Source: an optimization exercise on an open RTL-to-GDS flow (aim: small area). Production flows keep margins and buffers that such runs may drop. At most, simulation tests tie the RTL to the original design; equivalence was not proved. Some runs may be left out. An edit can pass the tests and still lose a function that they never use. Function not checked in runs 3 to 5: the RTL went through the layout flow alone.

===== constraint.sdc =====
create_clock -name core_clock -period 6.0 [get_ports {clk}]
set_input_delay 1.2000 -clock core_clock [delete_from_list [all_inputs] [get_ports {clk}]]
set_output_delay 1.2000 -clock core_clock [all_outputs]
set_load 0.01 [all_outputs]

===== run.sh =====
#!/bin/bash
# synth_recipe.tcl (not shown) runs the flow's synth.tcl, then flattens the netlist and writes it again
# the make line also repeats each setting of config.mk as NAME=value (left out here)
make -C /OpenROAD-flow-scripts/flow DESIGN_CONFIG=/design/flow/config.mk WORK_HOME=/design/flow/orfs CLKGATE_MAP_FILE= SYNTH_SCRIPT=/design/flow/synth_recipe.tcl finish

===== config.mk =====
export PLATFORM = sky130hd
export DESIGN_NAME = predictor_top
export DESIGN_NICKNAME = predictor_top
export VERILOG_FILES = /design/flow/design.v
export SDC_FILE = /design/flow/constraint.sdc
export NUM_CORES = 4
export LEC_CHECK = 0
export CAP_MARGIN = 20
export CORE_MARGIN = 2
export CORE_UTILIZATION = 40
export PLACE_DENSITY = 0.6
export SLEW_MARGIN = 20

===== design.v =====
module branch_history_register #(parameter M = 4) (
    input logic clk,
    input logic reset,
    input logic branch_outcome,   
    output logic [M-1:0] bhr_out  
);
    always_ff @(posedge clk or posedge reset) begin
        if (reset) 
            bhr_out <= 0;  
        else 
            bhr_out <= {bhr_out[M-2:0], branch_outcome};  
    end
endmodule
module mnk_bit_predictor #(parameter K = 4,
                        parameter N = 2,
                        parameter M = 4
                        ) (
    input logic clk,
    input logic reset,
    input logic [K-1:0] index,
    input logic [M-1:0] bhr_in,
    input logic branch_outcome,        
    output logic prediction            
);
    logic [N-1:0] pht [((1<<K)*(1<<M))-1:0];  
    logic [K + M -1:0] new_index;
    assign new_index = {bhr_in,index};
    assign prediction = pht[new_index][N-1];
    always_ff @(posedge clk , posedge reset) begin
        if (reset) begin
            for (int i = 0; i < (1<<K)*(1<<M); i++)
                pht[i] <= 0;  
        end
        else begin
            if (branch_outcome) begin
                if (~(&pht[new_index]))
                    pht[new_index] <= pht[new_index] + 1;
            end
            else begin
                if (pht[new_index] > 0)
                    pht[new_index] <= pht[new_index] - 1;
            end
        end
    end
endmodule
module predictor_top #(parameter M = 3, parameter K = 4, parameter N = 3) (
    input logic clk,
    input logic reset,
    input logic [K-1:0] index,
    input logic branch_outcome,  
    output logic prediction,      
    output logic success
);
    logic [M-1:0] bhr_out;      
    branch_history_register #(M) bhr_inst (
        .clk(clk),
        .reset(reset),
        .branch_outcome(branch_outcome),
        .bhr_out(bhr_out)
    );
    mnk_bit_predictor #(K, N, M) pht_inst (
        .clk(clk),
        .reset(reset),
        .index(index),
        .bhr_in (bhr_out),
        .branch_outcome(branch_outcome),
        .prediction(prediction)
    );
    always_comb  begin
        if (prediction == branch_outcome)
        begin success = 1; end
        else begin
        success = 0;
        end
    end 
endmodule

==> summary.txt, run 1 <==
status no timing/DRC/antenna violations; Clock Latency Late Sink 0.60 ns; row count 80; Worst EP arrival 4.63 ns; largest net degree at the start of global routing roughly 130; I/O pin cnt 9; number of endpoints failing setup at the final stage 0; Yosys reg bits 387; vias in the first global route 16200; Core ar. 47900 um^2; Chip Height 225 um; Die Area 50600 um^2; average routed wire per standard cell 34.7 um; CTS Sinks 387; crit-path max FO 10; drt pass-1 iters 5; Worst R2R End pht_inst.pht[10][0]$_DFFE_PP0P_; Worst Tran Pin Value 1.01 ns; root buffer selected by CTS clkbuf_16; Starting DRT DRC Count roughly 2400; Rel. slew slack 32.2%; Worst Hold Class flop to flop; final setup margin 0.174 ns; commonest non-fill, non-tap cell in the layout dfrtp_1; post-DP HPWL 60.8 mm; IO buf count 8; worst reg-to-reg path cell count 15; Area Overhead vs Synth 18.4%; crit path launch index[1]; clk buf depth 3; Vias 16500; Final nets around 1900; post-route clock skew ~0.025 ns; fmax 172 MHz; Worst Hold Slack 0.488 ns
run 1: cell usage after synthesis, types with 21 or more instances:
master    instances  area (um^2)
nand3_1          67          335
mux2_2          253         2850
buf_2            67          335
dfrtp_1         387         9680
a21oi_1          21          105
nor2_1          133          499
a32oi_1          27          236
o21ai_0         246         1230
nand2_1          61          229
a22oi_1          58          435
clkbuf_1         85          319
o211ai_1         28          210
run 1: worst min-delay path by stage:
stage               cells after the start                               to  slack (ns)
global route                            1  pht_inst.pht[89][0]$_DFFE_PP0P_        0.50
floorplan                               0    bhr_inst.bhr_out[1]$_DFF_PP0_        0.35
detailed placement                      1  pht_inst.pht[98][1]$_DFFE_PP0P_        0.47
CTS                                     1  pht_inst.pht[98][1]$_DFFE_PP0P_        0.48
global placement                        1  pht_inst.pht[98][1]$_DFFE_PP0P_        0.46
finish                                  1  pht_inst.pht[98][1]$_DFFE_PP0P_        0.49
run 1: what timing repair did:
item	4_1_cts	5_1_grt
setup endpoints to repair	1	1
hold buffers	0	0
pin swaps	0	0
setup buffers	0	0
gates resized for setup	2	5
run 1: layout make-up:
type	count	area share (%)
Antenna cell	2	0.0217
Clock buffer	60	5.60
Clock inverter	23	1.38
Inverter	15	0.260
Multi-Input combinational cell	1212	38.8
Sequential cell	387	42.0
Tap cell	615	3.33
Timing Repair Buffer	203	8.61
run 1: sequential cells by signal, summed over array words and instances, names as in the netlist:
signal,cells
pht_inst.pht,384
bhr_inst.bhr_out,3
run 1: critical path, stage by stage:
cell             delay (ns)
buf_2                  0.22
buf_12                 0.20
nor2_1                 0.68
or3_1                  0.23
o2111ai_1              0.11
or4_1                  0.45
or2_0                  0.28
buf_4                  0.19
nor2_1                 0.16
nor2_1                 0.10
xnor2_1                0.22
clkdlybuf4s50_1        0.57
run 1: logic make-up (layout without fill, tap and decap cells):
kind of cell / count (synthesis) / count (layout) / share of synthesized area [%]
compound gates: 483 / 483 / 16.0
simple gates: 441 / 441 / 12.6
flops: 387 / 387 / 49.6
mux: 284 / 284 / 16.7
buf+inv: 196 / 301 / 4.89
xor+xnor: 3 / 3 / 0.135
fa+ha+maj: 1 / 1 / 0.103
other cells: 0 / 2 / 0
run 1: metal layers:
metal,GRT usage [%],vias to the layer above,wire [um]
li1,-,6766,-
met1,47.9,8536,36100
met2,52.3,983,38100
met3,7.96,233,8450
met4,15.6,0,4590
met5,0,-,0
run 1: per-stage QoR:
| stage | utilization, % | setup TNS, ns | area, um^2 |
|---|---|---|---|
| 2_1_floorplan | - | -156.32 | 19500 |
| 3_3_place_gp | 44.7 | -0.0648 | 21400 |
| 3_5_place_dp | 44.7 | -0.0136 | 21500 |
| 4_1_cts | 48.1 | 0 | 23100 |
| 5_1_grt | 48.2 | 0 | 23100 |
| 6_report | 48.2 | 0 | 23100 |
Figure 1. Flops by top-level scope (run 1).
(2 px per um)
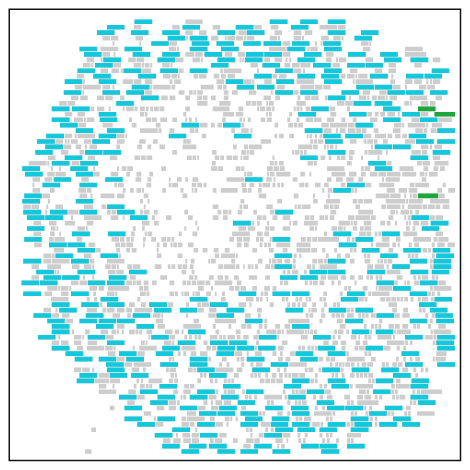
scope	color	placed flops
bhr_inst	green	3
pht_inst	cyan	384

Figure 2. The routed nets (run 1).
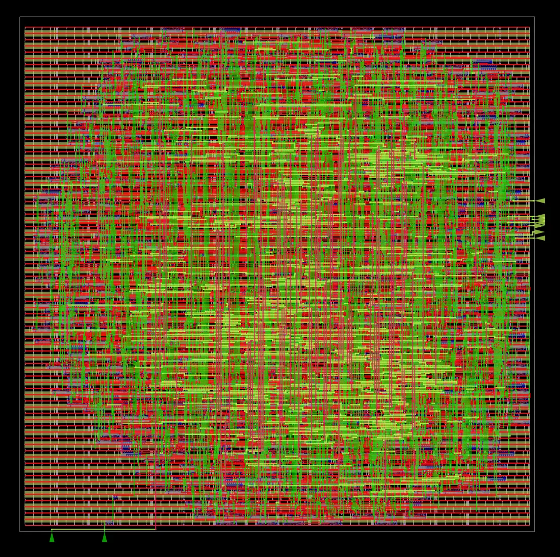
met3 WL post-DR: 8.45 mm
WL met1: 36.1 mm
routed wl met2: 38.1 mm

Figure 3. Nets reached from selected ports (run 1).
(1.5 px per um)
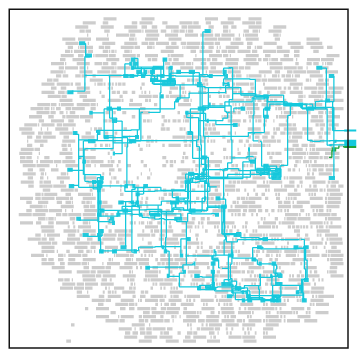
port	color	direction	edge	end cells	buffers	wire
index	cyan	input	east	177	24	5020 um
success	green	output	east	1	1	14.3 um

Figure 4. Where the registers sit (run 1).
(2 px per um)
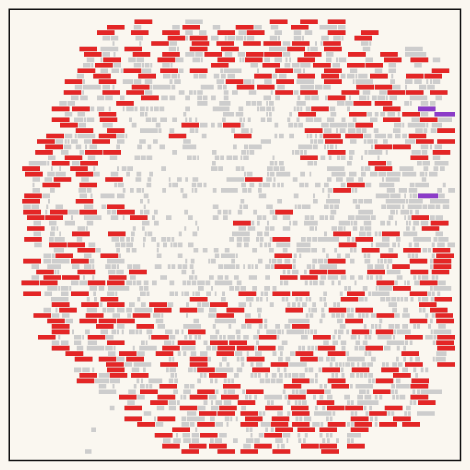
name in the netlist	color	placed flops
bhr_inst.bhr_out	purple	3
pht_inst.pht	red	384

Figure 5. Gate families picked out (run 1).
(3 px per um)
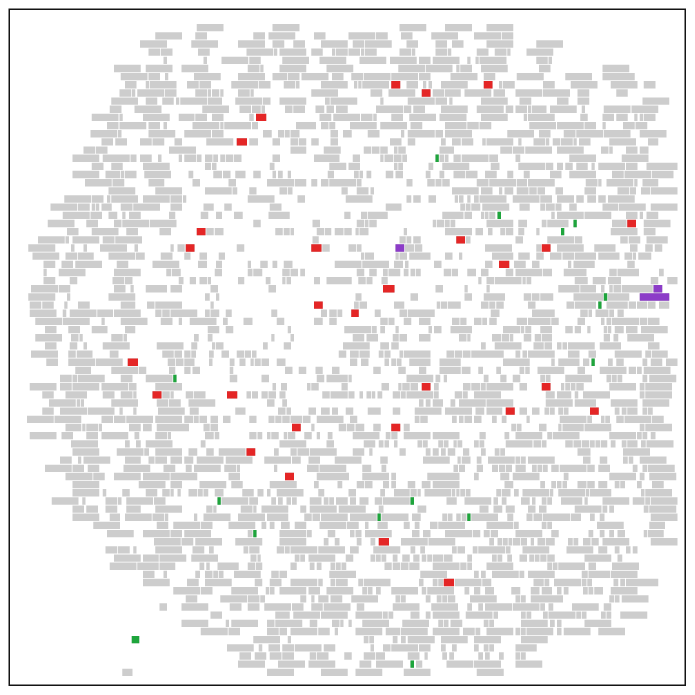

==> inputs of run 2 (changes only) <==
==> design.v (replaced) <==
module branch_history_register #(parameter M = 4) (
    input logic clk,
    input logic reset,
    input logic branch_outcome,   
    output logic [M-1:0] bhr_out  
);
    always_ff @(posedge clk or posedge reset) begin
        if (reset)
            bhr_out <= '0;  
        else
            bhr_out <= {bhr_out[M-2:0], branch_outcome};  
    end
endmodule
module pht_counter #(parameter N = 3) (
    input  logic         clk,
    input  logic         row,       
    input  logic         col,       
    input  logic [N-1:0] rownew,    
    output logic [N-1:0] q
);
    logic hold;
    assign hold = ~(row & col);
    always_ff @(posedge clk)
        q <= (q & {N{hold}}) | ({N{col}} & rownew);
endmodule
module pht_row #(parameter N = 3, parameter C = 16) (
    input  logic           clk,
    input  logic           row,
    input  logic [C-1:0]   col,
    input  logic [N-1:0]   rownew,
    output logic [N-1:0]   rd        
);
    logic [C*N-1:0] q;
    genvar gc;
    generate
        for (gc = 0; gc < C; gc++) begin : g_c
            pht_counter #(N) ctr (
                .clk(clk), .row(row), .col(col[gc]),
                .rownew(rownew), .q(q[gc*N +: N])
            );
        end
    endgenerate
    always_comb begin
        rd = '0;
        for (int c = 0; c < C; c++)
            rd = rd | ({N{col[c]}} & q[c*N +: N]);
    end
endmodule
module mnk_bit_predictor #(parameter K = 4,
                        parameter N = 2,
                        parameter M = 4
                        ) (
    input logic clk,
    input logic reset,
    input logic [K-1:0] index,
    input logic [M-1:0] bhr_in,
    input logic branch_outcome,        
    output logic prediction            
);
    localparam R = 1 << M;    
    localparam C = 1 << K;    
    logic [R-1:0] row;
    logic [C-1:0] col;
    logic [N-1:0] nxt;
    logic [R*N-1:0] rownew;
    logic [R*N-1:0] rd;
    genvar gr, gc;
    generate
        for (gr = 0; gr < R; gr++) begin : g_rsel
            assign row[gr] = (bhr_in == M'(gr)) | reset;
            assign rownew[gr*N +: N] = {N{row[gr]}} & nxt;
        end
        for (gc = 0; gc < C; gc++) begin : g_csel
            assign col[gc] = (index == K'(gc)) | reset;
        end
        for (gr = 0; gr < R; gr++) begin : g_r
            pht_row #(N, C) prow (
                .clk(clk), .row(row[gr]), .col(col), .rownew(rownew[gr*N +: N]),
                .rd(rd[gr*N +: N])
            );
        end
    endgenerate
    logic [N-1:0] cur;
    always_comb begin
        cur = '0;
        for (int r = 0; r < R; r++)
            cur = cur | ({N{row[r]}} & rd[r*N +: N]);
    end
    assign prediction = cur[N-1];
    always_comb begin
        if (reset)
            nxt = '0;
        else if (branch_outcome)
            nxt = (&cur) ? cur : cur + 1'b1;
        else
            nxt = (|cur) ? cur - 1'b1 : cur;
    end
endmodule
module predictor_top #(parameter M = 3, parameter K = 4, parameter N = 3) (
    input logic clk,
    input logic reset,
    input logic [K-1:0] index,
    input logic branch_outcome,  
    output logic prediction,      
    output logic success
);
    logic [M-1:0] bhr_out;
    branch_history_register #(M) bhr_inst (
        .clk(clk),
        .reset(reset),
        .branch_outcome(branch_outcome),
        .bhr_out(bhr_out)
    );
    mnk_bit_predictor #(K, N, M) pht_inst (
        .clk(clk),
        .reset(reset),
        .index(index),
        .bhr_in(bhr_out),
        .branch_outcome(branch_outcome),
        .prediction(prediction)
    );
    assign success = ~(prediction ^ branch_outcome);
endmodule
--- a/config.mk
+++ b/config.mk
@@ -10,3 +10,5 @@
 export CORE_UTILIZATION = 40
 export PLACE_DENSITY = 0.6
 export SLEW_MARGIN = 20
+export SYNTH_HIERARCHICAL = 1
+export SYNTH_MINIMUM_KEEP_SIZE = 0
Figure 6. Gate families picked out (run 2).
(4 px per um)
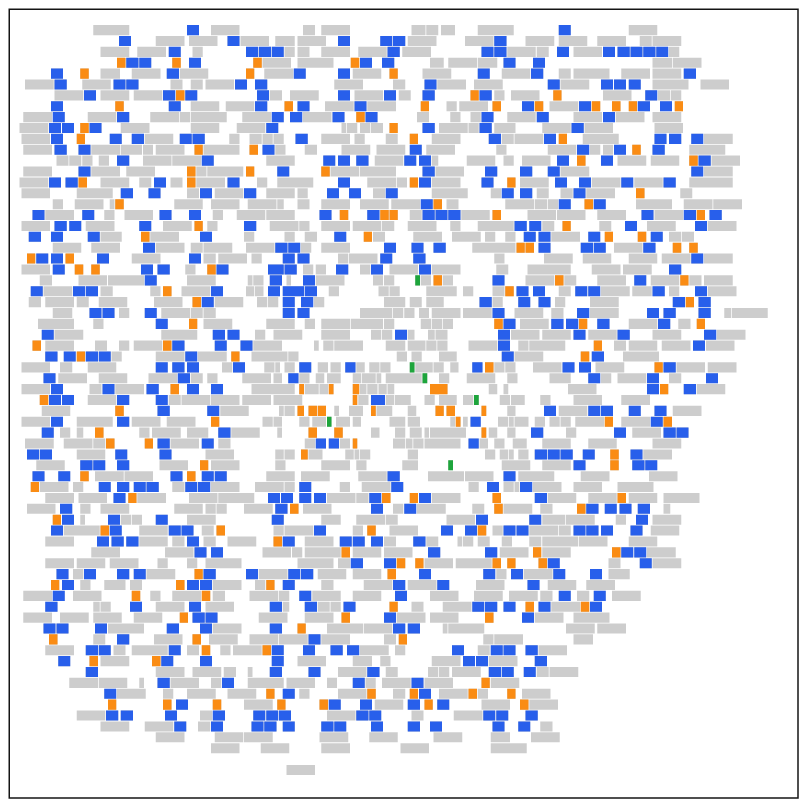
family	color	cells	most used	where
non-inverting ao/oa cells	blue	506	a22o_1	all over the die
nand cells	orange	170	nand2_2	all over the die
inv cells	green	6	inv_1	center

Figure 7. Nets reached from selected ports (run 2).
(2 px per um)
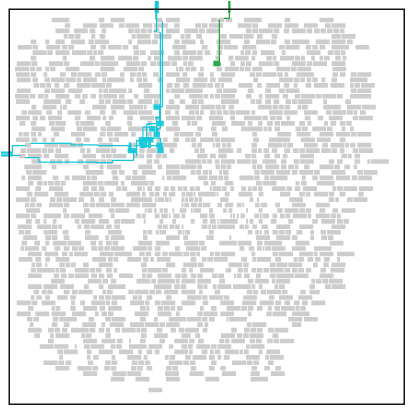
port	color	direction	edge	end cells	buffers	wire
index	cyan	input	2 north, 2 west	13	9	375 um
success	green	output	north	1	1	31.0 um

==> run 2 against run 1 <==
Effect of this change:
- highest routed layer unchanged
- first-iteration DRC count shrank 61%
- count of clock-buffer cells in the layout unchanged
- still clean on timing, DRC and antenna
- worst hold slack lost 0.018 ns
- synthesized area fell by 24%
- worst setup slack lost 0.090 ns
- via count decreased by 26%
- sequential share of layout area decreased by 0.059 points
- cell area is 20% lower
- critical path depth up 2
==> summary.txt, run 2 <==
status no timing/DRC/antenna violations (unchanged); crit-path max FO 15 (was 10); Chip Height 197 um (was 225 um); largest net degree at the start of global routing 22 (was 134); routed vias/inst 6.16 (was 6.56); Yosys reg bits 387 (unchanged); Worst Tran Pin Value 0.983 ns (was 1.01 ns); fmax 169 MHz (was 172 MHz); CTS Sinks 387 (unchanged); biggest regs pht_inst.g_r.prow.g_c.ctr.q x384, bhr_inst.bhr_out x3 (was pht_inst.pht x384, bhr_inst.bhr_out x3); Yosys warning count 10 (was 4); post-synth top area share 51.7% (was 49.6%); Max stage delay on crit path 0.54 ns (was 0.68 ns); root buffer selected by CTS clkbuf_16 (unchanged); IO buf count 8 (unchanged); Core ar. 36600 um^2 (was 47900 um^2); Worst EP arrival 4.72 ns (was 4.63 ns); Final nets 1491 (was 1872); post-DP HPWL 29.0 mm (was 60.8 mm); vias in the first global route 11800 (was 16200); Clock Latency Late Sink 0.56 ns (was 0.60 ns); post-route clock skew 0.0219 ns (was 0.0250 ns); top cells by count, synth a22o_1, dfxtp_1, nand2_2 (was dfrtp_1, mux2_2, o21ai_0); count leader, synth a22o_1 (was dfrtp_1); gr ovfl total 0 (unchanged); Worst Hold Slack 0.470 ns (was 0.488 ns); CP cell instances clkdlybuf4s50_1, buf_12, a31o_2, buf_12, a22o_1, a221oi_1, buf_4, nand4_1, mux4_2, mux2_4, nor2_8, inv_2, buf_4, clkdlybuf4s50_1 (was buf_2, buf_12, nor2_1, or3_1, o2111ai_1, or4_1, or2_0, buf_4, nor2_1, nor2_1, xnor2_1, clkdlybuf4s50_1); Die Area 38700 um^2 (was 50600 um^2); Reg with most FFs pht_inst.g_r.prow.g_c.ctr.q (was pht_inst.pht); Seq/Total Area, Yosys 52.2% (was 49.6%); top cells by area, synth dfxtp_1, a22o_1, a221oi_1 (was dfrtp_1, mux2_2, o21ai_0); I/O pin cnt 9 (unchanged); commonest non-fill, non-tap cell in the layout a22o_1 (was dfrtp_1); Rel. slew slack 34.5% (was 32.2%); Starting DRT DRC Count 934 (was 2393); post-cts hold buffer count 0 (unchanged); largest area contributor in the netlist dfxtp_1 (was dfrtp_1); drt pass-1 iters 7 (was 5); Crit-path slowest cell mux4_2 (was nor2_1); number of endpoints failing setup at the final stage 0 (unchanged)
Figure 8. The routed nets (run 2).
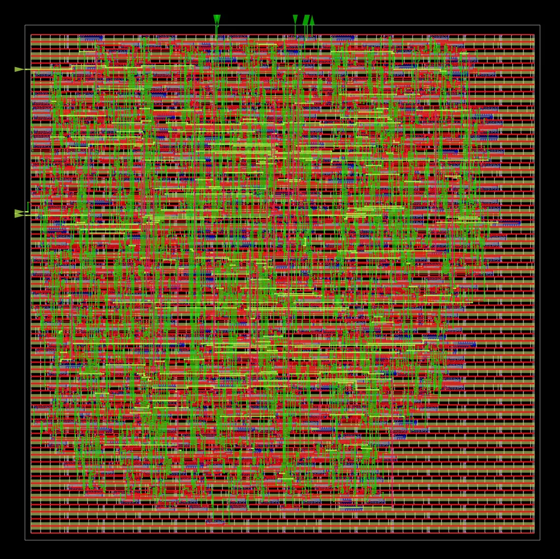
met3 WL post-DR: 2.51 mm
WL met1: 20.3 mm
Vias: 12200
average routed wire per standard cell: 21.6 um
routed wl met2: 18.9 mm

-- run 2: kinds of logic after synthesis --
family	after synthesis	share of synthesized area (%)
buffers and inverters	17	0.572
AOI/OAI and AO/OA	636	37.1
and+or+nand+nor	206	8.43
muxes	17	1.41
DFF	387	52.2
adders and majority gates	2	0.168
xor gates and xnor gates	1	0.0589
-- run 2: cell type report --
type / instances / share of cell area (%)
Sequential cell: 387 / 41.9
Tap cell: 468 / 3.16
Multi-Input combinational cell: 862 / 38.3
Antenna cell: 2 / 0.0270
Inverter: 6 / 0.122
Clock inverter: 12 / 0.925
Clock buffer: 60 / 6.58
Timing Repair Buffer: 184 / 9.02
-- run 2: per-stage QoR --
stage	setup WS, ns	instances	util (%)	cell area, um^2	setup TNS, ns
after floorplan	0.0615	1266	-	14900	0
after global placement	-0.197	1906	46.6	17100	-8.86
after detailed placement	-0.233	1906	46.6	17100	-16.28
after CTS	0.0465	1979	50.5	18500	0
after global routing	0.000311	1979	50.6	18500	0
final	0.0841	1981	50.6	18500	0
-- run 2: worst paths after layout --
| check | startpoint | to | cells after the start |
|---|---|---|---|
| worst max-delay path | reset | prediction | 14 |
| worst min register to register | pht_inst.g_r[0].prow.g_c[13].ctr.q[1]$_DFF_P_ | pht_inst.g_r[0].prow.g_c[13].ctr.q[1]$_DFF_P_ | 1 |
| worst min-delay path | pht_inst.g_r[0].prow.g_c[13].ctr.q[1]$_DFF_P_ | pht_inst.g_r[0].prow.g_c[13].ctr.q[1]$_DFF_P_ | 1 |
| min in group asynchronous | reset | bhr_inst.bhr_out[0]$_DFF_PP0_ | 4 |
| worst max register to register | pht_inst.g_r[1].prow.g_c[5].ctr.q[0]$_DFF_P_ | pht_inst.g_r[6].prow.g_c[1].ctr.q[1]$_DFF_P_ | 16 |
| max in group asynchronous | reset | bhr_inst.bhr_out[1]$_DFF_PP0_ | 4 |
-- run 2: routing by layer --
layer	global-route usage [%]	wire length, um
met1	31.5	20300
met4	6.82	1150
met5	0	0
met2	34.0	18900
met3	4.26	2510
-- run 2: critical path, delay by kind of cell --
family | cells | cell delay (ns)
buffers and inverters | 7 | 1.62
multiplexers | 2 | 0.85
AO/OA/AOI/OAI | 3 | 0.72
AND/OR/NAND/NOR | 2 | 0.31
-- run 2: timing repair --
action / 4_1_cts / 5_1_grt
buffers inserted: 1 / 0
resized for setup: 13 / 3
cloned: 0 / 0
endpoints found under the setup margin: 2 / 1
pin swaps: 3 / 2
==> inputs of run 3 (changes only) <==
--- a/design.v
+++ b/design.v
@@ -23,28 +23,38 @@
     always_ff @(posedge clk)
         q <= (q & {N{hold}}) | ({N{col}} & rownew);
 endmodule
-module pht_row #(parameter N = 3, parameter C = 16) (
+module pht_sel #(parameter W = 8) (
+    input  logic [W-1:0] sel,
+    input  logic [W-1:0] d,
+    output logic         y
+);
+    assign y = |(sel & d);
+endmodule
+module pht_col #(parameter N = 3, parameter R = 8) (
     input  logic           clk,
-    input  logic           row,
-    input  logic [C-1:0]   col,
-    input  logic [N-1:0]   rownew,
+    input  logic [R-1:0]   row_w,    
+    input  logic [R-1:0]   row_r,    
+    input  logic           col_w,    
+    input  logic [R*N-1:0] rownew,
     output logic [N-1:0]   rd        
 );
-    logic [C*N-1:0] q;
-    genvar gc;
+    logic [N-1:0] q [R-1:0];
+    logic [R-1:0] qb [N-1:0];
+    genvar gr, gb;
     generate
-        for (gc = 0; gc < C; gc++) begin : g_c
+        for (gr = 0; gr < R; gr++) begin : g_r
             pht_counter #(N) ctr (
-                .clk(clk), .row(row), .col(col[gc]),
-                .rownew(rownew), .q(q[gc*N +: N])
+                .clk(clk), .row(row_w[gr]), .col(col_w),
+                .rownew(rownew[gr*N +: N]), .q(q[gr])
             );
+            for (gb = 0; gb < N; gb++) begin : g_b
+                assign qb[gb][gr] = q[gr][gb];
+            end
+        end
+        for (gb = 0; gb < N; gb++) begin : g_rd
+            pht_sel #(R) rsel (.sel(row_r), .d(qb[gb]), .y(rd[gb]));
         end
     endgenerate
-    always_comb begin
-        rd = '0;
-        for (int c = 0; c < C; c++)
-            rd = rd | ({N{col[c]}} & q[c*N +: N]);
-    end
 endmodule
 module mnk_bit_predictor #(parameter K = 4,
                         parameter N = 2,
@@ -59,33 +69,37 @@
 );
     localparam R = 1 << M;    
     localparam C = 1 << K;    
-    logic [R-1:0] row;
-    logic [C-1:0] col;
+    logic [R-1:0] row_r, row_w;
+    logic [C-1:0] col_r, col_w;
     logic [N-1:0] nxt;
     logic [R*N-1:0] rownew;
-    logic [R*N-1:0] rd;
-    genvar gr, gc;
+    logic [N-1:0] rd [C-1:0];
+    logic [C-1:0] rdb [N-1:0];
+    logic [N-1:0] cur;
+    genvar gr, gc, gb;
     generate
         for (gr = 0; gr < R; gr++) begin : g_rsel
-            assign row[gr] = (bhr_in == M'(gr)) | reset;
-            assign rownew[gr*N +: N] = {N{row[gr]}} & nxt;
+            assign row_r[gr] = (bhr_in == M'(gr));
+            assign row_w[gr] = row_r[gr] | reset;
+            assign rownew[gr*N +: N] = {N{row_w[gr]}} & nxt;
         end
         for (gc = 0; gc < C; gc++) begin : g_csel
-            assign col[gc] = (index == K'(gc)) | reset;
+            assign col_r[gc] = (index == K'(gc));
+            assign col_w[gc] = col_r[gc] | reset;
         end
-        for (gr = 0; gr < R; gr++) begin : g_r
-            pht_row #(N, C) prow (
-                .clk(clk), .row(row[gr]), .col(col), .rownew(rownew[gr*N +: N]),
-                .rd(rd[gr*N +: N])
+        for (gc = 0; gc < C; gc++) begin : g_c
+            pht_col #(N, R) pcol (
+                .clk(clk), .row_w(row_w), .row_r(row_r), .col_w(col_w[gc]),
+                .rownew(rownew), .rd(rd[gc])
             );
+            for (gb = 0; gb < N; gb++) begin : g_b
+                assign rdb[gb][gc] = rd[gc][gb];
+            end
+        end
+        for (gb = 0; gb < N; gb++) begin : g_rd
+            pht_sel #(C) csel (.sel(col_r), .d(rdb[gb]), .y(cur[gb]));
         end
     endgenerate
-    logic [N-1:0] cur;
-    always_comb begin
-        cur = '0;
-        for (int r = 0; r < R; r++)
-            cur = cur | ({N{row[r]}} & rd[r*N +: N]);
-    end
     assign prediction = cur[N-1];
     always_comb begin
         if (reset)
==> config.mk (replaced) <==
export PLATFORM = sky130hd
export DESIGN_NAME = predictor_top
export DESIGN_NICKNAME = predictor_top
export VERILOG_FILES = /design/flow/design.v
export SDC_FILE = /design/flow/constraint.sdc
export NUM_CORES = 4
export LEC_CHECK = 0
export CAP_MARGIN = 0
export CORE_MARGIN = 2
export CORE_UTILIZATION = 60
export CTS_BUF_LIST = sky130_fd_sc_hd__clkbuf_4 sky130_fd_sc_hd__clkbuf_8
export PLACE_DENSITY = 0.75
export SLEW_MARGIN = 0
export SYNTH_HIERARCHICAL = 1
export SYNTH_MINIMUM_KEEP_SIZE = 0
==> run 3 against run 2 <==
Effect of this change:
- synthesized cell count up 1.3%
- non-clock buffer count down 141
- final cell count down 11%
- cell area down 9.3%
- die area down 34%
- maximum frequency up 6.1%
- count of clock-buffer cells in the layout up 39
==> summary.txt, run 3 <==
post-route clock skew 0.0217 ns (was 0.0219 ns); # resized after CTS 0 (was 13); Rel. slew slack 7.98% (was 34.5%); Final nets 1392 (was 1491); Clock Latency Late Sink 0.61 ns (was 0.56 ns); placed cell area 15500 um^2 (was 17100 um^2); row count 57 (was 70); number of endpoints failing setup at the final stage 0 (unchanged); crit-path max FO 38 (was 15); gr ovfl total 0 (unchanged); Worst Hold Slack 0.470 ns (about the same); top cells by area, synth dfxtp_1, a22o_1, a22oi_1 (was dfxtp_1, a22o_1, a221oi_1); commonest non-fill, non-tap cell in the layout a22o_1 (unchanged); final WL 47.7 mm (was 42.9 mm); Worst Hold Class flop to flop (unchanged); CTS Sinks 387 (unchanged); average routed wire per standard cell 27.2 um (was 21.6 um); Worst Tran Pin Value 1.37 ns (was 0.983 ns); I/O pin cnt 9 (unchanged); post-cts hold buffer count 0 (unchanged); routed vias/inst 7.19 (was 6.16); vias in the first global route 11900 (was 11800); Reg with most FFs pht_inst.g_c.pcol.g_r.ctr.q (was pht_inst.g_r.prow.g_c.ctr.q); status no timing/DRC/antenna violations (unchanged); biggest regs pht_inst.g_c.pcol.g_r.ctr.q x384, bhr_inst.bhr_out x3 (was pht_inst.g_r.prow.g_c.ctr.q x384, bhr_inst.bhr_out x3); IO buf count 8 (unchanged); initial antenna violation count 1 (unchanged); drt pass-1 iters 6 (was 7); asr flop ratio synth 0.775% (unchanged); Seq/Total Area, Yosys 53.1% (was 52.2%); root buffer selected by CTS clkbuf_8 (was clkbuf_16); Chip Height 160 um (was 197 um); clk buf depth 3 (unchanged); post-synth top area share 52.6% (was 51.7%); Starting DRT DRC Count 1706 (was 934); Yosys reg bits 387 (unchanged); Worst EP arrival 4.38 ns (was 4.72 ns); largest area contributor in the netlist dfxtp_1 (unchanged); Die Area 25600 um^2 (was 38700 um^2); Core ar. 24100 um^2 (was 36600 um^2); max reg flops 384 (unchanged); fmax 179 MHz (was 169 MHz); final instance area 16800 um^2 (was 18500 um^2); largest net degree at the start of global routing 50 (was 22); Area Overhead vs Synth 15.0% (was 24.6%); top cells by count, synth a22o_1, dfxtp_1, a22oi_1 (was a22o_1, dfxtp_1, nand2_2); postcts setup bufs 0 (was 1); gpl congestion 1.01 (was 0.867); count leader, synth a22o_1 (unchanged)
[run 3: changes by cell type after synthesis, moves of 6 or more]
| cell | before | now |
|---|---|---|
| nor2_1 | 15 | 21 |
| a22oi_1 | 0 | 192 |
| a31o_2 | 7 | 0 |
| nand4_1 | 28 | 51 |
| a221oi_2 | 0 | 12 |
| or2_2 | 0 | 24 |
| a22o_1 | 480 | 396 |
| o21bai_1 | 8 | 1 |
| a21oi_1 | 2 | 8 |
| mux2i_1 | 9 | 0 |
| a221oi_1 | 98 | 0 |
| nor3_1 | 0 | 15 |
| a21o_1 | 16 | 0 |
| a31oi_1 | 9 | 0 |
[run 3: per-stage QoR]
stage	worst slack (ns)	instances	util, %
finish	0.423	1754	69.7
global route	0.323	1753	69.7
CTS	0.513	1753	69.7
detailed placement	0.866	1646	64.3
global placement	0.947	1646	64.3
floorplan	0.258	1283	-
[run 3: critical path, cell delays in order, from the launching register on]
cell	delay, ns
dfrtp_1	0.47
nor2b_1	0.21
and2_2	0.50
buf_4	0.32
a22oi_1	0.32
nand4_1	0.18
a22o_1	0.27
a221oi_2	0.21
nand4_1	0.44
xnor2_1	0.30
clkdlybuf4s50_1	0.56
[run 3: logic make-up after synthesis]
group,count (synthesis),share of synthesized area (%)
compound gates,614,35.5
flops,387,53.1
simple gates,270,10.9
buf+inv,8,0.257
fa+ha+maj,2,0.171
xor+xnor,1,0.0599
mux,1,0.0770
[run 3: final timing paths]
path                            slack [ns]                                      endpoint                                    startpoint  cells after the start
worst max register to register        0.99  pht_inst.g_c[0].pcol.g_r[1].ctr.q[2]$_DFF_P_                 bhr_inst.bhr_out[0]$_DFF_PP0_                     14
max in group asynchronous             4.85                 bhr_inst.bhr_out[0]$_DFF_PP0_                                         reset                      3
worst max-delay path                  0.42                                       success                 bhr_inst.bhr_out[1]$_DFF_PP0_                     10
worst min-delay path                  0.47  pht_inst.g_c[4].pcol.g_r[2].ctr.q[1]$_DFF_P_  pht_inst.g_c[4].pcol.g_r[2].ctr.q[1]$_DFF_P_                      1
worst min register to register        0.47  pht_inst.g_c[4].pcol.g_r[2].ctr.q[1]$_DFF_P_  pht_inst.g_c[4].pcol.g_r[2].ctr.q[1]$_DFF_P_                      1
min in group asynchronous             1.00                 bhr_inst.bhr_out[2]$_DFF_PP0_                                         reset                      3
[run 3: metal layers]
metal	share of wire, %	track usage [%]	routed length (um)	vias to the layer above
li1	-	-	-	5509
met1	42	52.6	19900	6151
met2	43	53.8	20400	793
met3	11	8.18	5250	154
met4	4.4	16.0	2100	0
met5	0	0	0	-
[run 3: area by class of cell]
| cell class | instances | share of cell area, % |
|---|---|---|
| well taps | 324 | 2.41 |
| repair buffers | 43 | 2.26 |
| inverters | 4 | 0.0893 |
| clock inverters | 8 | 0.253 |
| clock buffers | 99 | 7.47 |
| diodes | 1 | 0.0149 |
| multi-input cells | 888 | 41.3 |
| flip-flops and latches | 387 | 46.2 |
Figure 9. Where the registers sit (run 3).
(4 px per um)
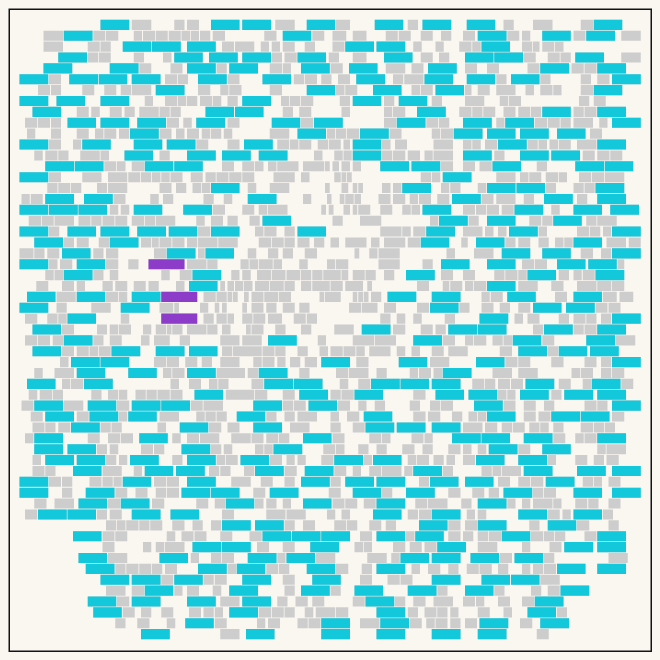
name in the netlist	color	placed flops
pht_inst.g_c.pcol.g_r.ctr.q	cyan	384
bhr_inst.bhr_out	purple	3

Figure 10. The routed nets (run 3).
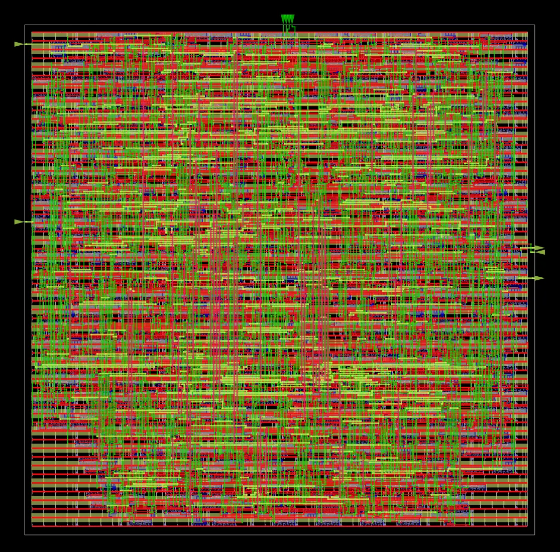
WL met1: 19.9 mm
routed wl met2: 20.4 mm
Vias: 12600
all-layer global routing usage: 36.8%

Figure 11. Worst path highlighted (run 3).
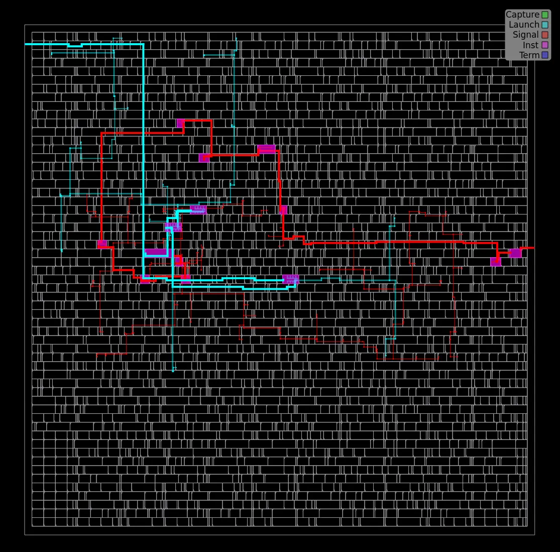
Final Critical Period: 5.58 ns
Setup TNS Final: 0 ns
non-filler cells, final: 1754
final setup margin: 0.423 ns

Figure 12. Flops by top-level scope (run 3).
(4 px per um)
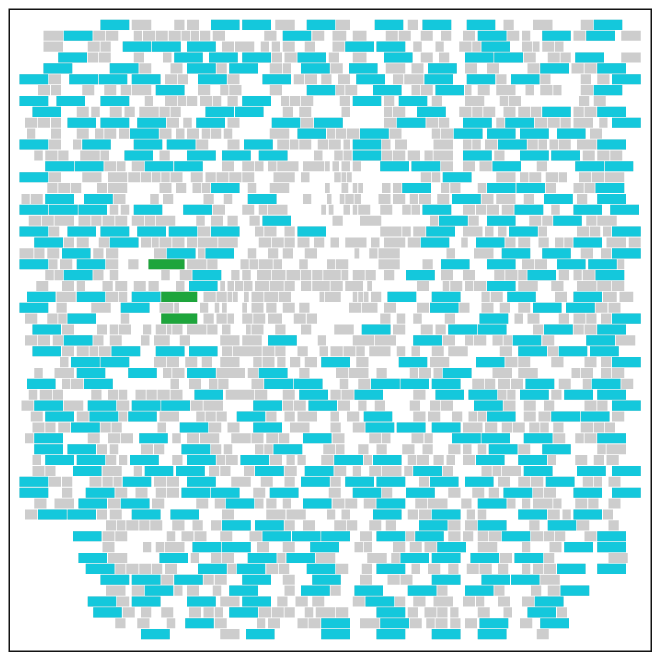

==> inputs of run 4 (changes only) <==
--- a/config.mk
+++ b/config.mk
@@ -8,7 +8,9 @@
 export CAP_MARGIN = 0
 export CORE_MARGIN = 2
 export CORE_UTILIZATION = 60
-export CTS_BUF_LIST = sky130_fd_sc_hd__clkbuf_4 sky130_fd_sc_hd__clkbuf_8
+export CTS_BUF_LIST = sky130_fd_sc_hd__clkbuf_8 sky130_fd_sc_hd__clkbuf_16
+export CTS_CLUSTER_DIAMETER = 100
+export CTS_CLUSTER_SIZE = 30
 export PLACE_DENSITY = 0.75
 export SLEW_MARGIN = 0
 export SYNTH_HIERARCHICAL = 1
Figure 13. Flops by top-level scope (run 4).
(4 px per um)
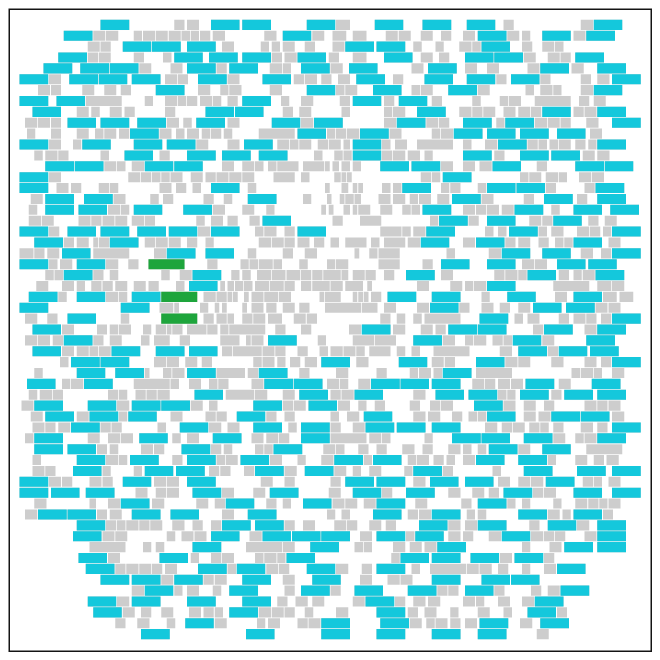
scope	color	placed flops
pht_inst	cyan	384
bhr_inst	green	3

Figure 14. Gate families picked out (run 4).
(4 px per um)
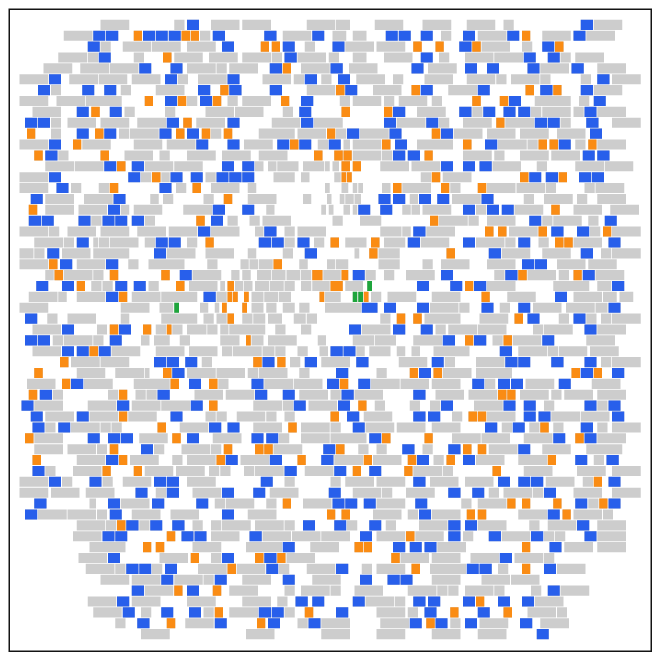
family	color	cells	most used	where
inv cells	green	4	inv_1	center
non-inverting ao/oa cells	blue	398	a22o_1	all over the die
nand cells	orange	199	nand2_2	all over the die

==> run 4 against run 3 <==
Effect of this change:
- synthesized area did not move
- first-iteration DRC count fell by 0.88%
- sequential share of layout area up 2.5 points
- maximum frequency grew 0.62%
- count of clock-buffer cells in the layout fell by 82
- synthesized cell count did not move
- non-clock buffer count did not move
- largest cell class unchanged
==> summary.txt, run 4 <==
all-layer global routing usage 35.8% (was 36.8%); number of endpoints failing setup at the final stage 0 (unchanged); gpl congestion 1.01 (unchanged); biggest regs pht_inst.g_c.pcol.g_r.ctr.q x384, bhr_inst.bhr_out x3 (unchanged); crit-path max FO 38 (unchanged); Worst Tran Pin Value 1.37 ns (about the same); IO buf count 8 (unchanged); # resized after CTS 0 (unchanged); Final nets 1349 (was 1392); vias in the first global route 11400 (was 11900); top cells by area, synth dfxtp_1, a22o_1, a22oi_1 (unchanged); Inserted Diodes 0 (was 1); CTS Sinks 387 (unchanged); average routed wire per standard cell 28.0 um (was 27.2 um); Area Overhead vs Synth 9.05% (was 15.0%); Reg with most FFs pht_inst.g_c.pcol.g_r.ctr.q (unchanged); Max stage delay on crit path 0.56 ns (about the same); initial antenna violation count 0 (was 1); asr flop ratio synth 0.775% (unchanged); clk buf depth 3 (unchanged); Hold Crit Depth 1 (unchanged); status no timing/DRC/antenna violations (unchanged); final setup margin 0.457 ns (was 0.423 ns); largest area contributor in the netlist dfxtp_1 (unchanged); post-DP HPWL 30.7 mm (unchanged); Worst Hold Class flop to flop (unchanged); largest net degree at the start of global routing 50 (unchanged); I/O pin cnt 9 (unchanged); count leader, synth a22o_1 (unchanged); postcts setup bufs 0 (unchanged); routed vias/inst 7.32 (was 7.19); DP Worst Slack 0.866 ns (unchanged); Rel. slew slack 7.96% (was 7.98%); final instance area 15900 um^2 (was 16800 um^2); Clock Latency Late Sink 0.53 ns (was 0.61 ns); max reg flops 384 (unchanged); fmax 180 MHz (was 179 MHz); Final Util 66.2% (was 69.7%); crit-path most repeated cell nand4_1 (unchanged); Setup TNS Final 0 ns (unchanged); commonest non-fill, non-tap cell in the layout a22o_1 (unchanged); Die Area 25600 um^2 (unchanged); Chip Height 160 um (unchanged)
Figure 15. The routed nets (run 4).
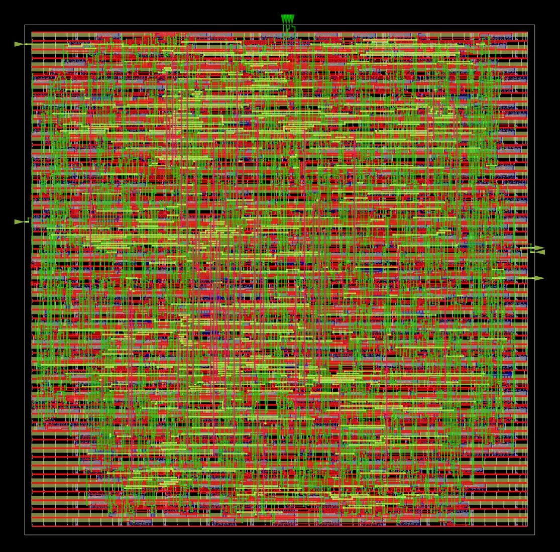
final WL: 46.6 mm
WL met1: 20.1 mm
routed wl met2: 20.2 mm

run 4: cell counts after synthesis:
No cell type changed its count.
run 4: cells by family (layout without fill, tap and decap cells):
logic type / Yosys count / count (layout) / synth area share [%]
simple gates: 270 / 270 / 10.9
fa+ha+maj: 2 / 2 / 0.171
xor+xnor: 1 / 1 / 0.0599
buf+inv: 8 / 67 / 0.257
flops: 387 / 387 / 53.1
mux: 1 / 1 / 0.0770
compound gates: 614 / 614 / 35.5
run 4: layout make-up:
cell class	instances	area share (%)
Clock inverter	3	0.0785
Timing Repair Buffer	43	2.39
Multi-Input combinational cell	888	43.6
Sequential cell	387	48.7
Tap cell	324	2.54
Clock buffer	17	2.67
Inverter	4	0.0942
run 4: path summary, 6_finish.rpt:
path	start	end	slack (ns)
worst max-delay path	bhr_inst.bhr_out[1]$_DFF_PP0_	success	0.46
min in group asynchronous	reset	bhr_inst.bhr_out[1]$_DFF_PP0_	1.07
worst min-delay path	pht_inst.g_c[7].pcol.g_r[1].ctr.q[1]$_DFF_P_	pht_inst.g_c[7].pcol.g_r[1].ctr.q[1]$_DFF_P_	0.48
worst min register to register	pht_inst.g_c[7].pcol.g_r[1].ctr.q[1]$_DFF_P_	pht_inst.g_c[7].pcol.g_r[1].ctr.q[1]$_DFF_P_	0.48
worst max register to register	bhr_inst.bhr_out[1]$_DFF_PP0_	pht_inst.g_c[0].pcol.g_r[1].ctr.q[2]$_DFF_P_	0.93
max in group asynchronous	reset	bhr_inst.bhr_out[0]$_DFF_PP0_	4.80
run 4: routing by layer:
metal / global-route usage, % / share of wire, %
met1: 52.3 / 43
met2: 53.7 / 43
met5: 0 / 0
met3: 6.23 / 9.8
met4: 12.2 / 3.8
run 4: critical path: cells and delay by family, from the launching register on:
kind	cells	cell delay (ns)
xor+xnor	1	0.29
buf+inv	2	0.88
flops	1	0.49
simple gates	4	1.33
compound gates	3	0.81
run 4: through the flow:
step / instances
5_1_grt: 1666
4_1_cts: 1666
3_5_place_dp: 1646
3_3_place_gp: 1646
2_1_floorplan: 1283
6_report: 1666
==> inputs of run 5 (changes only) <==
==> config.mk (replaced) <==
export PLATFORM = sky130hd
export DESIGN_NAME = predictor_top
export DESIGN_NICKNAME = predictor_top
export VERILOG_FILES = /design/flow/design.v
export SDC_FILE = /design/flow/constraint.sdc
export NUM_CORES = 4
export LEC_CHECK = 0
export CAP_MARGIN = 20
export CORE_MARGIN = 2
export CORE_UTILIZATION = 40
export PLACE_DENSITY = 0.6
export SLEW_MARGIN = 20
export SYNTH_HIERARCHICAL = 1
export SYNTH_MINIMUM_KEEP_SIZE = 0
Figure 16. Worst path highlighted (run 5).
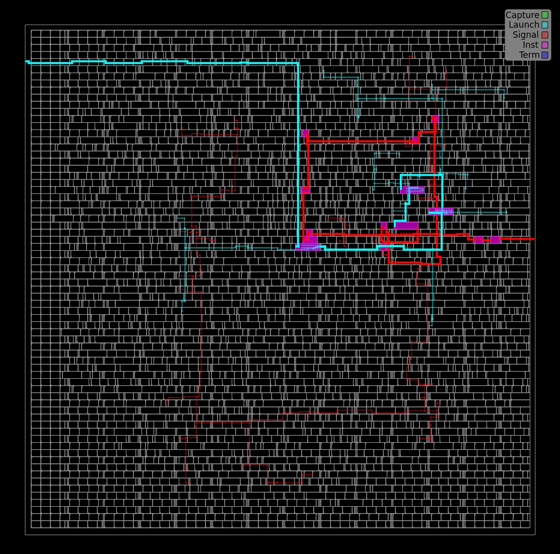
Final Util: 47.0%
Final Critical Period: 5.41 ns

Figure 17. Flops by top-level scope (run 5).
(3 px per um)
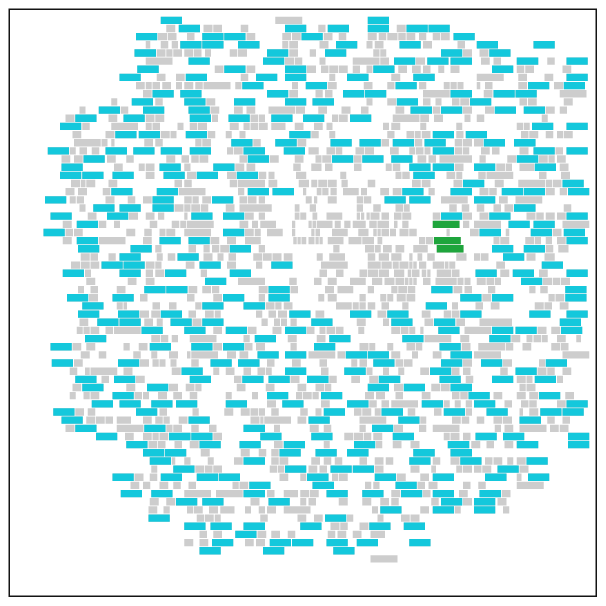
scope	color	placed flops
pht_inst	cyan	384
bhr_inst	green	3

==> run 5 against run 4 <==
Effect of this change:
- count of clock-buffer cells in the layout is 44 higher
- maximum frequency is 2.4% higher
- synthesized cell count stayed put
- die area is 49% higher
- register-to-register slack better by 0.09 ns
- clock skew is 0.0013 ns lower
- largest cell class unchanged
==> summary.txt, run 5 <==
biggest regs pht_inst.g_c.pcol.g_r.ctr.q x384, bhr_inst.bhr_out x3 (unchanged); Crit-path slowest cell clkdlybuf4s50_1 (unchanged); Vias 12100 (was 12200); post-synth top area share 52.6% (unchanged); Clock Latency Late Sink 0.54 ns (was 0.53 ns); startpoint of the worst hold path pht_inst.g_c[9].pcol.g_r[0].ctr.q[1]$_DFF_P_ (was pht_inst.g_c[7].pcol.g_r[1].ctr.q[1]$_DFF_P_); Die Area 38100 um^2 (was 25600 um^2); row count 70 (was 57); max reg flops 384 (unchanged); Setup TNS Final 0 ns (unchanged); commonest non-fill, non-tap cell in the layout a22o_1 (unchanged); top cells by count, synth a22o_1, dfxtp_1, a22oi_1 (unchanged); vias in the first global route 11500 (was 11400); post-cts hold buffer count 0 (unchanged); worst r2r src bhr_inst.bhr_out[0]$_DFF_PP0_ (was bhr_inst.bhr_out[1]$_DFF_PP0_); gpl congestion 0.913 (was 1.01); Yosys warning count 16 (unchanged); fmax 185 MHz (was 180 MHz); Worst path depth 10 (unchanged); Core ar. 36300 um^2 (was 24100 um^2); all-layer global routing usage 25.6% (was 35.8%); register-to-register setup slack 1.02 ns (was 0.93 ns); gr ovfl total 0 (unchanged); Final nets 1380 (was 1349); drt pass-1 iters 5 (was 7); IO buf count 8 (unchanged); Max stage delay on crit path 0.57 ns (was 0.56 ns); clk buf depth 3 (unchanged); I/O pin cnt 9 (unchanged); asr flop ratio synth 0.775% (unchanged); worst reg-to-reg path cell count 14 (unchanged); largest net degree at the start of global routing 49 (was 50); top cells by area, synth dfxtp_1, a22o_1, a22oi_1 (unchanged); # resized after CTS 0 (unchanged); initial antenna violation count 1 (was 0); Yosys reg bits 387 (unchanged); Rel. slew slack 28.4% (was 7.96%); status no timing/DRC/antenna violations (unchanged); Area Overhead vs Synth 16.8% (was 9.05%); root buffer selected by CTS clkbuf_16 (unchanged)
Figure 18. Nets reached from selected ports (run 5).
(2 px per um)
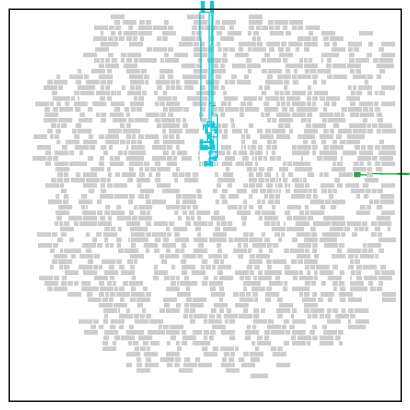
port	color	direction	edge	end cells	buffers	wire
success	green	output	east	1	1	17.2 um
index	cyan	input	north	13	4	368 um

==> run 5: cell counts after synthesis <==
No cell type changed its count.
==> run 5: worst max path at each step <==
stage | end | slack (ns)
after floorplan | pht_inst.g_c[0].pcol.g_r[0].ctr.q[2]$_DFF_P_ | 0.26
after global placement | pht_inst.g_c[5].pcol.g_r[3].ctr.q[1]$_DFF_P_ | 0.95
after detailed placement | pht_inst.g_c[5].pcol.g_r[3].ctr.q[1]$_DFF_P_ | 0.95
after CTS | success | 0.66
after global routing | success | 0.42
final | success | 0.59
==> run 5: logic make-up (layout without fill, tap and decap cells) <==
family                   after synthesis  count (layout)  synth area share, %
AO/OA/AOI/OAI                        614             614                 35.5
other                                  0               1                    0
adder cells (fa/ha/maj)                2               2                0.171
multiplexers                           1               1               0.0770
AND/OR/NAND/NOR                      270             270                 10.9
XOR/XNOR                               1               1               0.0599
buffers and inverters                  8             123                0.257
flip-flops                           387             387                 53.1
==> run 5: worst register-to-register path, delay by kind of cell (launching register included) <==
family                     cells  cell delay [ns]
adders and majority gates      1             0.33
AOI/OAI and AO/OA              5             1.17
and+or+nand+nor                6             2.18
DFF                            1             0.50
buffers and inverters          2             0.75
==> run 5: area by class of cell <==
| type | count | area, um^2 |
|---|---|---|
| inverters | 4 | 15.0 |
| multi-input cells | 888 | 6950 |
| clock inverters | 10 | 128 |
| flip-flops and latches | 387 | 7760 |
| clock buffers | 61 | 1250 |
| diodes | 1 | 2.50 |
| repair buffers | 48 | 393 |
| fillers | 3329 | 19300 |
| well taps | 468 | 586 |
==> run 5: routing by layer <==
layer | part of all wire [%] | vias to the layer above | GRT usage (%)
met3 | 7.1 | 113 | 4.58
met5 | 0 | - | 0
met1 | 45 | 5990 | 35.5
met4 | 3.7 | 0 | 10.4
met2 | 44 | 497 | 39.6
li1 | - | 5476 | -
==> run 5: metrics by stage <==
stage                     utilization (%)  setup WS (ns)  hold slack [ns]  instances  cell area (um^2)
after floorplan                         -          0.258            0.440       1283             14600
final                                47.0          0.588            0.472       1867             17100
after global placement               43.2          0.947            0.452       1795             15700
after global routing                 47.0          0.417            0.484       1867             17100
after detailed placement             43.2          0.953            0.455       1795             15700
after CTS                            47.0          0.663            0.472       1866             17100
==> inputs of run 6 (changes only) <==
--- a/design.v
+++ b/design.v
@@ -11,24 +11,57 @@
             bhr_out <= {bhr_out[M-2:0], branch_outcome};  
     end
 endmodule
+module pht_nand2 (input logic a, input logic b, output logic y);
+    assign y = ~(a & b);
+endmodule
+module pht_nand3 (input logic a, input logic b, input logic c, output logic y);
+    assign y = ~(a & b & c);
+endmodule
+module pht_nand4 (input logic [3:0] a, output logic y);
+    assign y = ~(&a);
+endmodule
+module pht_aoi222 (input logic [2:0] s, input logic [2:0] d, output logic y);
+    assign y = ~((s[0] & d[0]) | (s[1] & d[1]) | (s[2] & d[2]));
+endmodule
 module pht_counter #(parameter N = 3) (
     input  logic         clk,
-    input  logic         row,       
+    input  logic         hold,      
     input  logic         col,       
     input  logic [N-1:0] rownew,    
     output logic [N-1:0] q
 );
-    logic hold;
-    assign hold = ~(row & col);
     always_ff @(posedge clk)
         q <= (q & {N{hold}}) | ({N{col}} & rownew);
 endmodule
-module pht_sel #(parameter W = 8) (
-    input  logic [W-1:0] sel,
-    input  logic [W-1:0] d,
-    output logic         y
+module pht_sel8 (
+    input  logic [7:0] sel,
+    input  logic [7:0] d,
+    output logic       y
 );
-    assign y = |(sel & d);
+    logic [3:0] t;
+    pht_aoi222 g0 (.s(sel[2:0]), .d(d[2:0]), .y(t[0]));
+    pht_aoi222 g1 (.s(sel[5:3]), .d(d[5:3]), .y(t[1]));
+    pht_nand2  g2 (.a(sel[6]), .b(d[6]), .y(t[2]));
+    pht_nand2  g3 (.a(sel[7]), .b(d[7]), .y(t[3]));
+    pht_nand4  g4 (.a(t), .y(y));
+endmodule
+module pht_sel16 (
+    input  logic [15:0] sel,
+    input  logic [15:0] d,
+    output logic        y
+);
+    logic [5:0] t;
+    logic [1:0] u;
+    genvar i;
+    generate
+        for (i = 0; i < 5; i++) begin : g_a
+            pht_aoi222 g (.s(sel[3*i +: 3]), .d(d[3*i +: 3]), .y(t[i]));
+        end
+    endgenerate
+    pht_nand2 g5 (.a(sel[15]), .b(d[15]), .y(t[5]));
+    pht_nand3 g6 (.a(t[0]), .b(t[1]), .c(t[2]), .y(u[0]));
+    pht_nand3 g7 (.a(t[3]), .b(t[4]), .c(t[5]), .y(u[1]));
+    assign y = u[0] | u[1];
 endmodule
 module pht_col #(parameter N = 3, parameter R = 8) (
     input  logic           clk,
@@ -40,11 +73,13 @@
 );
     logic [N-1:0] q [R-1:0];
     logic [R-1:0] qb [N-1:0];
+    logic [R-1:0] hold;
     genvar gr, gb;
     generate
         for (gr = 0; gr < R; gr++) begin : g_r
+            pht_nand2 hg (.a(row_w[gr]), .b(col_w), .y(hold[gr]));
             pht_counter #(N) ctr (
-                .clk(clk), .row(row_w[gr]), .col(col_w),
+                .clk(clk), .hold(hold[gr]), .col(col_w),
                 .rownew(rownew[gr*N +: N]), .q(q[gr])
             );
             for (gb = 0; gb < N; gb++) begin : g_b
@@ -52,7 +87,7 @@
             end
         end
         for (gb = 0; gb < N; gb++) begin : g_rd
-            pht_sel #(R) rsel (.sel(row_r), .d(qb[gb]), .y(rd[gb]));
+            pht_sel8 rsel (.sel(row_r), .d(qb[gb]), .y(rd[gb]));
         end
     endgenerate
 endmodule
@@ -97,7 +132,7 @@
             end
         end
         for (gb = 0; gb < N; gb++) begin : g_rd
-            pht_sel #(C) csel (.sel(col_r), .d(rdb[gb]), .y(cur[gb]));
+            pht_sel16 csel (.sel(col_r), .d(rdb[gb]), .y(cur[gb]));
         end
     endgenerate
     assign prediction = cur[N-1];
==> config.mk (replaced) <==
export PLATFORM = sky130hd
export DESIGN_NAME = predictor_top
export DESIGN_NICKNAME = predictor_top
export VERILOG_FILES = /design/flow/design.v
export SDC_FILE = /design/flow/constraint.sdc
export NUM_CORES = 4
export LEC_CHECK = 0
export CAP_MARGIN = 0
export CORE_MARGIN = 2
export CORE_UTILIZATION = 75
export CTS_BUF_LIST = sky130_fd_sc_hd__clkbuf_8 sky130_fd_sc_hd__clkbuf_16
export CTS_CLUSTER_DIAMETER = 100
export CTS_CLUSTER_SIZE = 30
export GPL_TIMING_DRIVEN = 0
export PLACE_DENSITY = 0.9
export SLEW_MARGIN = 0
export SYNTH_HIERARCHICAL = 1
export SYNTH_MINIMUM_KEEP_SIZE = 0
Figure 19. Nets reached from selected ports (run 6).
(3 px per um)
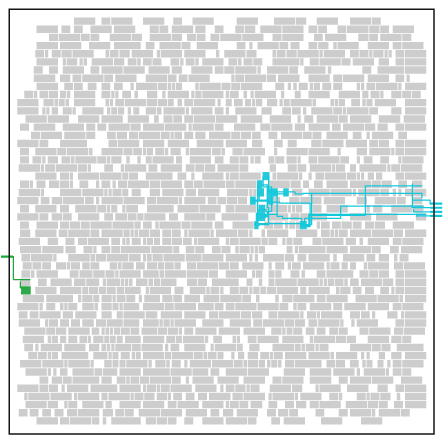
port	color	direction	edge	end cells	buffers	wire
index	cyan	input	east	13	4	387 um
success	green	output	west	1	1	18.7 um

Figure 20. Worst path highlighted (run 6).
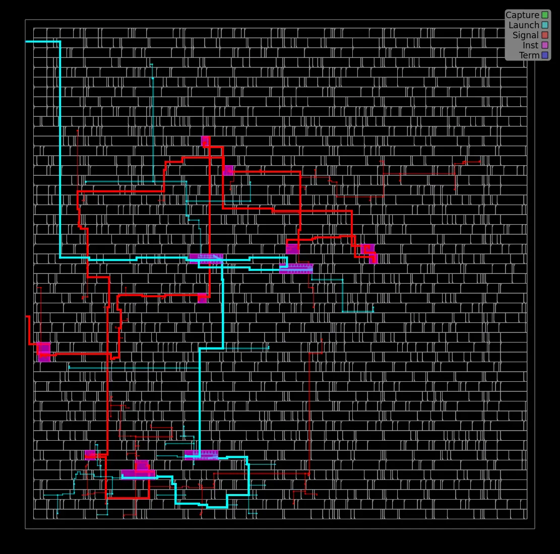
final setup margin: 0.175 ns
Final Util: 83.7%
non-filler cells, final: 1578

==> run 6 against run 5 <==
Effect of this change:
- highest routed layer unchanged
- final cell count decreased by 15%
- non-clock buffer count decreased by 2
- still clean
- critical path depth unchanged
- worst setup slack got worse by 0.41 ns
- largest cell class unchanged
- critical path type unchanged
==> summary.txt, run 6 <==
Starting DRT DRC Count 2614 (was 1328); Worst EP arrival 4.63 ns (was 4.21 ns); postcts setup bufs 0 (unchanged); Clock Latency Late Sink 0.53 ns (was 0.54 ns); # resized after CTS 0 (unchanged); Hold Crit Depth 1 (unchanged); Reg with most FFs pht_inst.g_c.pcol.g_r.ctr.q (unchanged); Area Overhead vs Synth 10.3% (was 16.8%); row count 50 (was 70); largest area contributor in the netlist dfxtp_1 (unchanged); top cells by area, synth dfxtp_1, a22o_1, a222oi_1 (was dfxtp_1, a22o_1, a22oi_1); Top Family by Delay on Critical Path simple AND/OR/NAND/NOR gates (unchanged); Worst R2R End pht_inst.g_c[4].pcol.g_r[2].ctr.q[2]$_DFF_P_ (was pht_inst.g_c[12].pcol.g_r[0].ctr.q[2]$_DFF_P_); number of endpoints failing setup at the final stage 0 (unchanged); root buffer selected by CTS clkbuf_16 (unchanged); Worst Tran Pin Value 1.18 ns (was 1.07 ns); status no timing/DRC/antenna violations (unchanged); Final nets 1352 (was 1380); worst r2r src bhr_inst.bhr_out[2]$_DFF_PP0_ (was bhr_inst.bhr_out[0]$_DFF_PP0_); register-to-register setup slack 0.31 ns (was 1.02 ns); worst reg-to-reg path cell count 15 (was 14); IO buf count 8 (unchanged); Yosys warning count 16 (unchanged); Setup TNS Final 0 ns (unchanged); CTS Sinks 387 (unchanged); top cells by count, synth a22o_1, dfxtp_1, nand2_1 (was a22o_1, dfxtp_1, a22oi_1); final worst path period share 97.1% (was 90.2%); Yosys reg bits 387 (unchanged); routed vias/inst 8.15 (was 6.47); gr ovfl total 0 (unchanged); Seq/Total Area, Yosys 55.1% (was 53.1%); post-cts hold buffer count 0 (unchanged); max reg flops 384 (unchanged); startpoint of the worst hold path pht_inst.g_c[7].pcol.g_r[4].ctr.q[0]$_DFF_P_ (was pht_inst.g_c[9].pcol.g_r[0].ctr.q[1]$_DFF_P_); Inserted Diodes 0 (was 1); Max Cap Viol 0 (unchanged); WHS Endpoint pht_inst.g_c[7].pcol.g_r[4].ctr.q[0]$_DFF_P_ (was pht_inst.g_c[9].pcol.g_r[0].ctr.q[1]$_DFF_P_); crit-path max FO 15 (was 37); Crit-path slowest cell dfrtp_1 (was clkdlybuf4s50_1); Buf/Inv on CP 3 (was 2); Worst Hold Slack 0.493 ns (was 0.472 ns); Max stage delay on crit path 0.67 ns (was 0.57 ns); drt pass-1 iters 8 (was 5); Die Area 19900 um^2 (was 38100 um^2); clk buf depth 3 (unchanged); biggest regs pht_inst.g_c.pcol.g_r.ctr.q x384, bhr_inst.bhr_out x3 (unchanged); layout cell share with drive strength beyond 1 8.48% (was 21.5%); asr flop ratio synth 0.775% (unchanged); initial antenna violation count 0 (was 1); post-synth top area share 54.6% (was 52.6%); Chip Height 141 um (was 195 um); vias in the first global route 12100 (was 11500)
Figure 21. The routed nets (run 6).
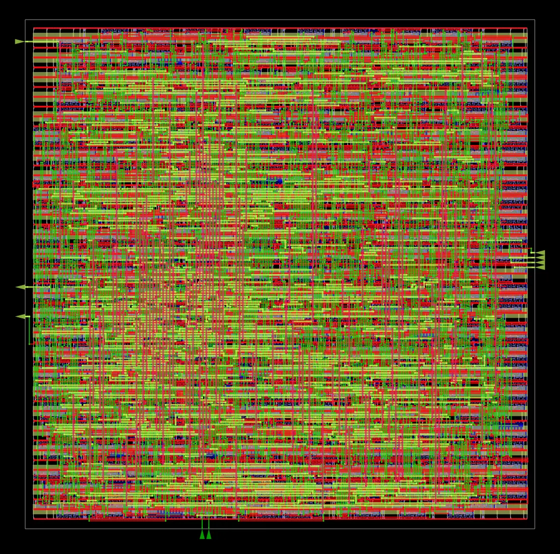
final WL: 45.9 mm
average routed wire per standard cell: 29.1 um
all-layer global routing usage: 45.3%
routed wl met2: 18.5 mm
top routing layer in use: met4

==> run 6: changes by cell type in the layout (fill, tap and decap cells not counted), moves of 12 or more <==
| cell | previous run | this run |
|---|---|---|
| nand2_1 | 11 | 238 |
| a22oi_1 | 192 | 0 |
| nand2_2 | 128 | 0 |
| a222oi_1 | 0 | 111 |
| buf_4 | 39 | 3 |
| clkbuf_16 | 45 | 17 |
| buf_8 | 0 | 17 |
| a221oi_2 | 12 | 0 |
| a22o_1 | 396 | 384 |
==> run 6: worst register-to-register path: stages (launching register included) <==
cell      delay (ns)
dfrtp_1         0.67
nor3_2          0.28
buf_4           0.27
buf_4           0.22
a222oi_1        0.43
nand4_1         0.17
a222oi_1        0.57
nand3_1         0.38
or2_1           0.43
inv_1           0.10
ha_1            0.17
mux2_2          0.16
o211ai_2        0.23
nor3_2          0.99
buf_4           0.39
a22o_1          0.17
==> run 6: cells by family (layout without fill, tap and decap cells) <==
logic type	after synthesis	in the layout	synth area share (%)
flops	387	387	55.1
compound gates	509	509	32.4
fa+ha+maj	2	2	0.178
mux	1	1	0.0799
simple gates	375	375	11.9
xor+xnor	1	1	0.0622
buf+inv	8	69	0.266
==> run 6: modules after synthesis, one instance, submodules excluded, excerpt <==
module / times used / cells
pht_nand3: 6 / 1
pht_sel16: 3 / 1
pht_nand4: 48 / 1
pht_nand2: 227 / 1
pht_aoi222: 111 / 1
predictor_top: 1 / 1
==> run 6: routing by layer <==
layer / track usage (%) / share of wire (%) / vias up
met3: 15.6 / 17 / 313
met1: 60.9 / 36 / 5980
li1: - / - / 5388
met5: 0 / 0 / -
met4: 25.3 / 7.1 / 0
met2: 64.0 / 40 / 1174
==> run 6: worst max path at each step <==
stage | from | to | cells after the start
2_1_floorplan | bhr_inst.bhr_out[2]$_DFF_PP0_ | pht_inst.g_c[0].pcol.g_r[0].ctr.q[2]$_DFF_P_ | 13
3_3_place_gp | bhr_inst.bhr_out[2]$_DFF_PP0_ | pht_inst.g_c[2].pcol.g_r[2].ctr.q[2]$_DFF_P_ | 13
3_5_place_dp | index[0] | pht_inst.g_c[4].pcol.g_r[2].ctr.q[2]$_DFF_P_ | 13
4_1_cts | bhr_inst.bhr_out[2]$_DFF_PP0_ | success | 11
5_1_grt | bhr_inst.bhr_out[2]$_DFF_PP0_ | success | 10
6_report | bhr_inst.bhr_out[2]$_DFF_PP0_ | success | 10
==> run 6: final cells by class <==
type / instances / area (um^2)
fill: 1062 / 3030
tap: 234 / 293
inverter: 4 / 15.0
multi-input combinational: 888 / 6410
buffer: 3 / 18.8
clock inverter: 2 / 8.76
sequential: 387 / 7760
clock buffer: 17 / 425
timing repair buffer: 43 / 612
==> run 6: metrics by stage <==
step,std cells,area (um^2),setup WS [ns]
final,1578,15500,0.175
after global routing,1578,15500,0.126
after CTS,1579,15500,0.175
after detailed placement,1560,15100,0.567
after global placement,1525,14500,-4.18
after floorplan,1283,14100,0.340
Figure 22. Flops by top-level scope (run 6).
(4 px per um)
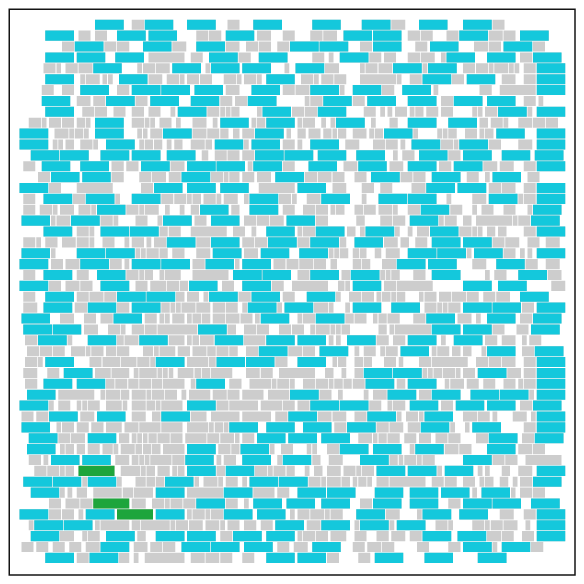

==> inputs of run 7 (changes only) <==
--- a/config.mk
+++ b/config.mk
@@ -11,7 +11,6 @@
 export CTS_BUF_LIST = sky130_fd_sc_hd__clkbuf_8 sky130_fd_sc_hd__clkbuf_16
 export CTS_CLUSTER_DIAMETER = 100
 export CTS_CLUSTER_SIZE = 30
-export GPL_TIMING_DRIVEN = 0
 export PLACE_DENSITY = 0.9
 export SLEW_MARGIN = 0
 export SYNTH_HIERARCHICAL = 1
Figure 23. Flops by top-level scope (run 7).
(4 px per um)
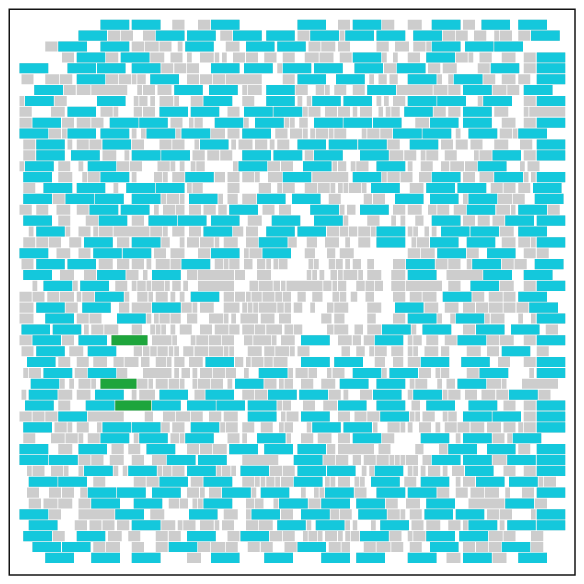
scope	color	placed flops
bhr_inst	green	3
pht_inst	cyan	384

Figure 24. Nets reached from selected ports (run 7).
(3 px per um)
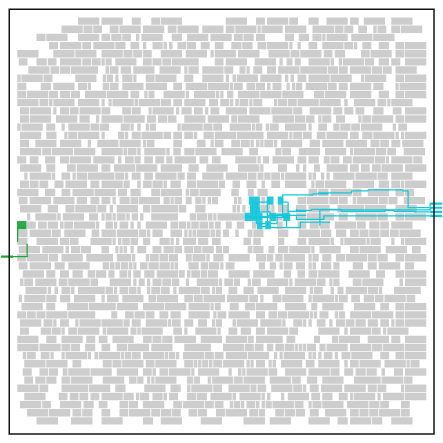
port	color	direction	edge	end cells	buffers	wire
success	green	output	west	1	1	17.1 um
index	cyan	input	east	13	4	341 um

Figure 25. The routed nets (run 7).
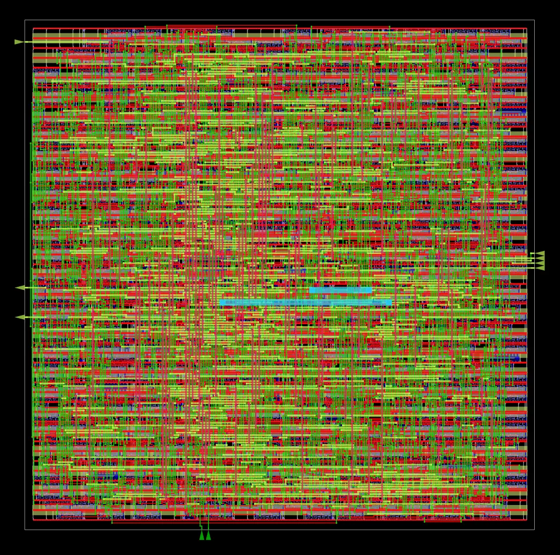
top routing layer in use: met5
WL met1: 16.5 mm
routed wl met2: 18.7 mm

==> run 7 against run 6 <==
Effect of this change:
- still clean
- die area unchanged
- final cell count decreased by 0.32%
- via count decreased by 2.2%
- utilization decreased by 1.7 points
- synthesized area unchanged
- register-to-register slack improved by 0.49 ns
- global-route usage decreased by 2.5 points
- non-clock buffer count decreased by 5
- worst setup slack improved by 0.37 ns
- critical path type unchanged
- critical endpoint unchanged
==> summary.txt, run 7 <==
routed vias/inst 7.99 (was 8.15); Setup TNS Final 0 ns (unchanged); Seq/Total Area, Yosys 55.1% (unchanged); number of endpoints failing setup at the final stage 0 (unchanged); max reg flops 384 (unchanged); CTS Sinks 387 (unchanged); vias in the first global route 11500 (was 12100); postcts setup bufs 0 (unchanged); Inserted Diodes 0 (unchanged); Final nets 1347 (was 1352); Area Overhead vs Synth 8.14% (was 10.3%); average routed wire per standard cell 28.1 um (was 29.1 um); Post-Synth Adder-Cell Area 0.178% (unchanged); fmax 183 MHz (was 172 MHz); Rel. slew slack 17.6% (was 21.6%); final-layout fill cell count 1141 (was 1062); Crit-path slowest cell a222oi_1 (was dfrtp_1); status no timing/DRC/antenna violations (unchanged); complex-gate fraction of the synthesized area 32.4% (unchanged); gr ovfl total 0 (unchanged); all-layer global routing usage 42.8% (was 45.3%); Vias 12600 (was 12900); Yosys reg bits 387 (unchanged); Max stage delay on crit path 0.61 ns (was 0.67 ns); # resized after CTS 0 (unchanged); Synth Area in Simple Gates 11.9% (unchanged); Reg with most FFs pht_inst.g_c.pcol.g_r.ctr.q (unchanged); gpl congestion 0.950 (was 0.935); Worst Tran Pin Value 1.24 ns (was 1.18 ns); post-cts hold buffer count 0 (unchanged); largest area contributor in the netlist dfxtp_1 (unchanged); Final Critical Period 5.45 ns (was 5.83 ns)
==> run 7: logic make-up after synthesis <==
| kind of cell | Yosys count |
|---|---|
| AO/OA/AOI/OAI | 509 |
| multiplexers | 1 |
| XOR/XNOR | 1 |
| buffers and inverters | 8 |
| flip-flops | 387 |
| AND/OR/NAND/NOR | 375 |
| adder cells (fa/ha/maj) | 2 |
==> run 7: layout make-up <==
class                           instances  area [um^2]  area share [%]
Sequential cell                       387         7760            50.9
Multi-Input combinational cell        888         6390            41.9
Clock buffer                           17          425            2.79
Timing Repair Buffer                   41          340            2.23
Tap cell                              234          293            1.92
Inverter                                4         15.0          0.0985
Clock inverter                          2         8.76          0.0575
==> run 7: modules after synthesis, one instance, submodules excluded, a selection <==
module / cell area, um^2 / cells inside / times used
pht_sel16: 6.26 / 1 / 3
predictor_top: 8.76 / 1 / 1
pht_nand4: 6.26 / 1 / 48
pht_nand3: 5.00 / 1 / 6
pht_nand2: 3.75 / 1 / 227
pht_aoi222: 10.0 / 1 / 111
==> run 7: worst paths after layout <==
check | startpoint | slack, ns | depth (start not counted) | endpoint
min in group asynchronous | reset | 1.51 | 2 | bhr_inst.bhr_out[1]$_DFF_PP0_
min reg2reg | pht_inst.g_c[15].pcol.g_r[1].ctr.q[0]$_DFF_P_ | 0.49 | 1 | pht_inst.g_c[15].pcol.g_r[1].ctr.q[0]$_DFF_P_
max | bhr_inst.bhr_out[0]$_DFF_PP0_ | 0.55 | 9 | success
max reg2reg | bhr_inst.bhr_out[0]$_DFF_PP0_ | 0.80 | 13 | pht_inst.g_c[2].pcol.g_r[5].ctr.q[2]$_DFF_P_
min | pht_inst.g_c[15].pcol.g_r[1].ctr.q[0]$_DFF_P_ | 0.49 | 1 | pht_inst.g_c[15].pcol.g_r[1].ctr.q[0]$_DFF_P_
max in group asynchronous | reset | 4.31 | 2 | bhr_inst.bhr_out[2]$_DFF_PP0_
==> run 7: metrics by stage <==
stage	util, %	setup slack [ns]	instance area [um^2]
floorplan	-	0.340	14100
global placement	79.7	1.10	14800
detailed placement	79.7	1.01	14800
CTS	82.0	0.634	15200
global route	82.0	0.408	15200
finish	82.0	0.547	15200
==> run 7: worst reg2reg max path, delay by kind of cell, from the launching register on <==
kind / cells / cell delay, ns
flops: 1 / 0.48
buf+inv: 1 / 0.35
simple gates: 7 / 2.61
fa+ha+maj: 1 / 0.27
compound gates: 4 / 1.45
==> run 7: metal layers <==
metal	GRT usage [%]	part of all wire (%)
met3	10.4	14
met4	21.6	6.0
met2	64.1	42
met5	0	0.14
met1	58.4	37
Figure 26. Worst path highlighted (run 7).
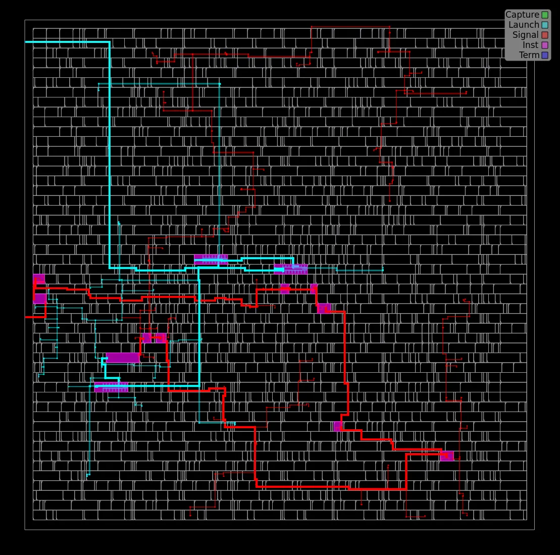

==> inputs of run 8 (changes only) <==
--- a/config.mk
+++ b/config.mk
@@ -7,11 +7,11 @@
 export LEC_CHECK = 0
 export CAP_MARGIN = 0
 export CORE_MARGIN = 2
-export CORE_UTILIZATION = 75
+export CORE_UTILIZATION = 50
 export CTS_BUF_LIST = sky130_fd_sc_hd__clkbuf_8 sky130_fd_sc_hd__clkbuf_16
 export CTS_CLUSTER_DIAMETER = 100
 export CTS_CLUSTER_SIZE = 30
-export PLACE_DENSITY = 0.9
+export PLACE_DENSITY = 0.65
 export SLEW_MARGIN = 0
 export SYNTH_HIERARCHICAL = 1
 export SYNTH_MINIMUM_KEEP_SIZE = 0
Figure 27. Worst path highlighted (run 8).
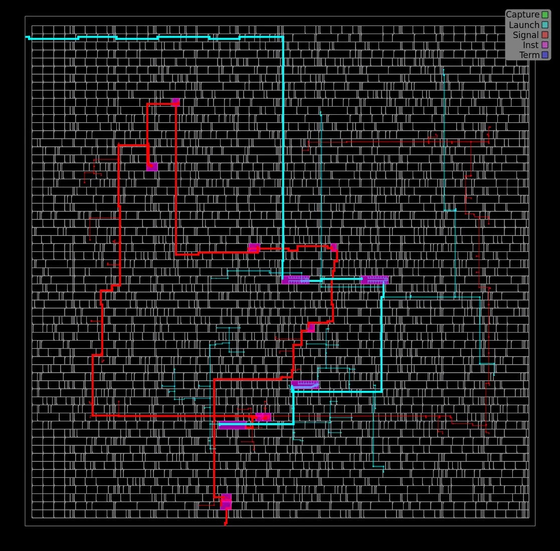
final setup margin: 0.297 ns
Final Util: 55.7%
Final Critical Period: 5.70 ns

Figure 28. Nets reached from selected ports (run 8).
(2 px per um)
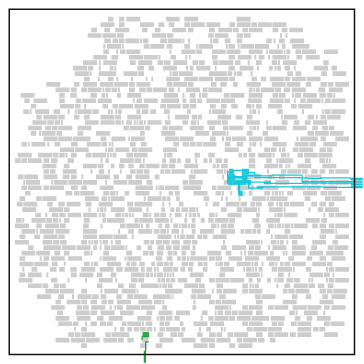
port	color	direction	edge	end cells	buffers	wire
success	green	output	south	1	1	12.4 um
index	cyan	input	east	13	4	333 um

Figure 29. The routed nets (run 8).
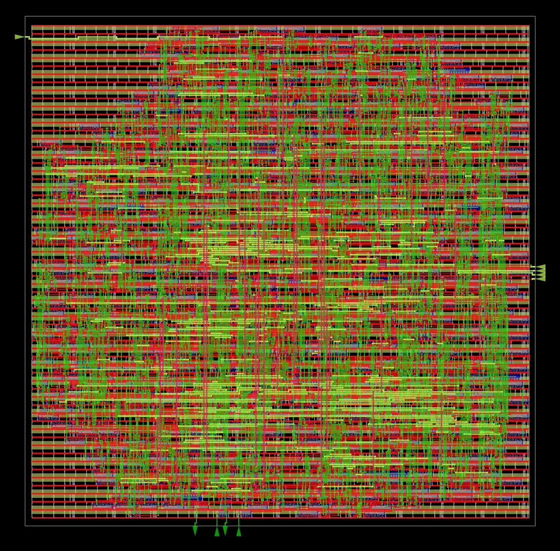
routed wl met2: 20.7 mm
average routed wire per standard cell: 26.6 um

==> run 8 against run 7 <==
Effect of this change:
- worst hold slack better by 0.0063 ns
- via count fell by 5.6%
- global-route usage shrank 12 points
- critical endpoint unchanged
- first-iteration DRC count down 28%
- clock skew grew 0.020 ns
- count of clock-buffer cells in the layout increased by 1
- critical path type unchanged
- cell area increased by 1.6%
- non-clock buffer count increased by 3
- largest cell class unchanged
- highest routed layer is now met4
- final cell count up 9.5%
==> summary.txt, run 8 <==
Die Area 29500 um^2 (was 19900 um^2); Area Overhead vs Synth 9.84% (was 8.14%); root buffer selected by CTS clkbuf_16 (unchanged); CTS Sinks 387 (unchanged); max reg flops 384 (unchanged); gr ovfl total 0 (unchanged); post-cts hold buffer count 0 (unchanged); Seq/Total Area, Yosys 55.1% (unchanged); final WL 45.8 mm (was 44.2 mm); worst reg-to-reg path cell count 13 (unchanged); biggest regs pht_inst.g_c.pcol.g_r.ctr.q x384, bhr_inst.bhr_out x3 (unchanged); Chip Height 172 um (was 141 um); final worst path period share 95.0% (was 90.9%); Rel. slew slack 27.6% (was 17.6%); largest area contributor in the netlist dfxtp_1 (unchanged); largest net degree at the start of global routing 50 (unchanged); drt pass-1 iters 10 (unchanged); post-DP HPWL 30.0 mm (was 28.1 mm); asr flop ratio synth 0.775% (unchanged); Clock Latency Late Sink 0.54 ns (was 0.53 ns); Max Cap Viol 0 (unchanged); top cells by area, synth dfxtp_1, a22o_1, a222oi_1 (unchanged); CP cell instances nor2b_1, and2_2, a222oi_1, nand4_1, a222oi_1, nand3_1, or2_1, xnor2_1, clkdlybuf4s50_1 (unchanged); final instance area 15500 um^2 (was 15200 um^2); number of endpoints failing setup at the final stage 0 (unchanged); Worst R2R End pht_inst.g_c[4].pcol.g_r[1].ctr.q[1]$_DFF_P_ (was pht_inst.g_c[2].pcol.g_r[5].ctr.q[2]$_DFF_P_); status no timing/DRC/antenna violations (unchanged); Yosys warning count 16 (unchanged); crit-path max FO 46 (was 49); Starting DRT DRC Count 1641 (was 2279); top cells by count, synth a22o_1, dfxtp_1, nand2_1 (unchanged); startpoint of the worst hold path pht_inst.g_c[6].pcol.g_r[6].ctr.q[0]$_DFF_P_ (was pht_inst.g_c[15].pcol.g_r[1].ctr.q[0]$_DFF_P_); Reg with most FFs pht_inst.g_c.pcol.g_r.ctr.q (unchanged)
run 8: cell counts after synthesis:
Identical to the previous run, type by type.
run 8: kinds of logic after synthesis:
group,after synthesis,synth area share [%]
xor+xnor,1,0.0622
flops,387,55.1
buf+inv,8,0.266
simple gates,375,11.9
fa+ha+maj,2,0.178
mux,1,0.0799
compound gates,509,32.4
run 8: per-layer routing:
metal | up-vias | part of all wire [%] | track usage [%]
met5 | - | 0 | 0
met4 | 0 | 3.5 | 10.5
met3 | 89 | 9.2 | 6.41
met2 | 589 | 45 | 48.8
met1 | 5817 | 42 | 41.5
li1 | 5379 | - | -
run 8: metrics by stage:
stage	utilization [%]	setup slack [ns]	hold WS (ns)
final	55.7	0.297	0.493
after global routing	55.7	0.193	0.505
after CTS	55.7	0.432	0.494
after detailed placement	54.1	0.960	0.464
after global placement	54.1	1.02	0.461
after floorplan	-	0.340	0.448
run 8: final cells by class:
class	instances	share of cell area, %
flip-flops and latches	387	50.2
multi-input cells	888	41.4
well taps	378	3.06
clock buffers	18	2.84
repair buffers	44	2.34
inverters	4	0.0970
clock inverters	3	0.0728
run 8: critical path: cells and delay by family (launching register included):
family,cells,cell delay (ns)
buffers and inverters,1,0.56
and+or+nand+nor,5,1.62
xor gates and xnor gates,1,0.20
DFF,1,0.49
AOI/OAI and AO/OA,2,1.08
run 8: Yosys stat by module (local to each module, per instance), excerpt:
module         flops+latches  copies in the design
pht_nand4                  0                    48
pht_aoi222                 0                   111
pht_sel16                  0                     3
pht_nand2                  0                   227
pht_nand3                  0                     6
predictor_top              0                     1
run 8: worst max path at each step:
stage,start,cells past startpoint,to
finish,bhr_inst.bhr_out[0]$_DFF_PP0_,9,success
global route,bhr_inst.bhr_out[0]$_DFF_PP0_,9,success
CTS,bhr_inst.bhr_out[0]$_DFF_PP0_,9,success
detailed placement,index[0],8,success
global placement,index[0],13,pht_inst.g_c[0].pcol.g_r[6].ctr.q[2]$_DFF_P_
floorplan,bhr_inst.bhr_out[2]$_DFF_PP0_,13,pht_inst.g_c[0].pcol.g_r[0].ctr.q[2]$_DFF_P_
==> inputs of run 9 (changes only) <==
--- a/config.mk
+++ b/config.mk
@@ -7,11 +7,11 @@
 export LEC_CHECK = 0
 export CAP_MARGIN = 0
 export CORE_MARGIN = 2
-export CORE_UTILIZATION = 50
+export CORE_UTILIZATION = 70
 export CTS_BUF_LIST = sky130_fd_sc_hd__clkbuf_8 sky130_fd_sc_hd__clkbuf_16
 export CTS_CLUSTER_DIAMETER = 100
 export CTS_CLUSTER_SIZE = 30
-export PLACE_DENSITY = 0.65
+export PLACE_DENSITY = 0.85
 export SLEW_MARGIN = 0
 export SYNTH_HIERARCHICAL = 1
 export SYNTH_MINIMUM_KEEP_SIZE = 0
==> run 9 against run 8 <==
Effect of this change:
- wire length grew 3.7%
- non-clock buffer count unchanged
- largest cell class unchanged
- critical path type unchanged
- still clean
- sequential cell count is the same
- count of clock-buffer cells in the layout decreased by 1
- register-to-register slack worse by 0.14 ns
- worst setup slack gained 0.12 ns
- via count rose by 7.5%
- final cell count down 6.6%
==> summary.txt, run 9 <==
top cells by area, synth dfxtp_1, a22o_1, a222oi_1 (unchanged); gr ovfl total 0 (unchanged); Rel. slew slack 22.2% (was 27.6%); gpl congestion 1.01 (was 0.914); Starting DRT DRC Count 2459 (was 1641); Worst Setup EP success (unchanged); post-synth top area share 54.6% (unchanged); layout cell share with drive strength beyond 1 8.27% (was 8.48%); worst reg-to-reg path cell count 14 (was 13); initial antenna violation count 0 (unchanged); I/O pin cnt 9 (unchanged); Clock Latency Late Sink 0.53 ns (was 0.54 ns); top cells by count, synth a22o_1, dfxtp_1, nand2_1 (unchanged); post-DP HPWL 29.9 mm (was 30.0 mm); Die Area 21300 um^2 (was 29500 um^2); max reg flops 384 (unchanged); routing usage on met1 59.4% (was 41.5%); IO buf count 8 (unchanged); Final Critical Period 5.58 ns (was 5.70 ns); final-layout fill cell count 1351 (was 2468); Max stage delay on crit path 0.56 ns (about the same); CTS Sinks 387 (unchanged); Max Cap Viol 0 (unchanged); Chip Height 146 um (was 172 um); Final nets 1350 (unchanged); drt pass-1 iters 11 (was 10); Worst Hold Class flop to flop (unchanged); GRT met2 Usage 60.3% (was 48.8%); DP Worst Slack 0.974 ns (was 0.960 ns); routed vias/inst 7.94 (was 6.90); Seq/Total Area, Yosys 55.1% (unchanged); Worst Tran Pin Value 1.16 ns (was 1.09 ns); final worst path period share 93.1% (was 95.0%); Yosys reg bits 387 (unchanged); post-route clock skew 0.0273 ns (was 0.0347 ns); biggest regs pht_inst.g_c.pcol.g_r.ctr.q x384, bhr_inst.bhr_out x3 (unchanged); worst r2r src bhr_inst.bhr_out[0]$_DFF_PP0_ (unchanged); final setup margin 0.417 ns (was 0.297 ns); global route hottest layer met2 (unchanged); largest area contributor in the netlist dfxtp_1 (unchanged); Worst R2R End pht_inst.g_c[9].pcol.g_r[0].ctr.q[2]$_DFF_P_ (was pht_inst.g_c[4].pcol.g_r[1].ctr.q[1]$_DFF_P_); postcts setup bufs 0 (unchanged); Yosys warning count 16 (unchanged); status no timing/DRC/antenna violations (unchanged); startpoint of the worst hold path pht_inst.g_c[3].pcol.g_r[7].ctr.q[0]$_DFF_P_ (was pht_inst.g_c[6].pcol.g_r[6].ctr.q[0]$_DFF_P_); largest net degree at the start of global routing 50 (unchanged); Hold Crit Depth 1 (unchanged)
## run 9: changes by cell type in the layout (fill, tap and decap cells not counted)
cell | before | now
buf_12 | 1 | 2
nor2_1 | 12 | 15
clkinv_2 | 0 | 1
buf_4 | 35 | 34
nor2_2 | 8 | 5
inv_1 | 7 | 5
diode_2 | 0 | 1
clkbuf_8 | 1 | 0
## run 9: cells by family after synthesis
kind of cell	after synthesis	synth area share, %
AOI/OAI and AO/OA	509	32.4
xor gates and xnor gates	1	0.0622
adders and majority gates	2	0.178
buffers and inverters	8	0.266
DFF	387	55.1
muxes	1	0.0799
and+or+nand+nor	375	11.9
## run 9: per-stage QoR
stage	hold WS, ns	cells	cell area (um^2)
6_report	0.494	1608	15300
2_1_floorplan	0.448	1283	14100
3_3_place_gp	0.460	1588	14900
3_5_place_dp	0.463	1588	14900
5_1_grt	0.508	1607	15300
4_1_cts	0.493	1607	15300
## run 9: final cells by class
class	instances	area (um^2)	area share, %
Antenna cell	1	2.50	0.0163
Clock inverter	2	8.76	0.0572
Timing Repair Buffer	44	375	2.45
Inverter	4	15.0	0.0980
Multi-Input combinational cell	888	6400	41.8
Tap cell	265	332	2.16
Sequential cell	387	7760	50.7
Clock buffer	17	425	2.78
## run 9: how the worst min path moves through the flow
| stage | to | slack (ns) |
|---|---|---|
| 2_1_floorplan | pht_inst.g_c[0].pcol.g_r[0].ctr.q[0]$_DFF_P_ | 0.45 |
| 3_3_place_gp | pht_inst.g_c[8].pcol.g_r[0].ctr.q[0]$_DFF_P_ | 0.46 |
| 3_5_place_dp | pht_inst.g_c[3].pcol.g_r[7].ctr.q[0]$_DFF_P_ | 0.46 |
| 4_1_cts | pht_inst.g_c[14].pcol.g_r[1].ctr.q[0]$_DFF_P_ | 0.49 |
| 5_1_grt | pht_inst.g_c[12].pcol.g_r[5].ctr.q[0]$_DFF_P_ | 0.51 |
| 6_report | pht_inst.g_c[3].pcol.g_r[7].ctr.q[0]$_DFF_P_ | 0.49 |
## run 9: critical path, delay by kind of cell (launching register included)
kind                      cells  cell delay, ns
DFF                           1            0.51
and+or+nand+nor               5            1.32
xor gates and xnor gates      1            0.19
AOI/OAI and AO/OA             2            0.92
buffers and inverters         2            0.90
## run 9: Yosys stat by module (local to each module, per instance), excerpt
module / flops+latches / copies in the design / cells inside
pht_aoi222: 0 / 111 / 1
pht_nand2: 0 / 227 / 1
pht_nand3: 0 / 6 / 1
pht_nand4: 0 / 48 / 1
pht_sel16: 0 / 3 / 1
predictor_top: 0 / 1 / 1
## run 9: layer usage
| metal | part of all wire (%) | vias to the layer above |
|---|---|---|
| met5 | 0 | - |
| met4 | 6.7 | 0 |
| met3 | 16 | 232 |
| met2 | 40 | 1068 |
| met1 | 37 | 6079 |
| li1 | - | 5385 |
Figure 30. Where the registers sit (run 9).
(4 px per um)
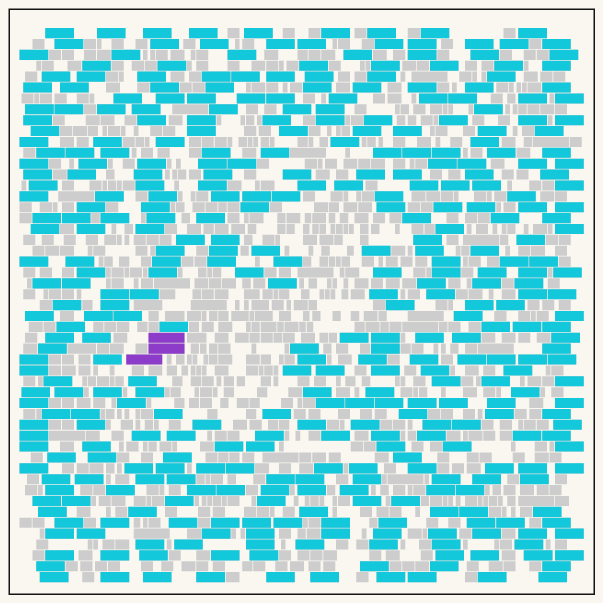
name in the netlist	color	placed flops
bhr_inst.bhr_out	purple	3
pht_inst.g_c.pcol.g_r.ctr.q	cyan	384

Figure 31. The routed nets (run 9).
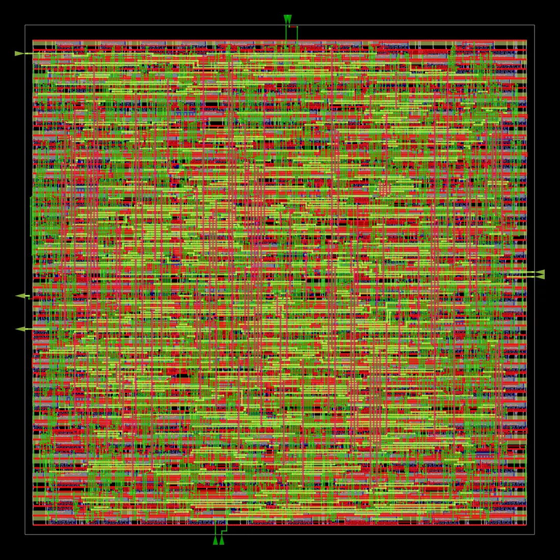
final WL: 47.5 mm
Vias: 12800
average routed wire per standard cell: 29.5 um
all-layer global routing usage: 42.9%
WL met1: 17.8 mm

Figure 32. Gate families picked out (run 9).
(6 px per um)
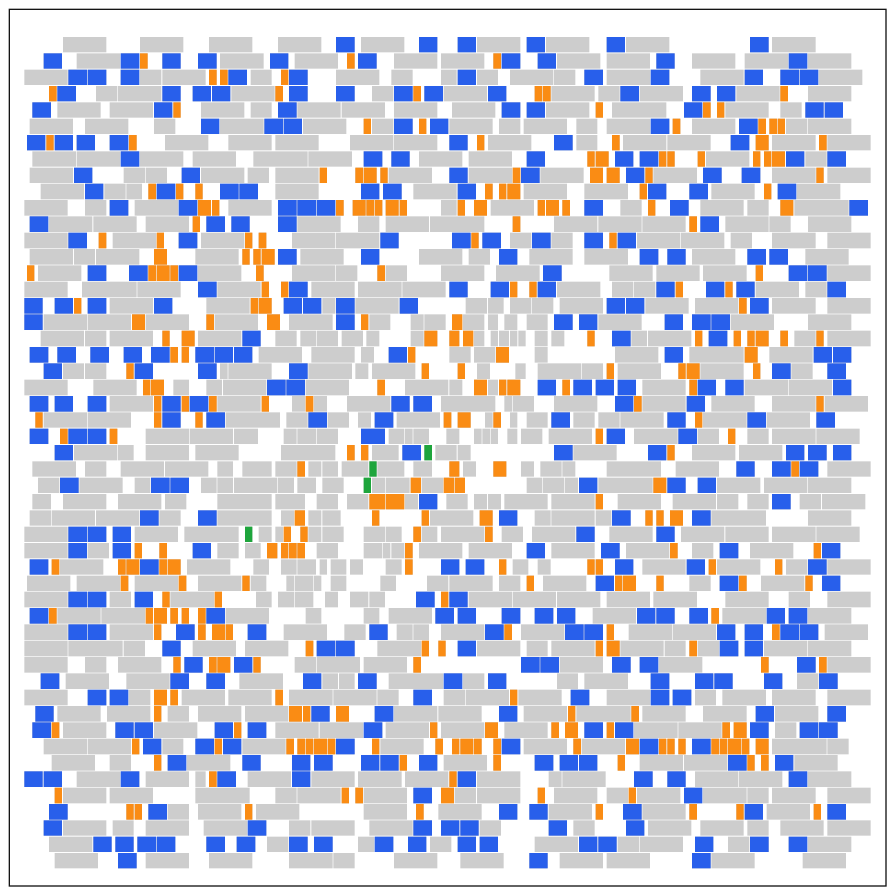
family	color	cells	most used	where
non-inverting ao/oa cells	blue	386	a22o_1	all over the die
inv cells	green	4	inv_1	center
nand cells	orange	301	nand2_1	all over the die

==> inputs of run 10 (changes only) <==
--- a/config.mk
+++ b/config.mk
@@ -7,11 +7,11 @@
 export LEC_CHECK = 0
 export CAP_MARGIN = 0
 export CORE_MARGIN = 2
-export CORE_UTILIZATION = 70
+export CORE_UTILIZATION = 60
 export CTS_BUF_LIST = sky130_fd_sc_hd__clkbuf_8 sky130_fd_sc_hd__clkbuf_16
 export CTS_CLUSTER_DIAMETER = 100
 export CTS_CLUSTER_SIZE = 30
-export PLACE_DENSITY = 0.85
+export PLACE_DENSITY = 0.75
 export SLEW_MARGIN = 0
 export SYNTH_HIERARCHICAL = 1
 export SYNTH_MINIMUM_KEEP_SIZE = 0
==> run 10 against run 9 <==
Effect of this change:
- die area increased by 16%
- global-route usage decreased by 7.1 points
- sequential share of layout area decreased by 0.12 points
- count of clock-buffer cells in the layout unchanged
- synthesized cell count unchanged
- wire length decreased by 5.1%
- worst hold slack got worse by 0.0042 ns
- clock skew decreased by 0.0068 ns
- sequential cell count unchanged
- synthesized area unchanged
==> summary.txt, run 10 <==
status no timing/DRC/antenna violations (unchanged); Max Cap Viol 0 (unchanged); Rel. slew slack 17.4% (was 22.2%); post-cts hold buffer count 0 (unchanged); startpoint of the worst hold path pht_inst.g_c[9].pcol.g_r[4].ctr.q[0]$_DFF_P_ (was pht_inst.g_c[3].pcol.g_r[7].ctr.q[0]$_DFF_P_); all-layer global routing usage 35.7% (was 42.9%); Hold Crit Depth 1 (unchanged); # resized after CTS 0 (unchanged); largest net degree at the start of global routing 50 (unchanged); Worst R2R End pht_inst.g_c[7].pcol.g_r[0].ctr.q[2]$_DFF_P_ (was pht_inst.g_c[9].pcol.g_r[0].ctr.q[2]$_DFF_P_); post-DP HPWL 28.9 mm (was 29.9 mm); Worst Tran Pin Value 1.24 ns (was 1.16 ns); gr ovfl total 0 (unchanged); worst r2r src bhr_inst.bhr_out[0]$_DFF_PP0_ (unchanged); crit-path max FO 49 (was 32); Yosys warning count 16 (unchanged); largest area contributor in the netlist dfxtp_1 (unchanged); final-layout fill cell count 1860 (was 1351); final worst path period share 92.3% (was 93.1%); post-synth top area share 54.6% (unchanged); CTS Sinks 387 (unchanged); initial antenna violation count 0 (unchanged); I/O pin cnt 9 (unchanged); Area Overhead vs Synth 9.02% (was 8.77%); crit path launch bhr_inst.bhr_out[0]$_DFF_PP0_ (unchanged); asr flop ratio synth 0.775% (unchanged); biggest regs pht_inst.g_c.pcol.g_r.ctr.q x384, bhr_inst.bhr_out x3 (unchanged); Buf/Inv on CP 1 (was 2); clk buf depth 3 (unchanged); final instance area 15400 um^2 (was 15300 um^2); placed cell area 14900 um^2 (about the same); drt pass-1 iters 8 (was 11); CP cell instances nor2b_1, and2_2, a222oi_1, nand4_1, a222oi_1, nand3_1, or2_1, xnor2_1, clkdlybuf4s50_1 (was nor2_1, and2_2, buf_4, a222oi_1, nand4_1, a222oi_1, nand3_1, or2_1, xnor2_1, clkdlybuf4s50_1); Seq/Total Area, Yosys 55.1% (unchanged); post-route clock skew 0.0205 ns (was 0.0273 ns); Die Area 24700 um^2 (was 21300 um^2); Vias 12200 (was 12800); DP Cell Count 1637 (was 1588); row count 56 (was 51); top cells by count, synth a22o_1, dfxtp_1, nand2_1 (unchanged); Worst path depth 9 (was 10); postcts setup bufs 0 (unchanged); final WL 45.0 mm (was 47.5 mm); IO buf count 8 (unchanged); worst reg-to-reg path cell count 14 (unchanged); root buffer selected by CTS clkbuf_16 (unchanged); fmax 181 MHz (was 179 MHz); WHS Endpoint pht_inst.g_c[9].pcol.g_r[4].ctr.q[0]$_DFF_P_ (was pht_inst.g_c[3].pcol.g_r[7].ctr.q[0]$_DFF_P_); Clock Latency Late Sink 0.53 ns (about the same); Chip Height 157 um (was 146 um); top cells by area, synth dfxtp_1, a22o_1, a222oi_1 (unchanged); Worst Hold Slack 0.490 ns (was 0.494 ns); Core ar. 23300 um^2 (was 19600 um^2)
-- run 10: cell types whose count changed in the layout (fill, tap and decap cells not counted), sizes merged --
cell and delta:
buf -5, diode -1
-- run 10: per-layer routing --
metal	GRT usage, %	wire length, um
met1	49.3	18500
met2	53.5	19500
met3	8.34	4910
met4	16.1	2080
met5	0	0
-- run 10: logic make-up after synthesis --
family,count (synthesis),synth area share [%]
AOI/OAI and AO/OA,509,32.4
xor gates and xnor gates,1,0.0622
adders and majority gates,2,0.178
buffers and inverters,8,0.266
DFF,387,55.1
muxes,1,0.0799
and+or+nand+nor,375,11.9
-- run 10: area by class of cell --
cell class	count	area, um^2	area share [%]
Inverter	4	15.0	0.0978
Multi-Input combinational cell	888	6410	41.7
Timing Repair Buffer	39	338	2.20
Tap cell	319	399	2.60
Clock buffer	17	425	2.77
Sequential cell	387	7760	50.5
Clock inverter	2	8.76	0.0570
-- run 10: worst max path at each step --
stage	endpoint	slack [ns]
6_report	success	0.46
3_3_place_gp	success	0.91
5_1_grt	success	0.32
2_1_floorplan	pht_inst.g_c[0].pcol.g_r[0].ctr.q[2]$_DFF_P_	0.34
4_1_cts	success	0.54
3_5_place_dp	pht_inst.g_c[15].pcol.g_r[1].ctr.q[1]$_DFF_P_	0.90
-- run 10: Yosys stat by module, one instance, submodules excluded, excerpt --
| module | flip-flops and latches | copies in the design |
|---|---|---|
| predictor_top | 0 | 1 |
| pht_sel16 | 0 | 3 |
| pht_nand3 | 0 | 6 |
| pht_aoi222 | 0 | 111 |
| pht_nand4 | 0 | 48 |
| pht_nand2 | 0 | 227 |
Figure 33. Where the registers sit (run 10).
(4 px per um)
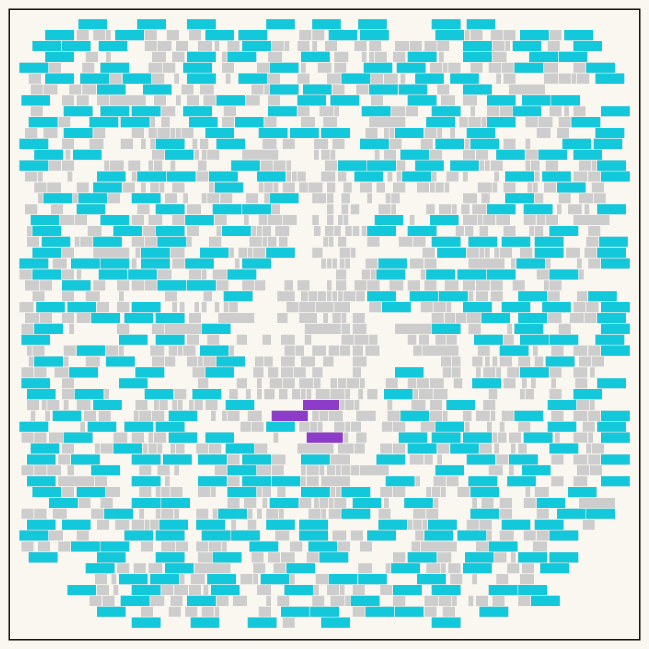
name in the netlist	color	placed flops
bhr_inst.bhr_out	purple	3
pht_inst.g_c.pcol.g_r.ctr.q	cyan	384

Figure 34. Worst path highlighted (run 10).
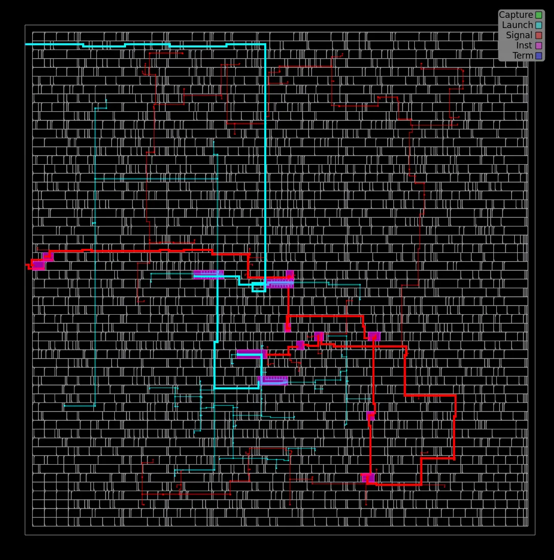
non-filler cells, final: 1656
Final Util: 66.0%
Final Critical Period: 5.54 ns
final setup margin: 0.464 ns

Figure 35. Nets reached from selected ports (run 10).
(2 px per um)
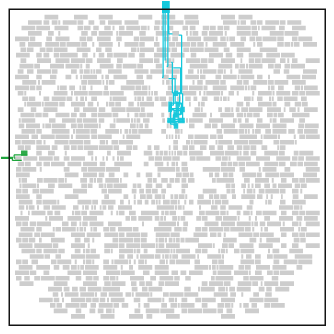
port	color	direction	edge	end cells	buffers	wire
index	cyan	input	north	13	4	291 um
success	green	output	west	1	1	15.1 um

==> inputs of run 11 (changes only) <==
--- a/config.mk
+++ b/config.mk
@@ -8,9 +8,10 @@
 export CAP_MARGIN = 0
 export CORE_MARGIN = 2
 export CORE_UTILIZATION = 60
-export CTS_BUF_LIST = sky130_fd_sc_hd__clkbuf_8 sky130_fd_sc_hd__clkbuf_16
+export CTS_BUF_LIST = sky130_fd_sc_hd__clkbuf_16
 export CTS_CLUSTER_DIAMETER = 100
 export CTS_CLUSTER_SIZE = 30
+export GPL_ROUTABILITY_DRIVEN = 0
 export PLACE_DENSITY = 0.75
 export SLEW_MARGIN = 0
 export SYNTH_HIERARCHICAL = 1
Figure 36. The routed nets (run 11).
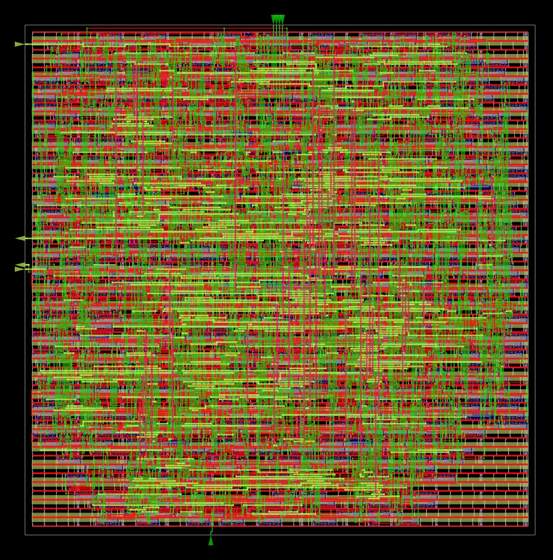
all-layer global routing usage: 36.0%
average routed wire per standard cell: 27.3 um
met3 WL post-DR: 5.49 mm
routed wl met2: 19.9 mm

Figure 37. Where the registers sit (run 11).
(4 px per um)
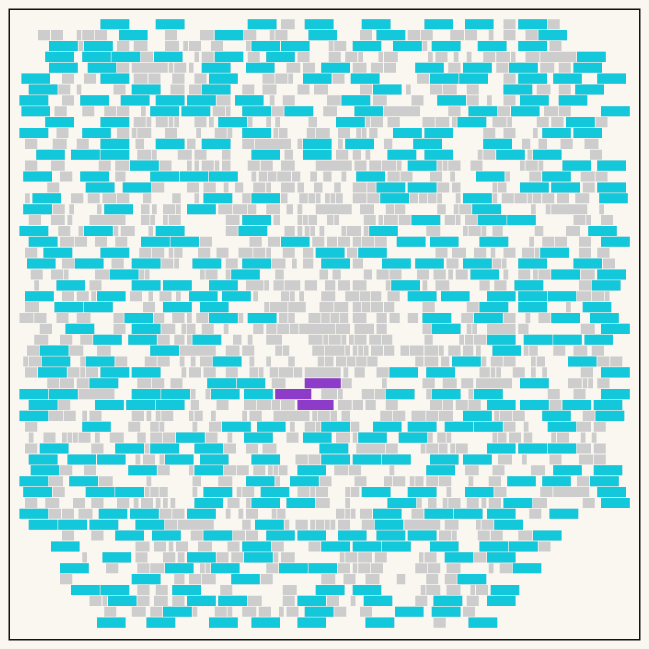
name in the netlist	color	placed flops
pht_inst.g_c.pcol.g_r.ctr.q	cyan	384
bhr_inst.bhr_out	purple	3

Figure 38. Flops by top-level scope (run 11).
(4 px per um)
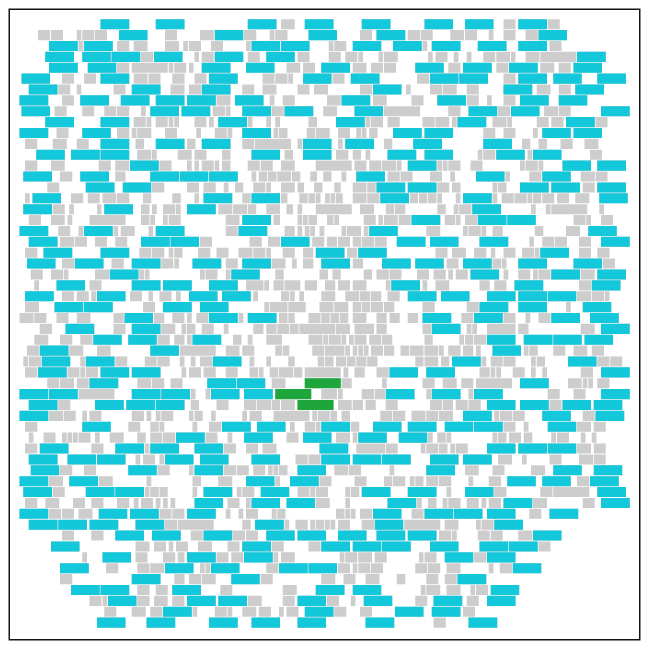
scope	color	placed flops
bhr_inst	green	3
pht_inst	cyan	384

==> run 11 against run 10 <==
Effect of this change:
- still clean
- sequential share of layout area shrank 0.099 points
- synthesized cell count is the same
- critical path depth is the same
- sequential cell count is the same
- worst hold slack lost 0.00091 ns
- maximum frequency shrank 2.0%
- wire length grew 0.77%
- critical path type unchanged
==> summary.txt, run 11 <==
status no timing/DRC/antenna violations (unchanged); routed vias/inst 7.40 (was 7.35); placed cell area 15000 um^2 (was 14900 um^2); max reg flops 384 (unchanged); CP cell instances nor2b_1, and2_2, a222oi_1, nand4_1, a222oi_1, nand3_1, or2_1, xnor2_1, clkdlybuf4s50_1 (unchanged); final worst path period share 94.1% (was 92.3%); top cells by count, synth a22o_1, dfxtp_1, nand2_1 (unchanged); Core ar. 23300 um^2 (unchanged); Final nets 1349 (was 1345); vias in the first global route 11000 (was 11300); Rel. slew slack 9.52% (was 17.4%); CTS Sinks 387 (unchanged); Max stage delay on crit path 0.60 ns (was 0.59 ns); post-route clock skew 0.0187 ns (was 0.0205 ns); post-DP HPWL 29.0 mm (was 28.9 mm); fmax 177 MHz (was 181 MHz); drt pass-1 iters 9 (was 8); row count 56 (unchanged); biggest regs pht_inst.g_c.pcol.g_r.ctr.q x384, bhr_inst.bhr_out x3 (unchanged); postcts setup bufs 0 (unchanged); Die Area 24700 um^2 (unchanged); worst reg-to-reg path cell count 14 (unchanged); worst r2r src bhr_inst.bhr_out[0]$_DFF_PP0_ (unchanged); post-cts hold buffer count 0 (unchanged); crit-path most repeated cell a222oi_1 (unchanged); largest area contributor in the netlist dfxtp_1 (unchanged); Worst EP arrival 4.45 ns (was 4.34 ns); top cells by area, synth dfxtp_1, a22o_1, a222oi_1 (unchanged); startpoint of the worst hold path pht_inst.g_c[15].pcol.g_r[1].ctr.q[0]$_DFF_P_ (was pht_inst.g_c[9].pcol.g_r[4].ctr.q[0]$_DFF_P_); FF/Latch Area 7760 um^2 (unchanged); Crit-path slowest cell and2_2 (unchanged); crit-path max FO 49 (unchanged); Synth Area in Simple Gates 11.9% (unchanged); Inserted Diodes 0 (unchanged); Synth Area in XOR/XNOR 0.0622% (unchanged); WHS Endpoint pht_inst.g_c[15].pcol.g_r[1].ctr.q[0]$_DFF_P_ (was pht_inst.g_c[9].pcol.g_r[4].ctr.q[0]$_DFF_P_); clk buf depth 3 (unchanged); multiplexer area fraction after synthesis 0.0799% (unchanged); Yosys reg bits 387 (unchanged); Final Util 66.2% (was 66.0%); final instance area 15400 um^2 (about the same); final setup margin 0.352 ns (was 0.464 ns)
==> run 11: per-module statistics from Yosys, one instance, submodules excluded, a selection <==
module	area [um^2]	copies in the design	flops+latches
pht_nand4	6.26	48	0
pht_sel16	6.26	3	0
pht_nand3	5.00	6	0
pht_nand2	3.75	227	0
pht_aoi222	10.0	111	0
predictor_top	8.76	1	0
==> run 11: metal layers <==
metal	track usage [%]	share of wire, %	wire [um]
met5	0	0	0
met4	11.5	3.5	1600
met3	7.13	12	5490
met2	54.3	44	19900
met1	52.1	41	18400
==> run 11: worst max path at each step <==
stage,startpoint,to,slack [ns],cells after the start
final,bhr_inst.bhr_out[0]$_DFF_PP0_,success,0.35,9
after global routing,bhr_inst.bhr_out[0]$_DFF_PP0_,success,0.29,9
after CTS,bhr_inst.bhr_out[0]$_DFF_PP0_,success,0.49,9
after detailed placement,index[3],pht_inst.g_c[0].pcol.g_r[6].ctr.q[2]$_DFF_P_,0.72,13
after floorplan,bhr_inst.bhr_out[2]$_DFF_PP0_,pht_inst.g_c[0].pcol.g_r[0].ctr.q[2]$_DFF_P_,0.34,13
after global placement,index[3],pht_inst.g_c[13].pcol.g_r[6].ctr.q[2]$_DFF_P_,0.85,13
==> run 11: worst reg2reg max path, cell delays in order, from the launching register on <==
cell and delay, ns:
dfrtp_1 0.48, nor2b_1 0.21, and2_2 0.60, a222oi_1 0.61, nand4_1 0.25, a222oi_1 0.45, nand3_1 0.17, or2_1 0.34
inv_1 0.09, ha_1 0.16, mux2_2 0.17, o211ai_2 0.23, nor3_2 1.13, buf_4 0.32, a22o_1 0.14
==> run 11: area by class of cell <==
| class | instances | share of cell area (%) |
|---|---|---|
| Clock buffer | 17 | 2.76 |
| Clock inverter | 2 | 0.0569 |
| Inverter | 4 | 0.0976 |
| Multi-Input combinational cell | 888 | 41.7 |
| Sequential cell | 387 | 50.4 |
| Tap cell | 319 | 2.59 |
| Timing Repair Buffer | 43 | 2.39 |
==> run 11: kinds of logic (layout without fill, tap and decap cells) <==
family | Yosys count | count (layout)
buffers and inverters | 8 | 66
XOR/XNOR | 1 | 1
AND/OR/NAND/NOR | 375 | 375
flip-flops | 387 | 387
adder cells (fa/ha/maj) | 2 | 2
AO/OA/AOI/OAI | 509 | 509
multiplexers | 1 | 1
==> run 11: per-stage QoR <==
step | std cells
finish | 1660
global route | 1660
CTS | 1660
detailed placement | 1641
global placement | 1641
floorplan | 1283

## Gallery

Where the registers sit.
picture 1
(4 px per um)
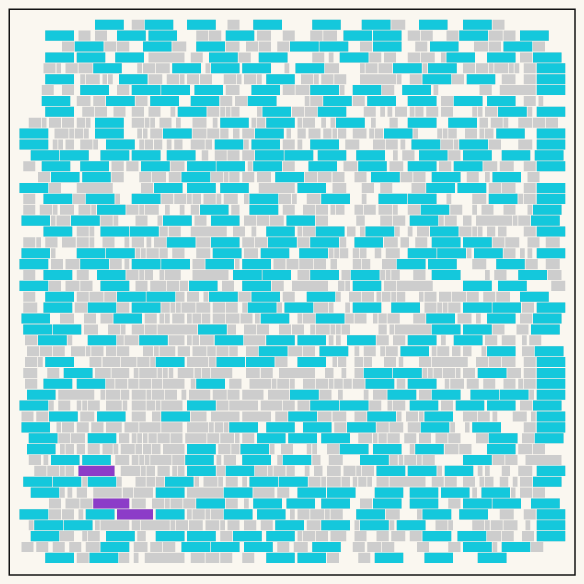
picture 2
(3 px per um)
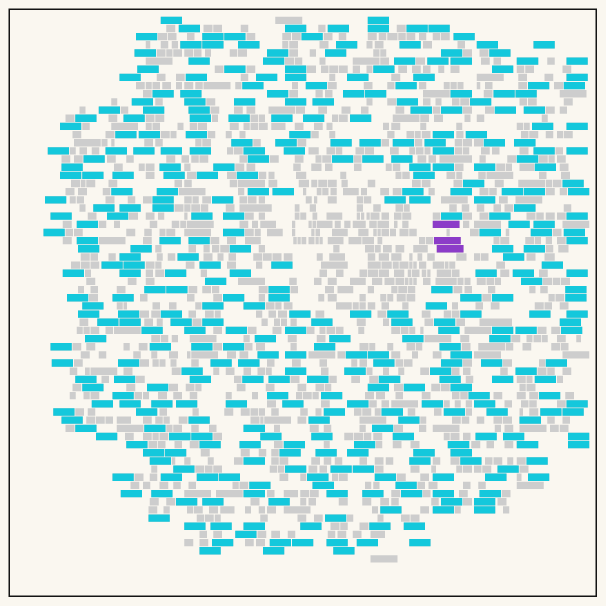
picture 3
(3 px per um)
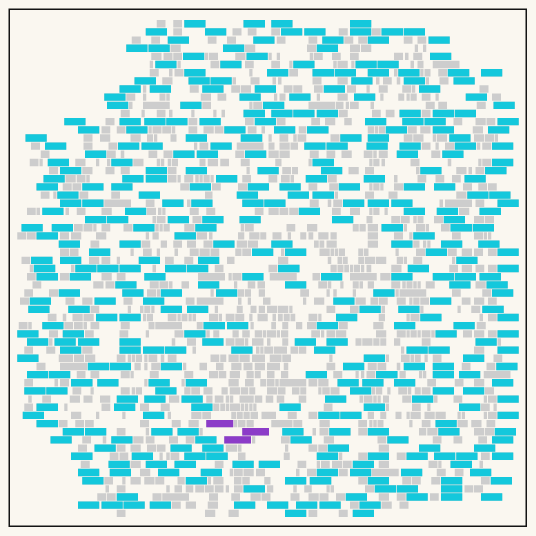
picture 4
(4 px per um)
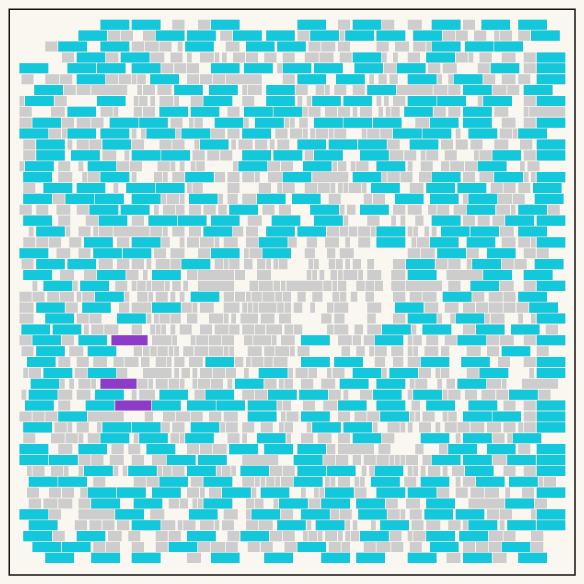
picture 5
(4 px per um)
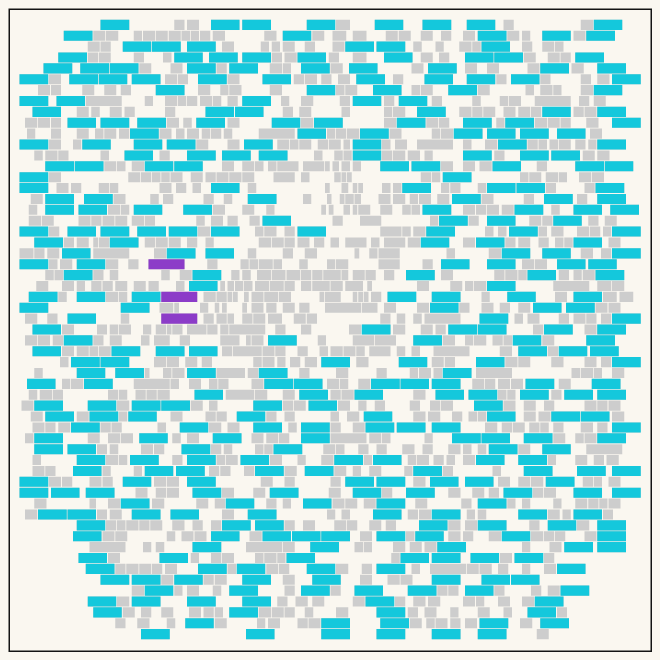
picture 6
(3 px per um)
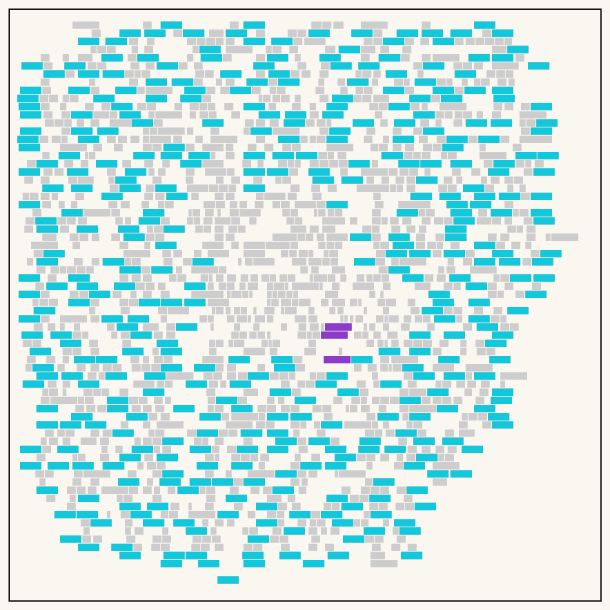
run 8: picture 3
run 4: picture 5
run 2: picture 6
run 7: picture 4
run 6: picture 1
run 5: picture 2


==> screenshots <==
Flops by top-level scope.
(a)
(3 px per um)
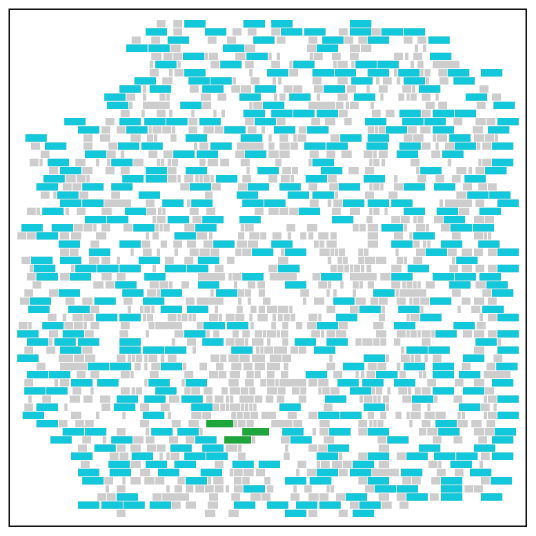
(b)
(4 px per um)
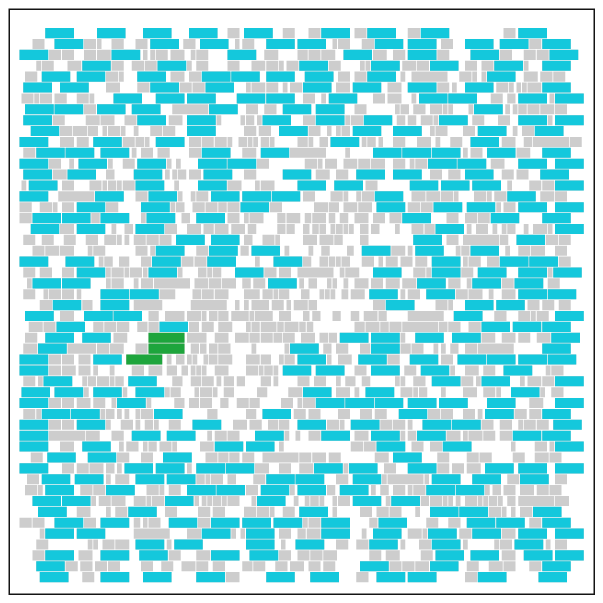
(c)
(3 px per um)
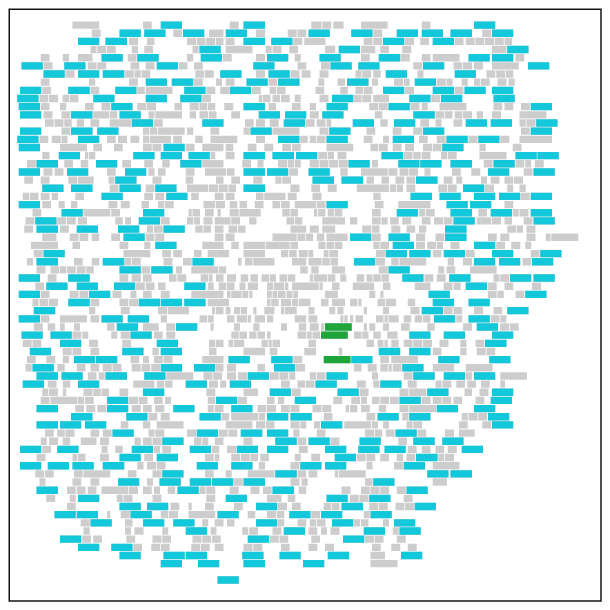
(d)
(4 px per um)
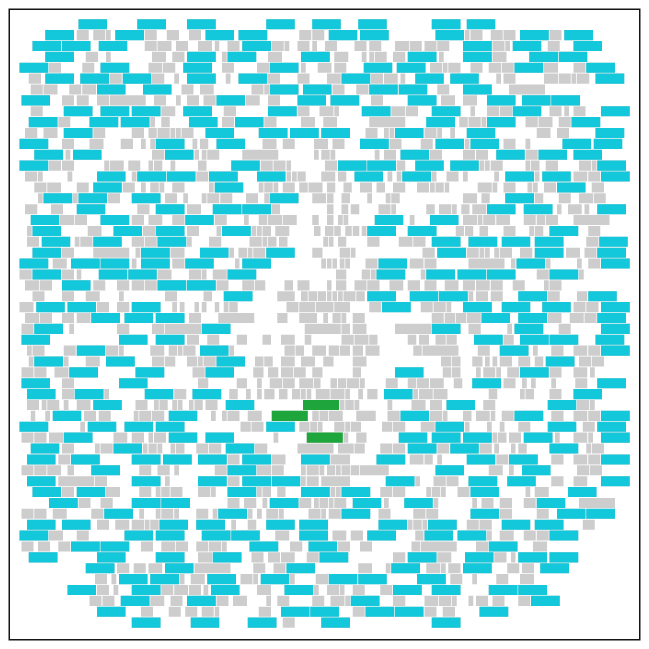
| picture | from |
|---|---|
| (d) | run 10 |
| (c) | run 2 |
| (b) | run 9 |
| (a) | run 8 |
The one with the largest die is (c).

Key to (c):
scope	color	placed flops
pht_inst	cyan	384
bhr_inst	green	3

==> re-timing with driven ports <==
The flow's constraints put no driver on any port. The routed layouts listed below were extracted and timed again, unchanged, in two steps.
Step 1 (the two cells are an assumption about what drives the block):
set clk [get_ports {clk}]
set_driving_cell -lib_cell sky130_fd_sc_hd__clkbuf_16 $clk
set_driving_cell -lib_cell sky130_fd_sc_hd__buf_2 [delete_from_list [all_inputs] $clk]
Step 2, shift: input delay + t, output delay - t, t = (earliest + latest rising clock arrival at the registers) / 2. This alone moves slack from input paths to output paths.
Three values: ideal, step 1, step 2; two values: the first two.
run	t (ns)	setup slack, ns	slew at the worst register clock pin (ns)	cell pins on the clock port's net
run 1	0.641	0.174 / 0.120 / 0.153	0.07 / 0.07	1
run 2	0.604	0.084 / 0.062 / -0.053	0.06 / 0.06	1
run 3	0.649	0.423 / 0.374 / 0.703	0.07 / 0.07	1
run 4	0.575	0.457 / 0.406 / 0.693	0.12 / 0.12	1
run 5	0.588	0.588 / 0.533 / 0.752	0.06 / 0.06	1
run 6	0.565	0.175 / 0.125 / 0.108	0.12 / 0.12	1
run 7	0.568	0.547 / 0.498 / 0.766	0.11 / 0.11	1
run 8	0.577	0.297 / 0.245 / 0.730	0.12 / 0.12	1
run 9	0.568	0.417 / 0.369 / 0.594	0.12 / 0.12	1
run 10	0.575	0.464 / 0.410 / 0.736	0.12 / 0.12	1
run 11	0.573	0.352 / 0.300 / 0.474	0.12 / 0.12	1
Met with ideal ports but missed after step 2: setup timing in run 2. For run 2, which loses most, drivers alone change the setup slack by -0.022 ns; drivers and shift together by -0.137 ns.
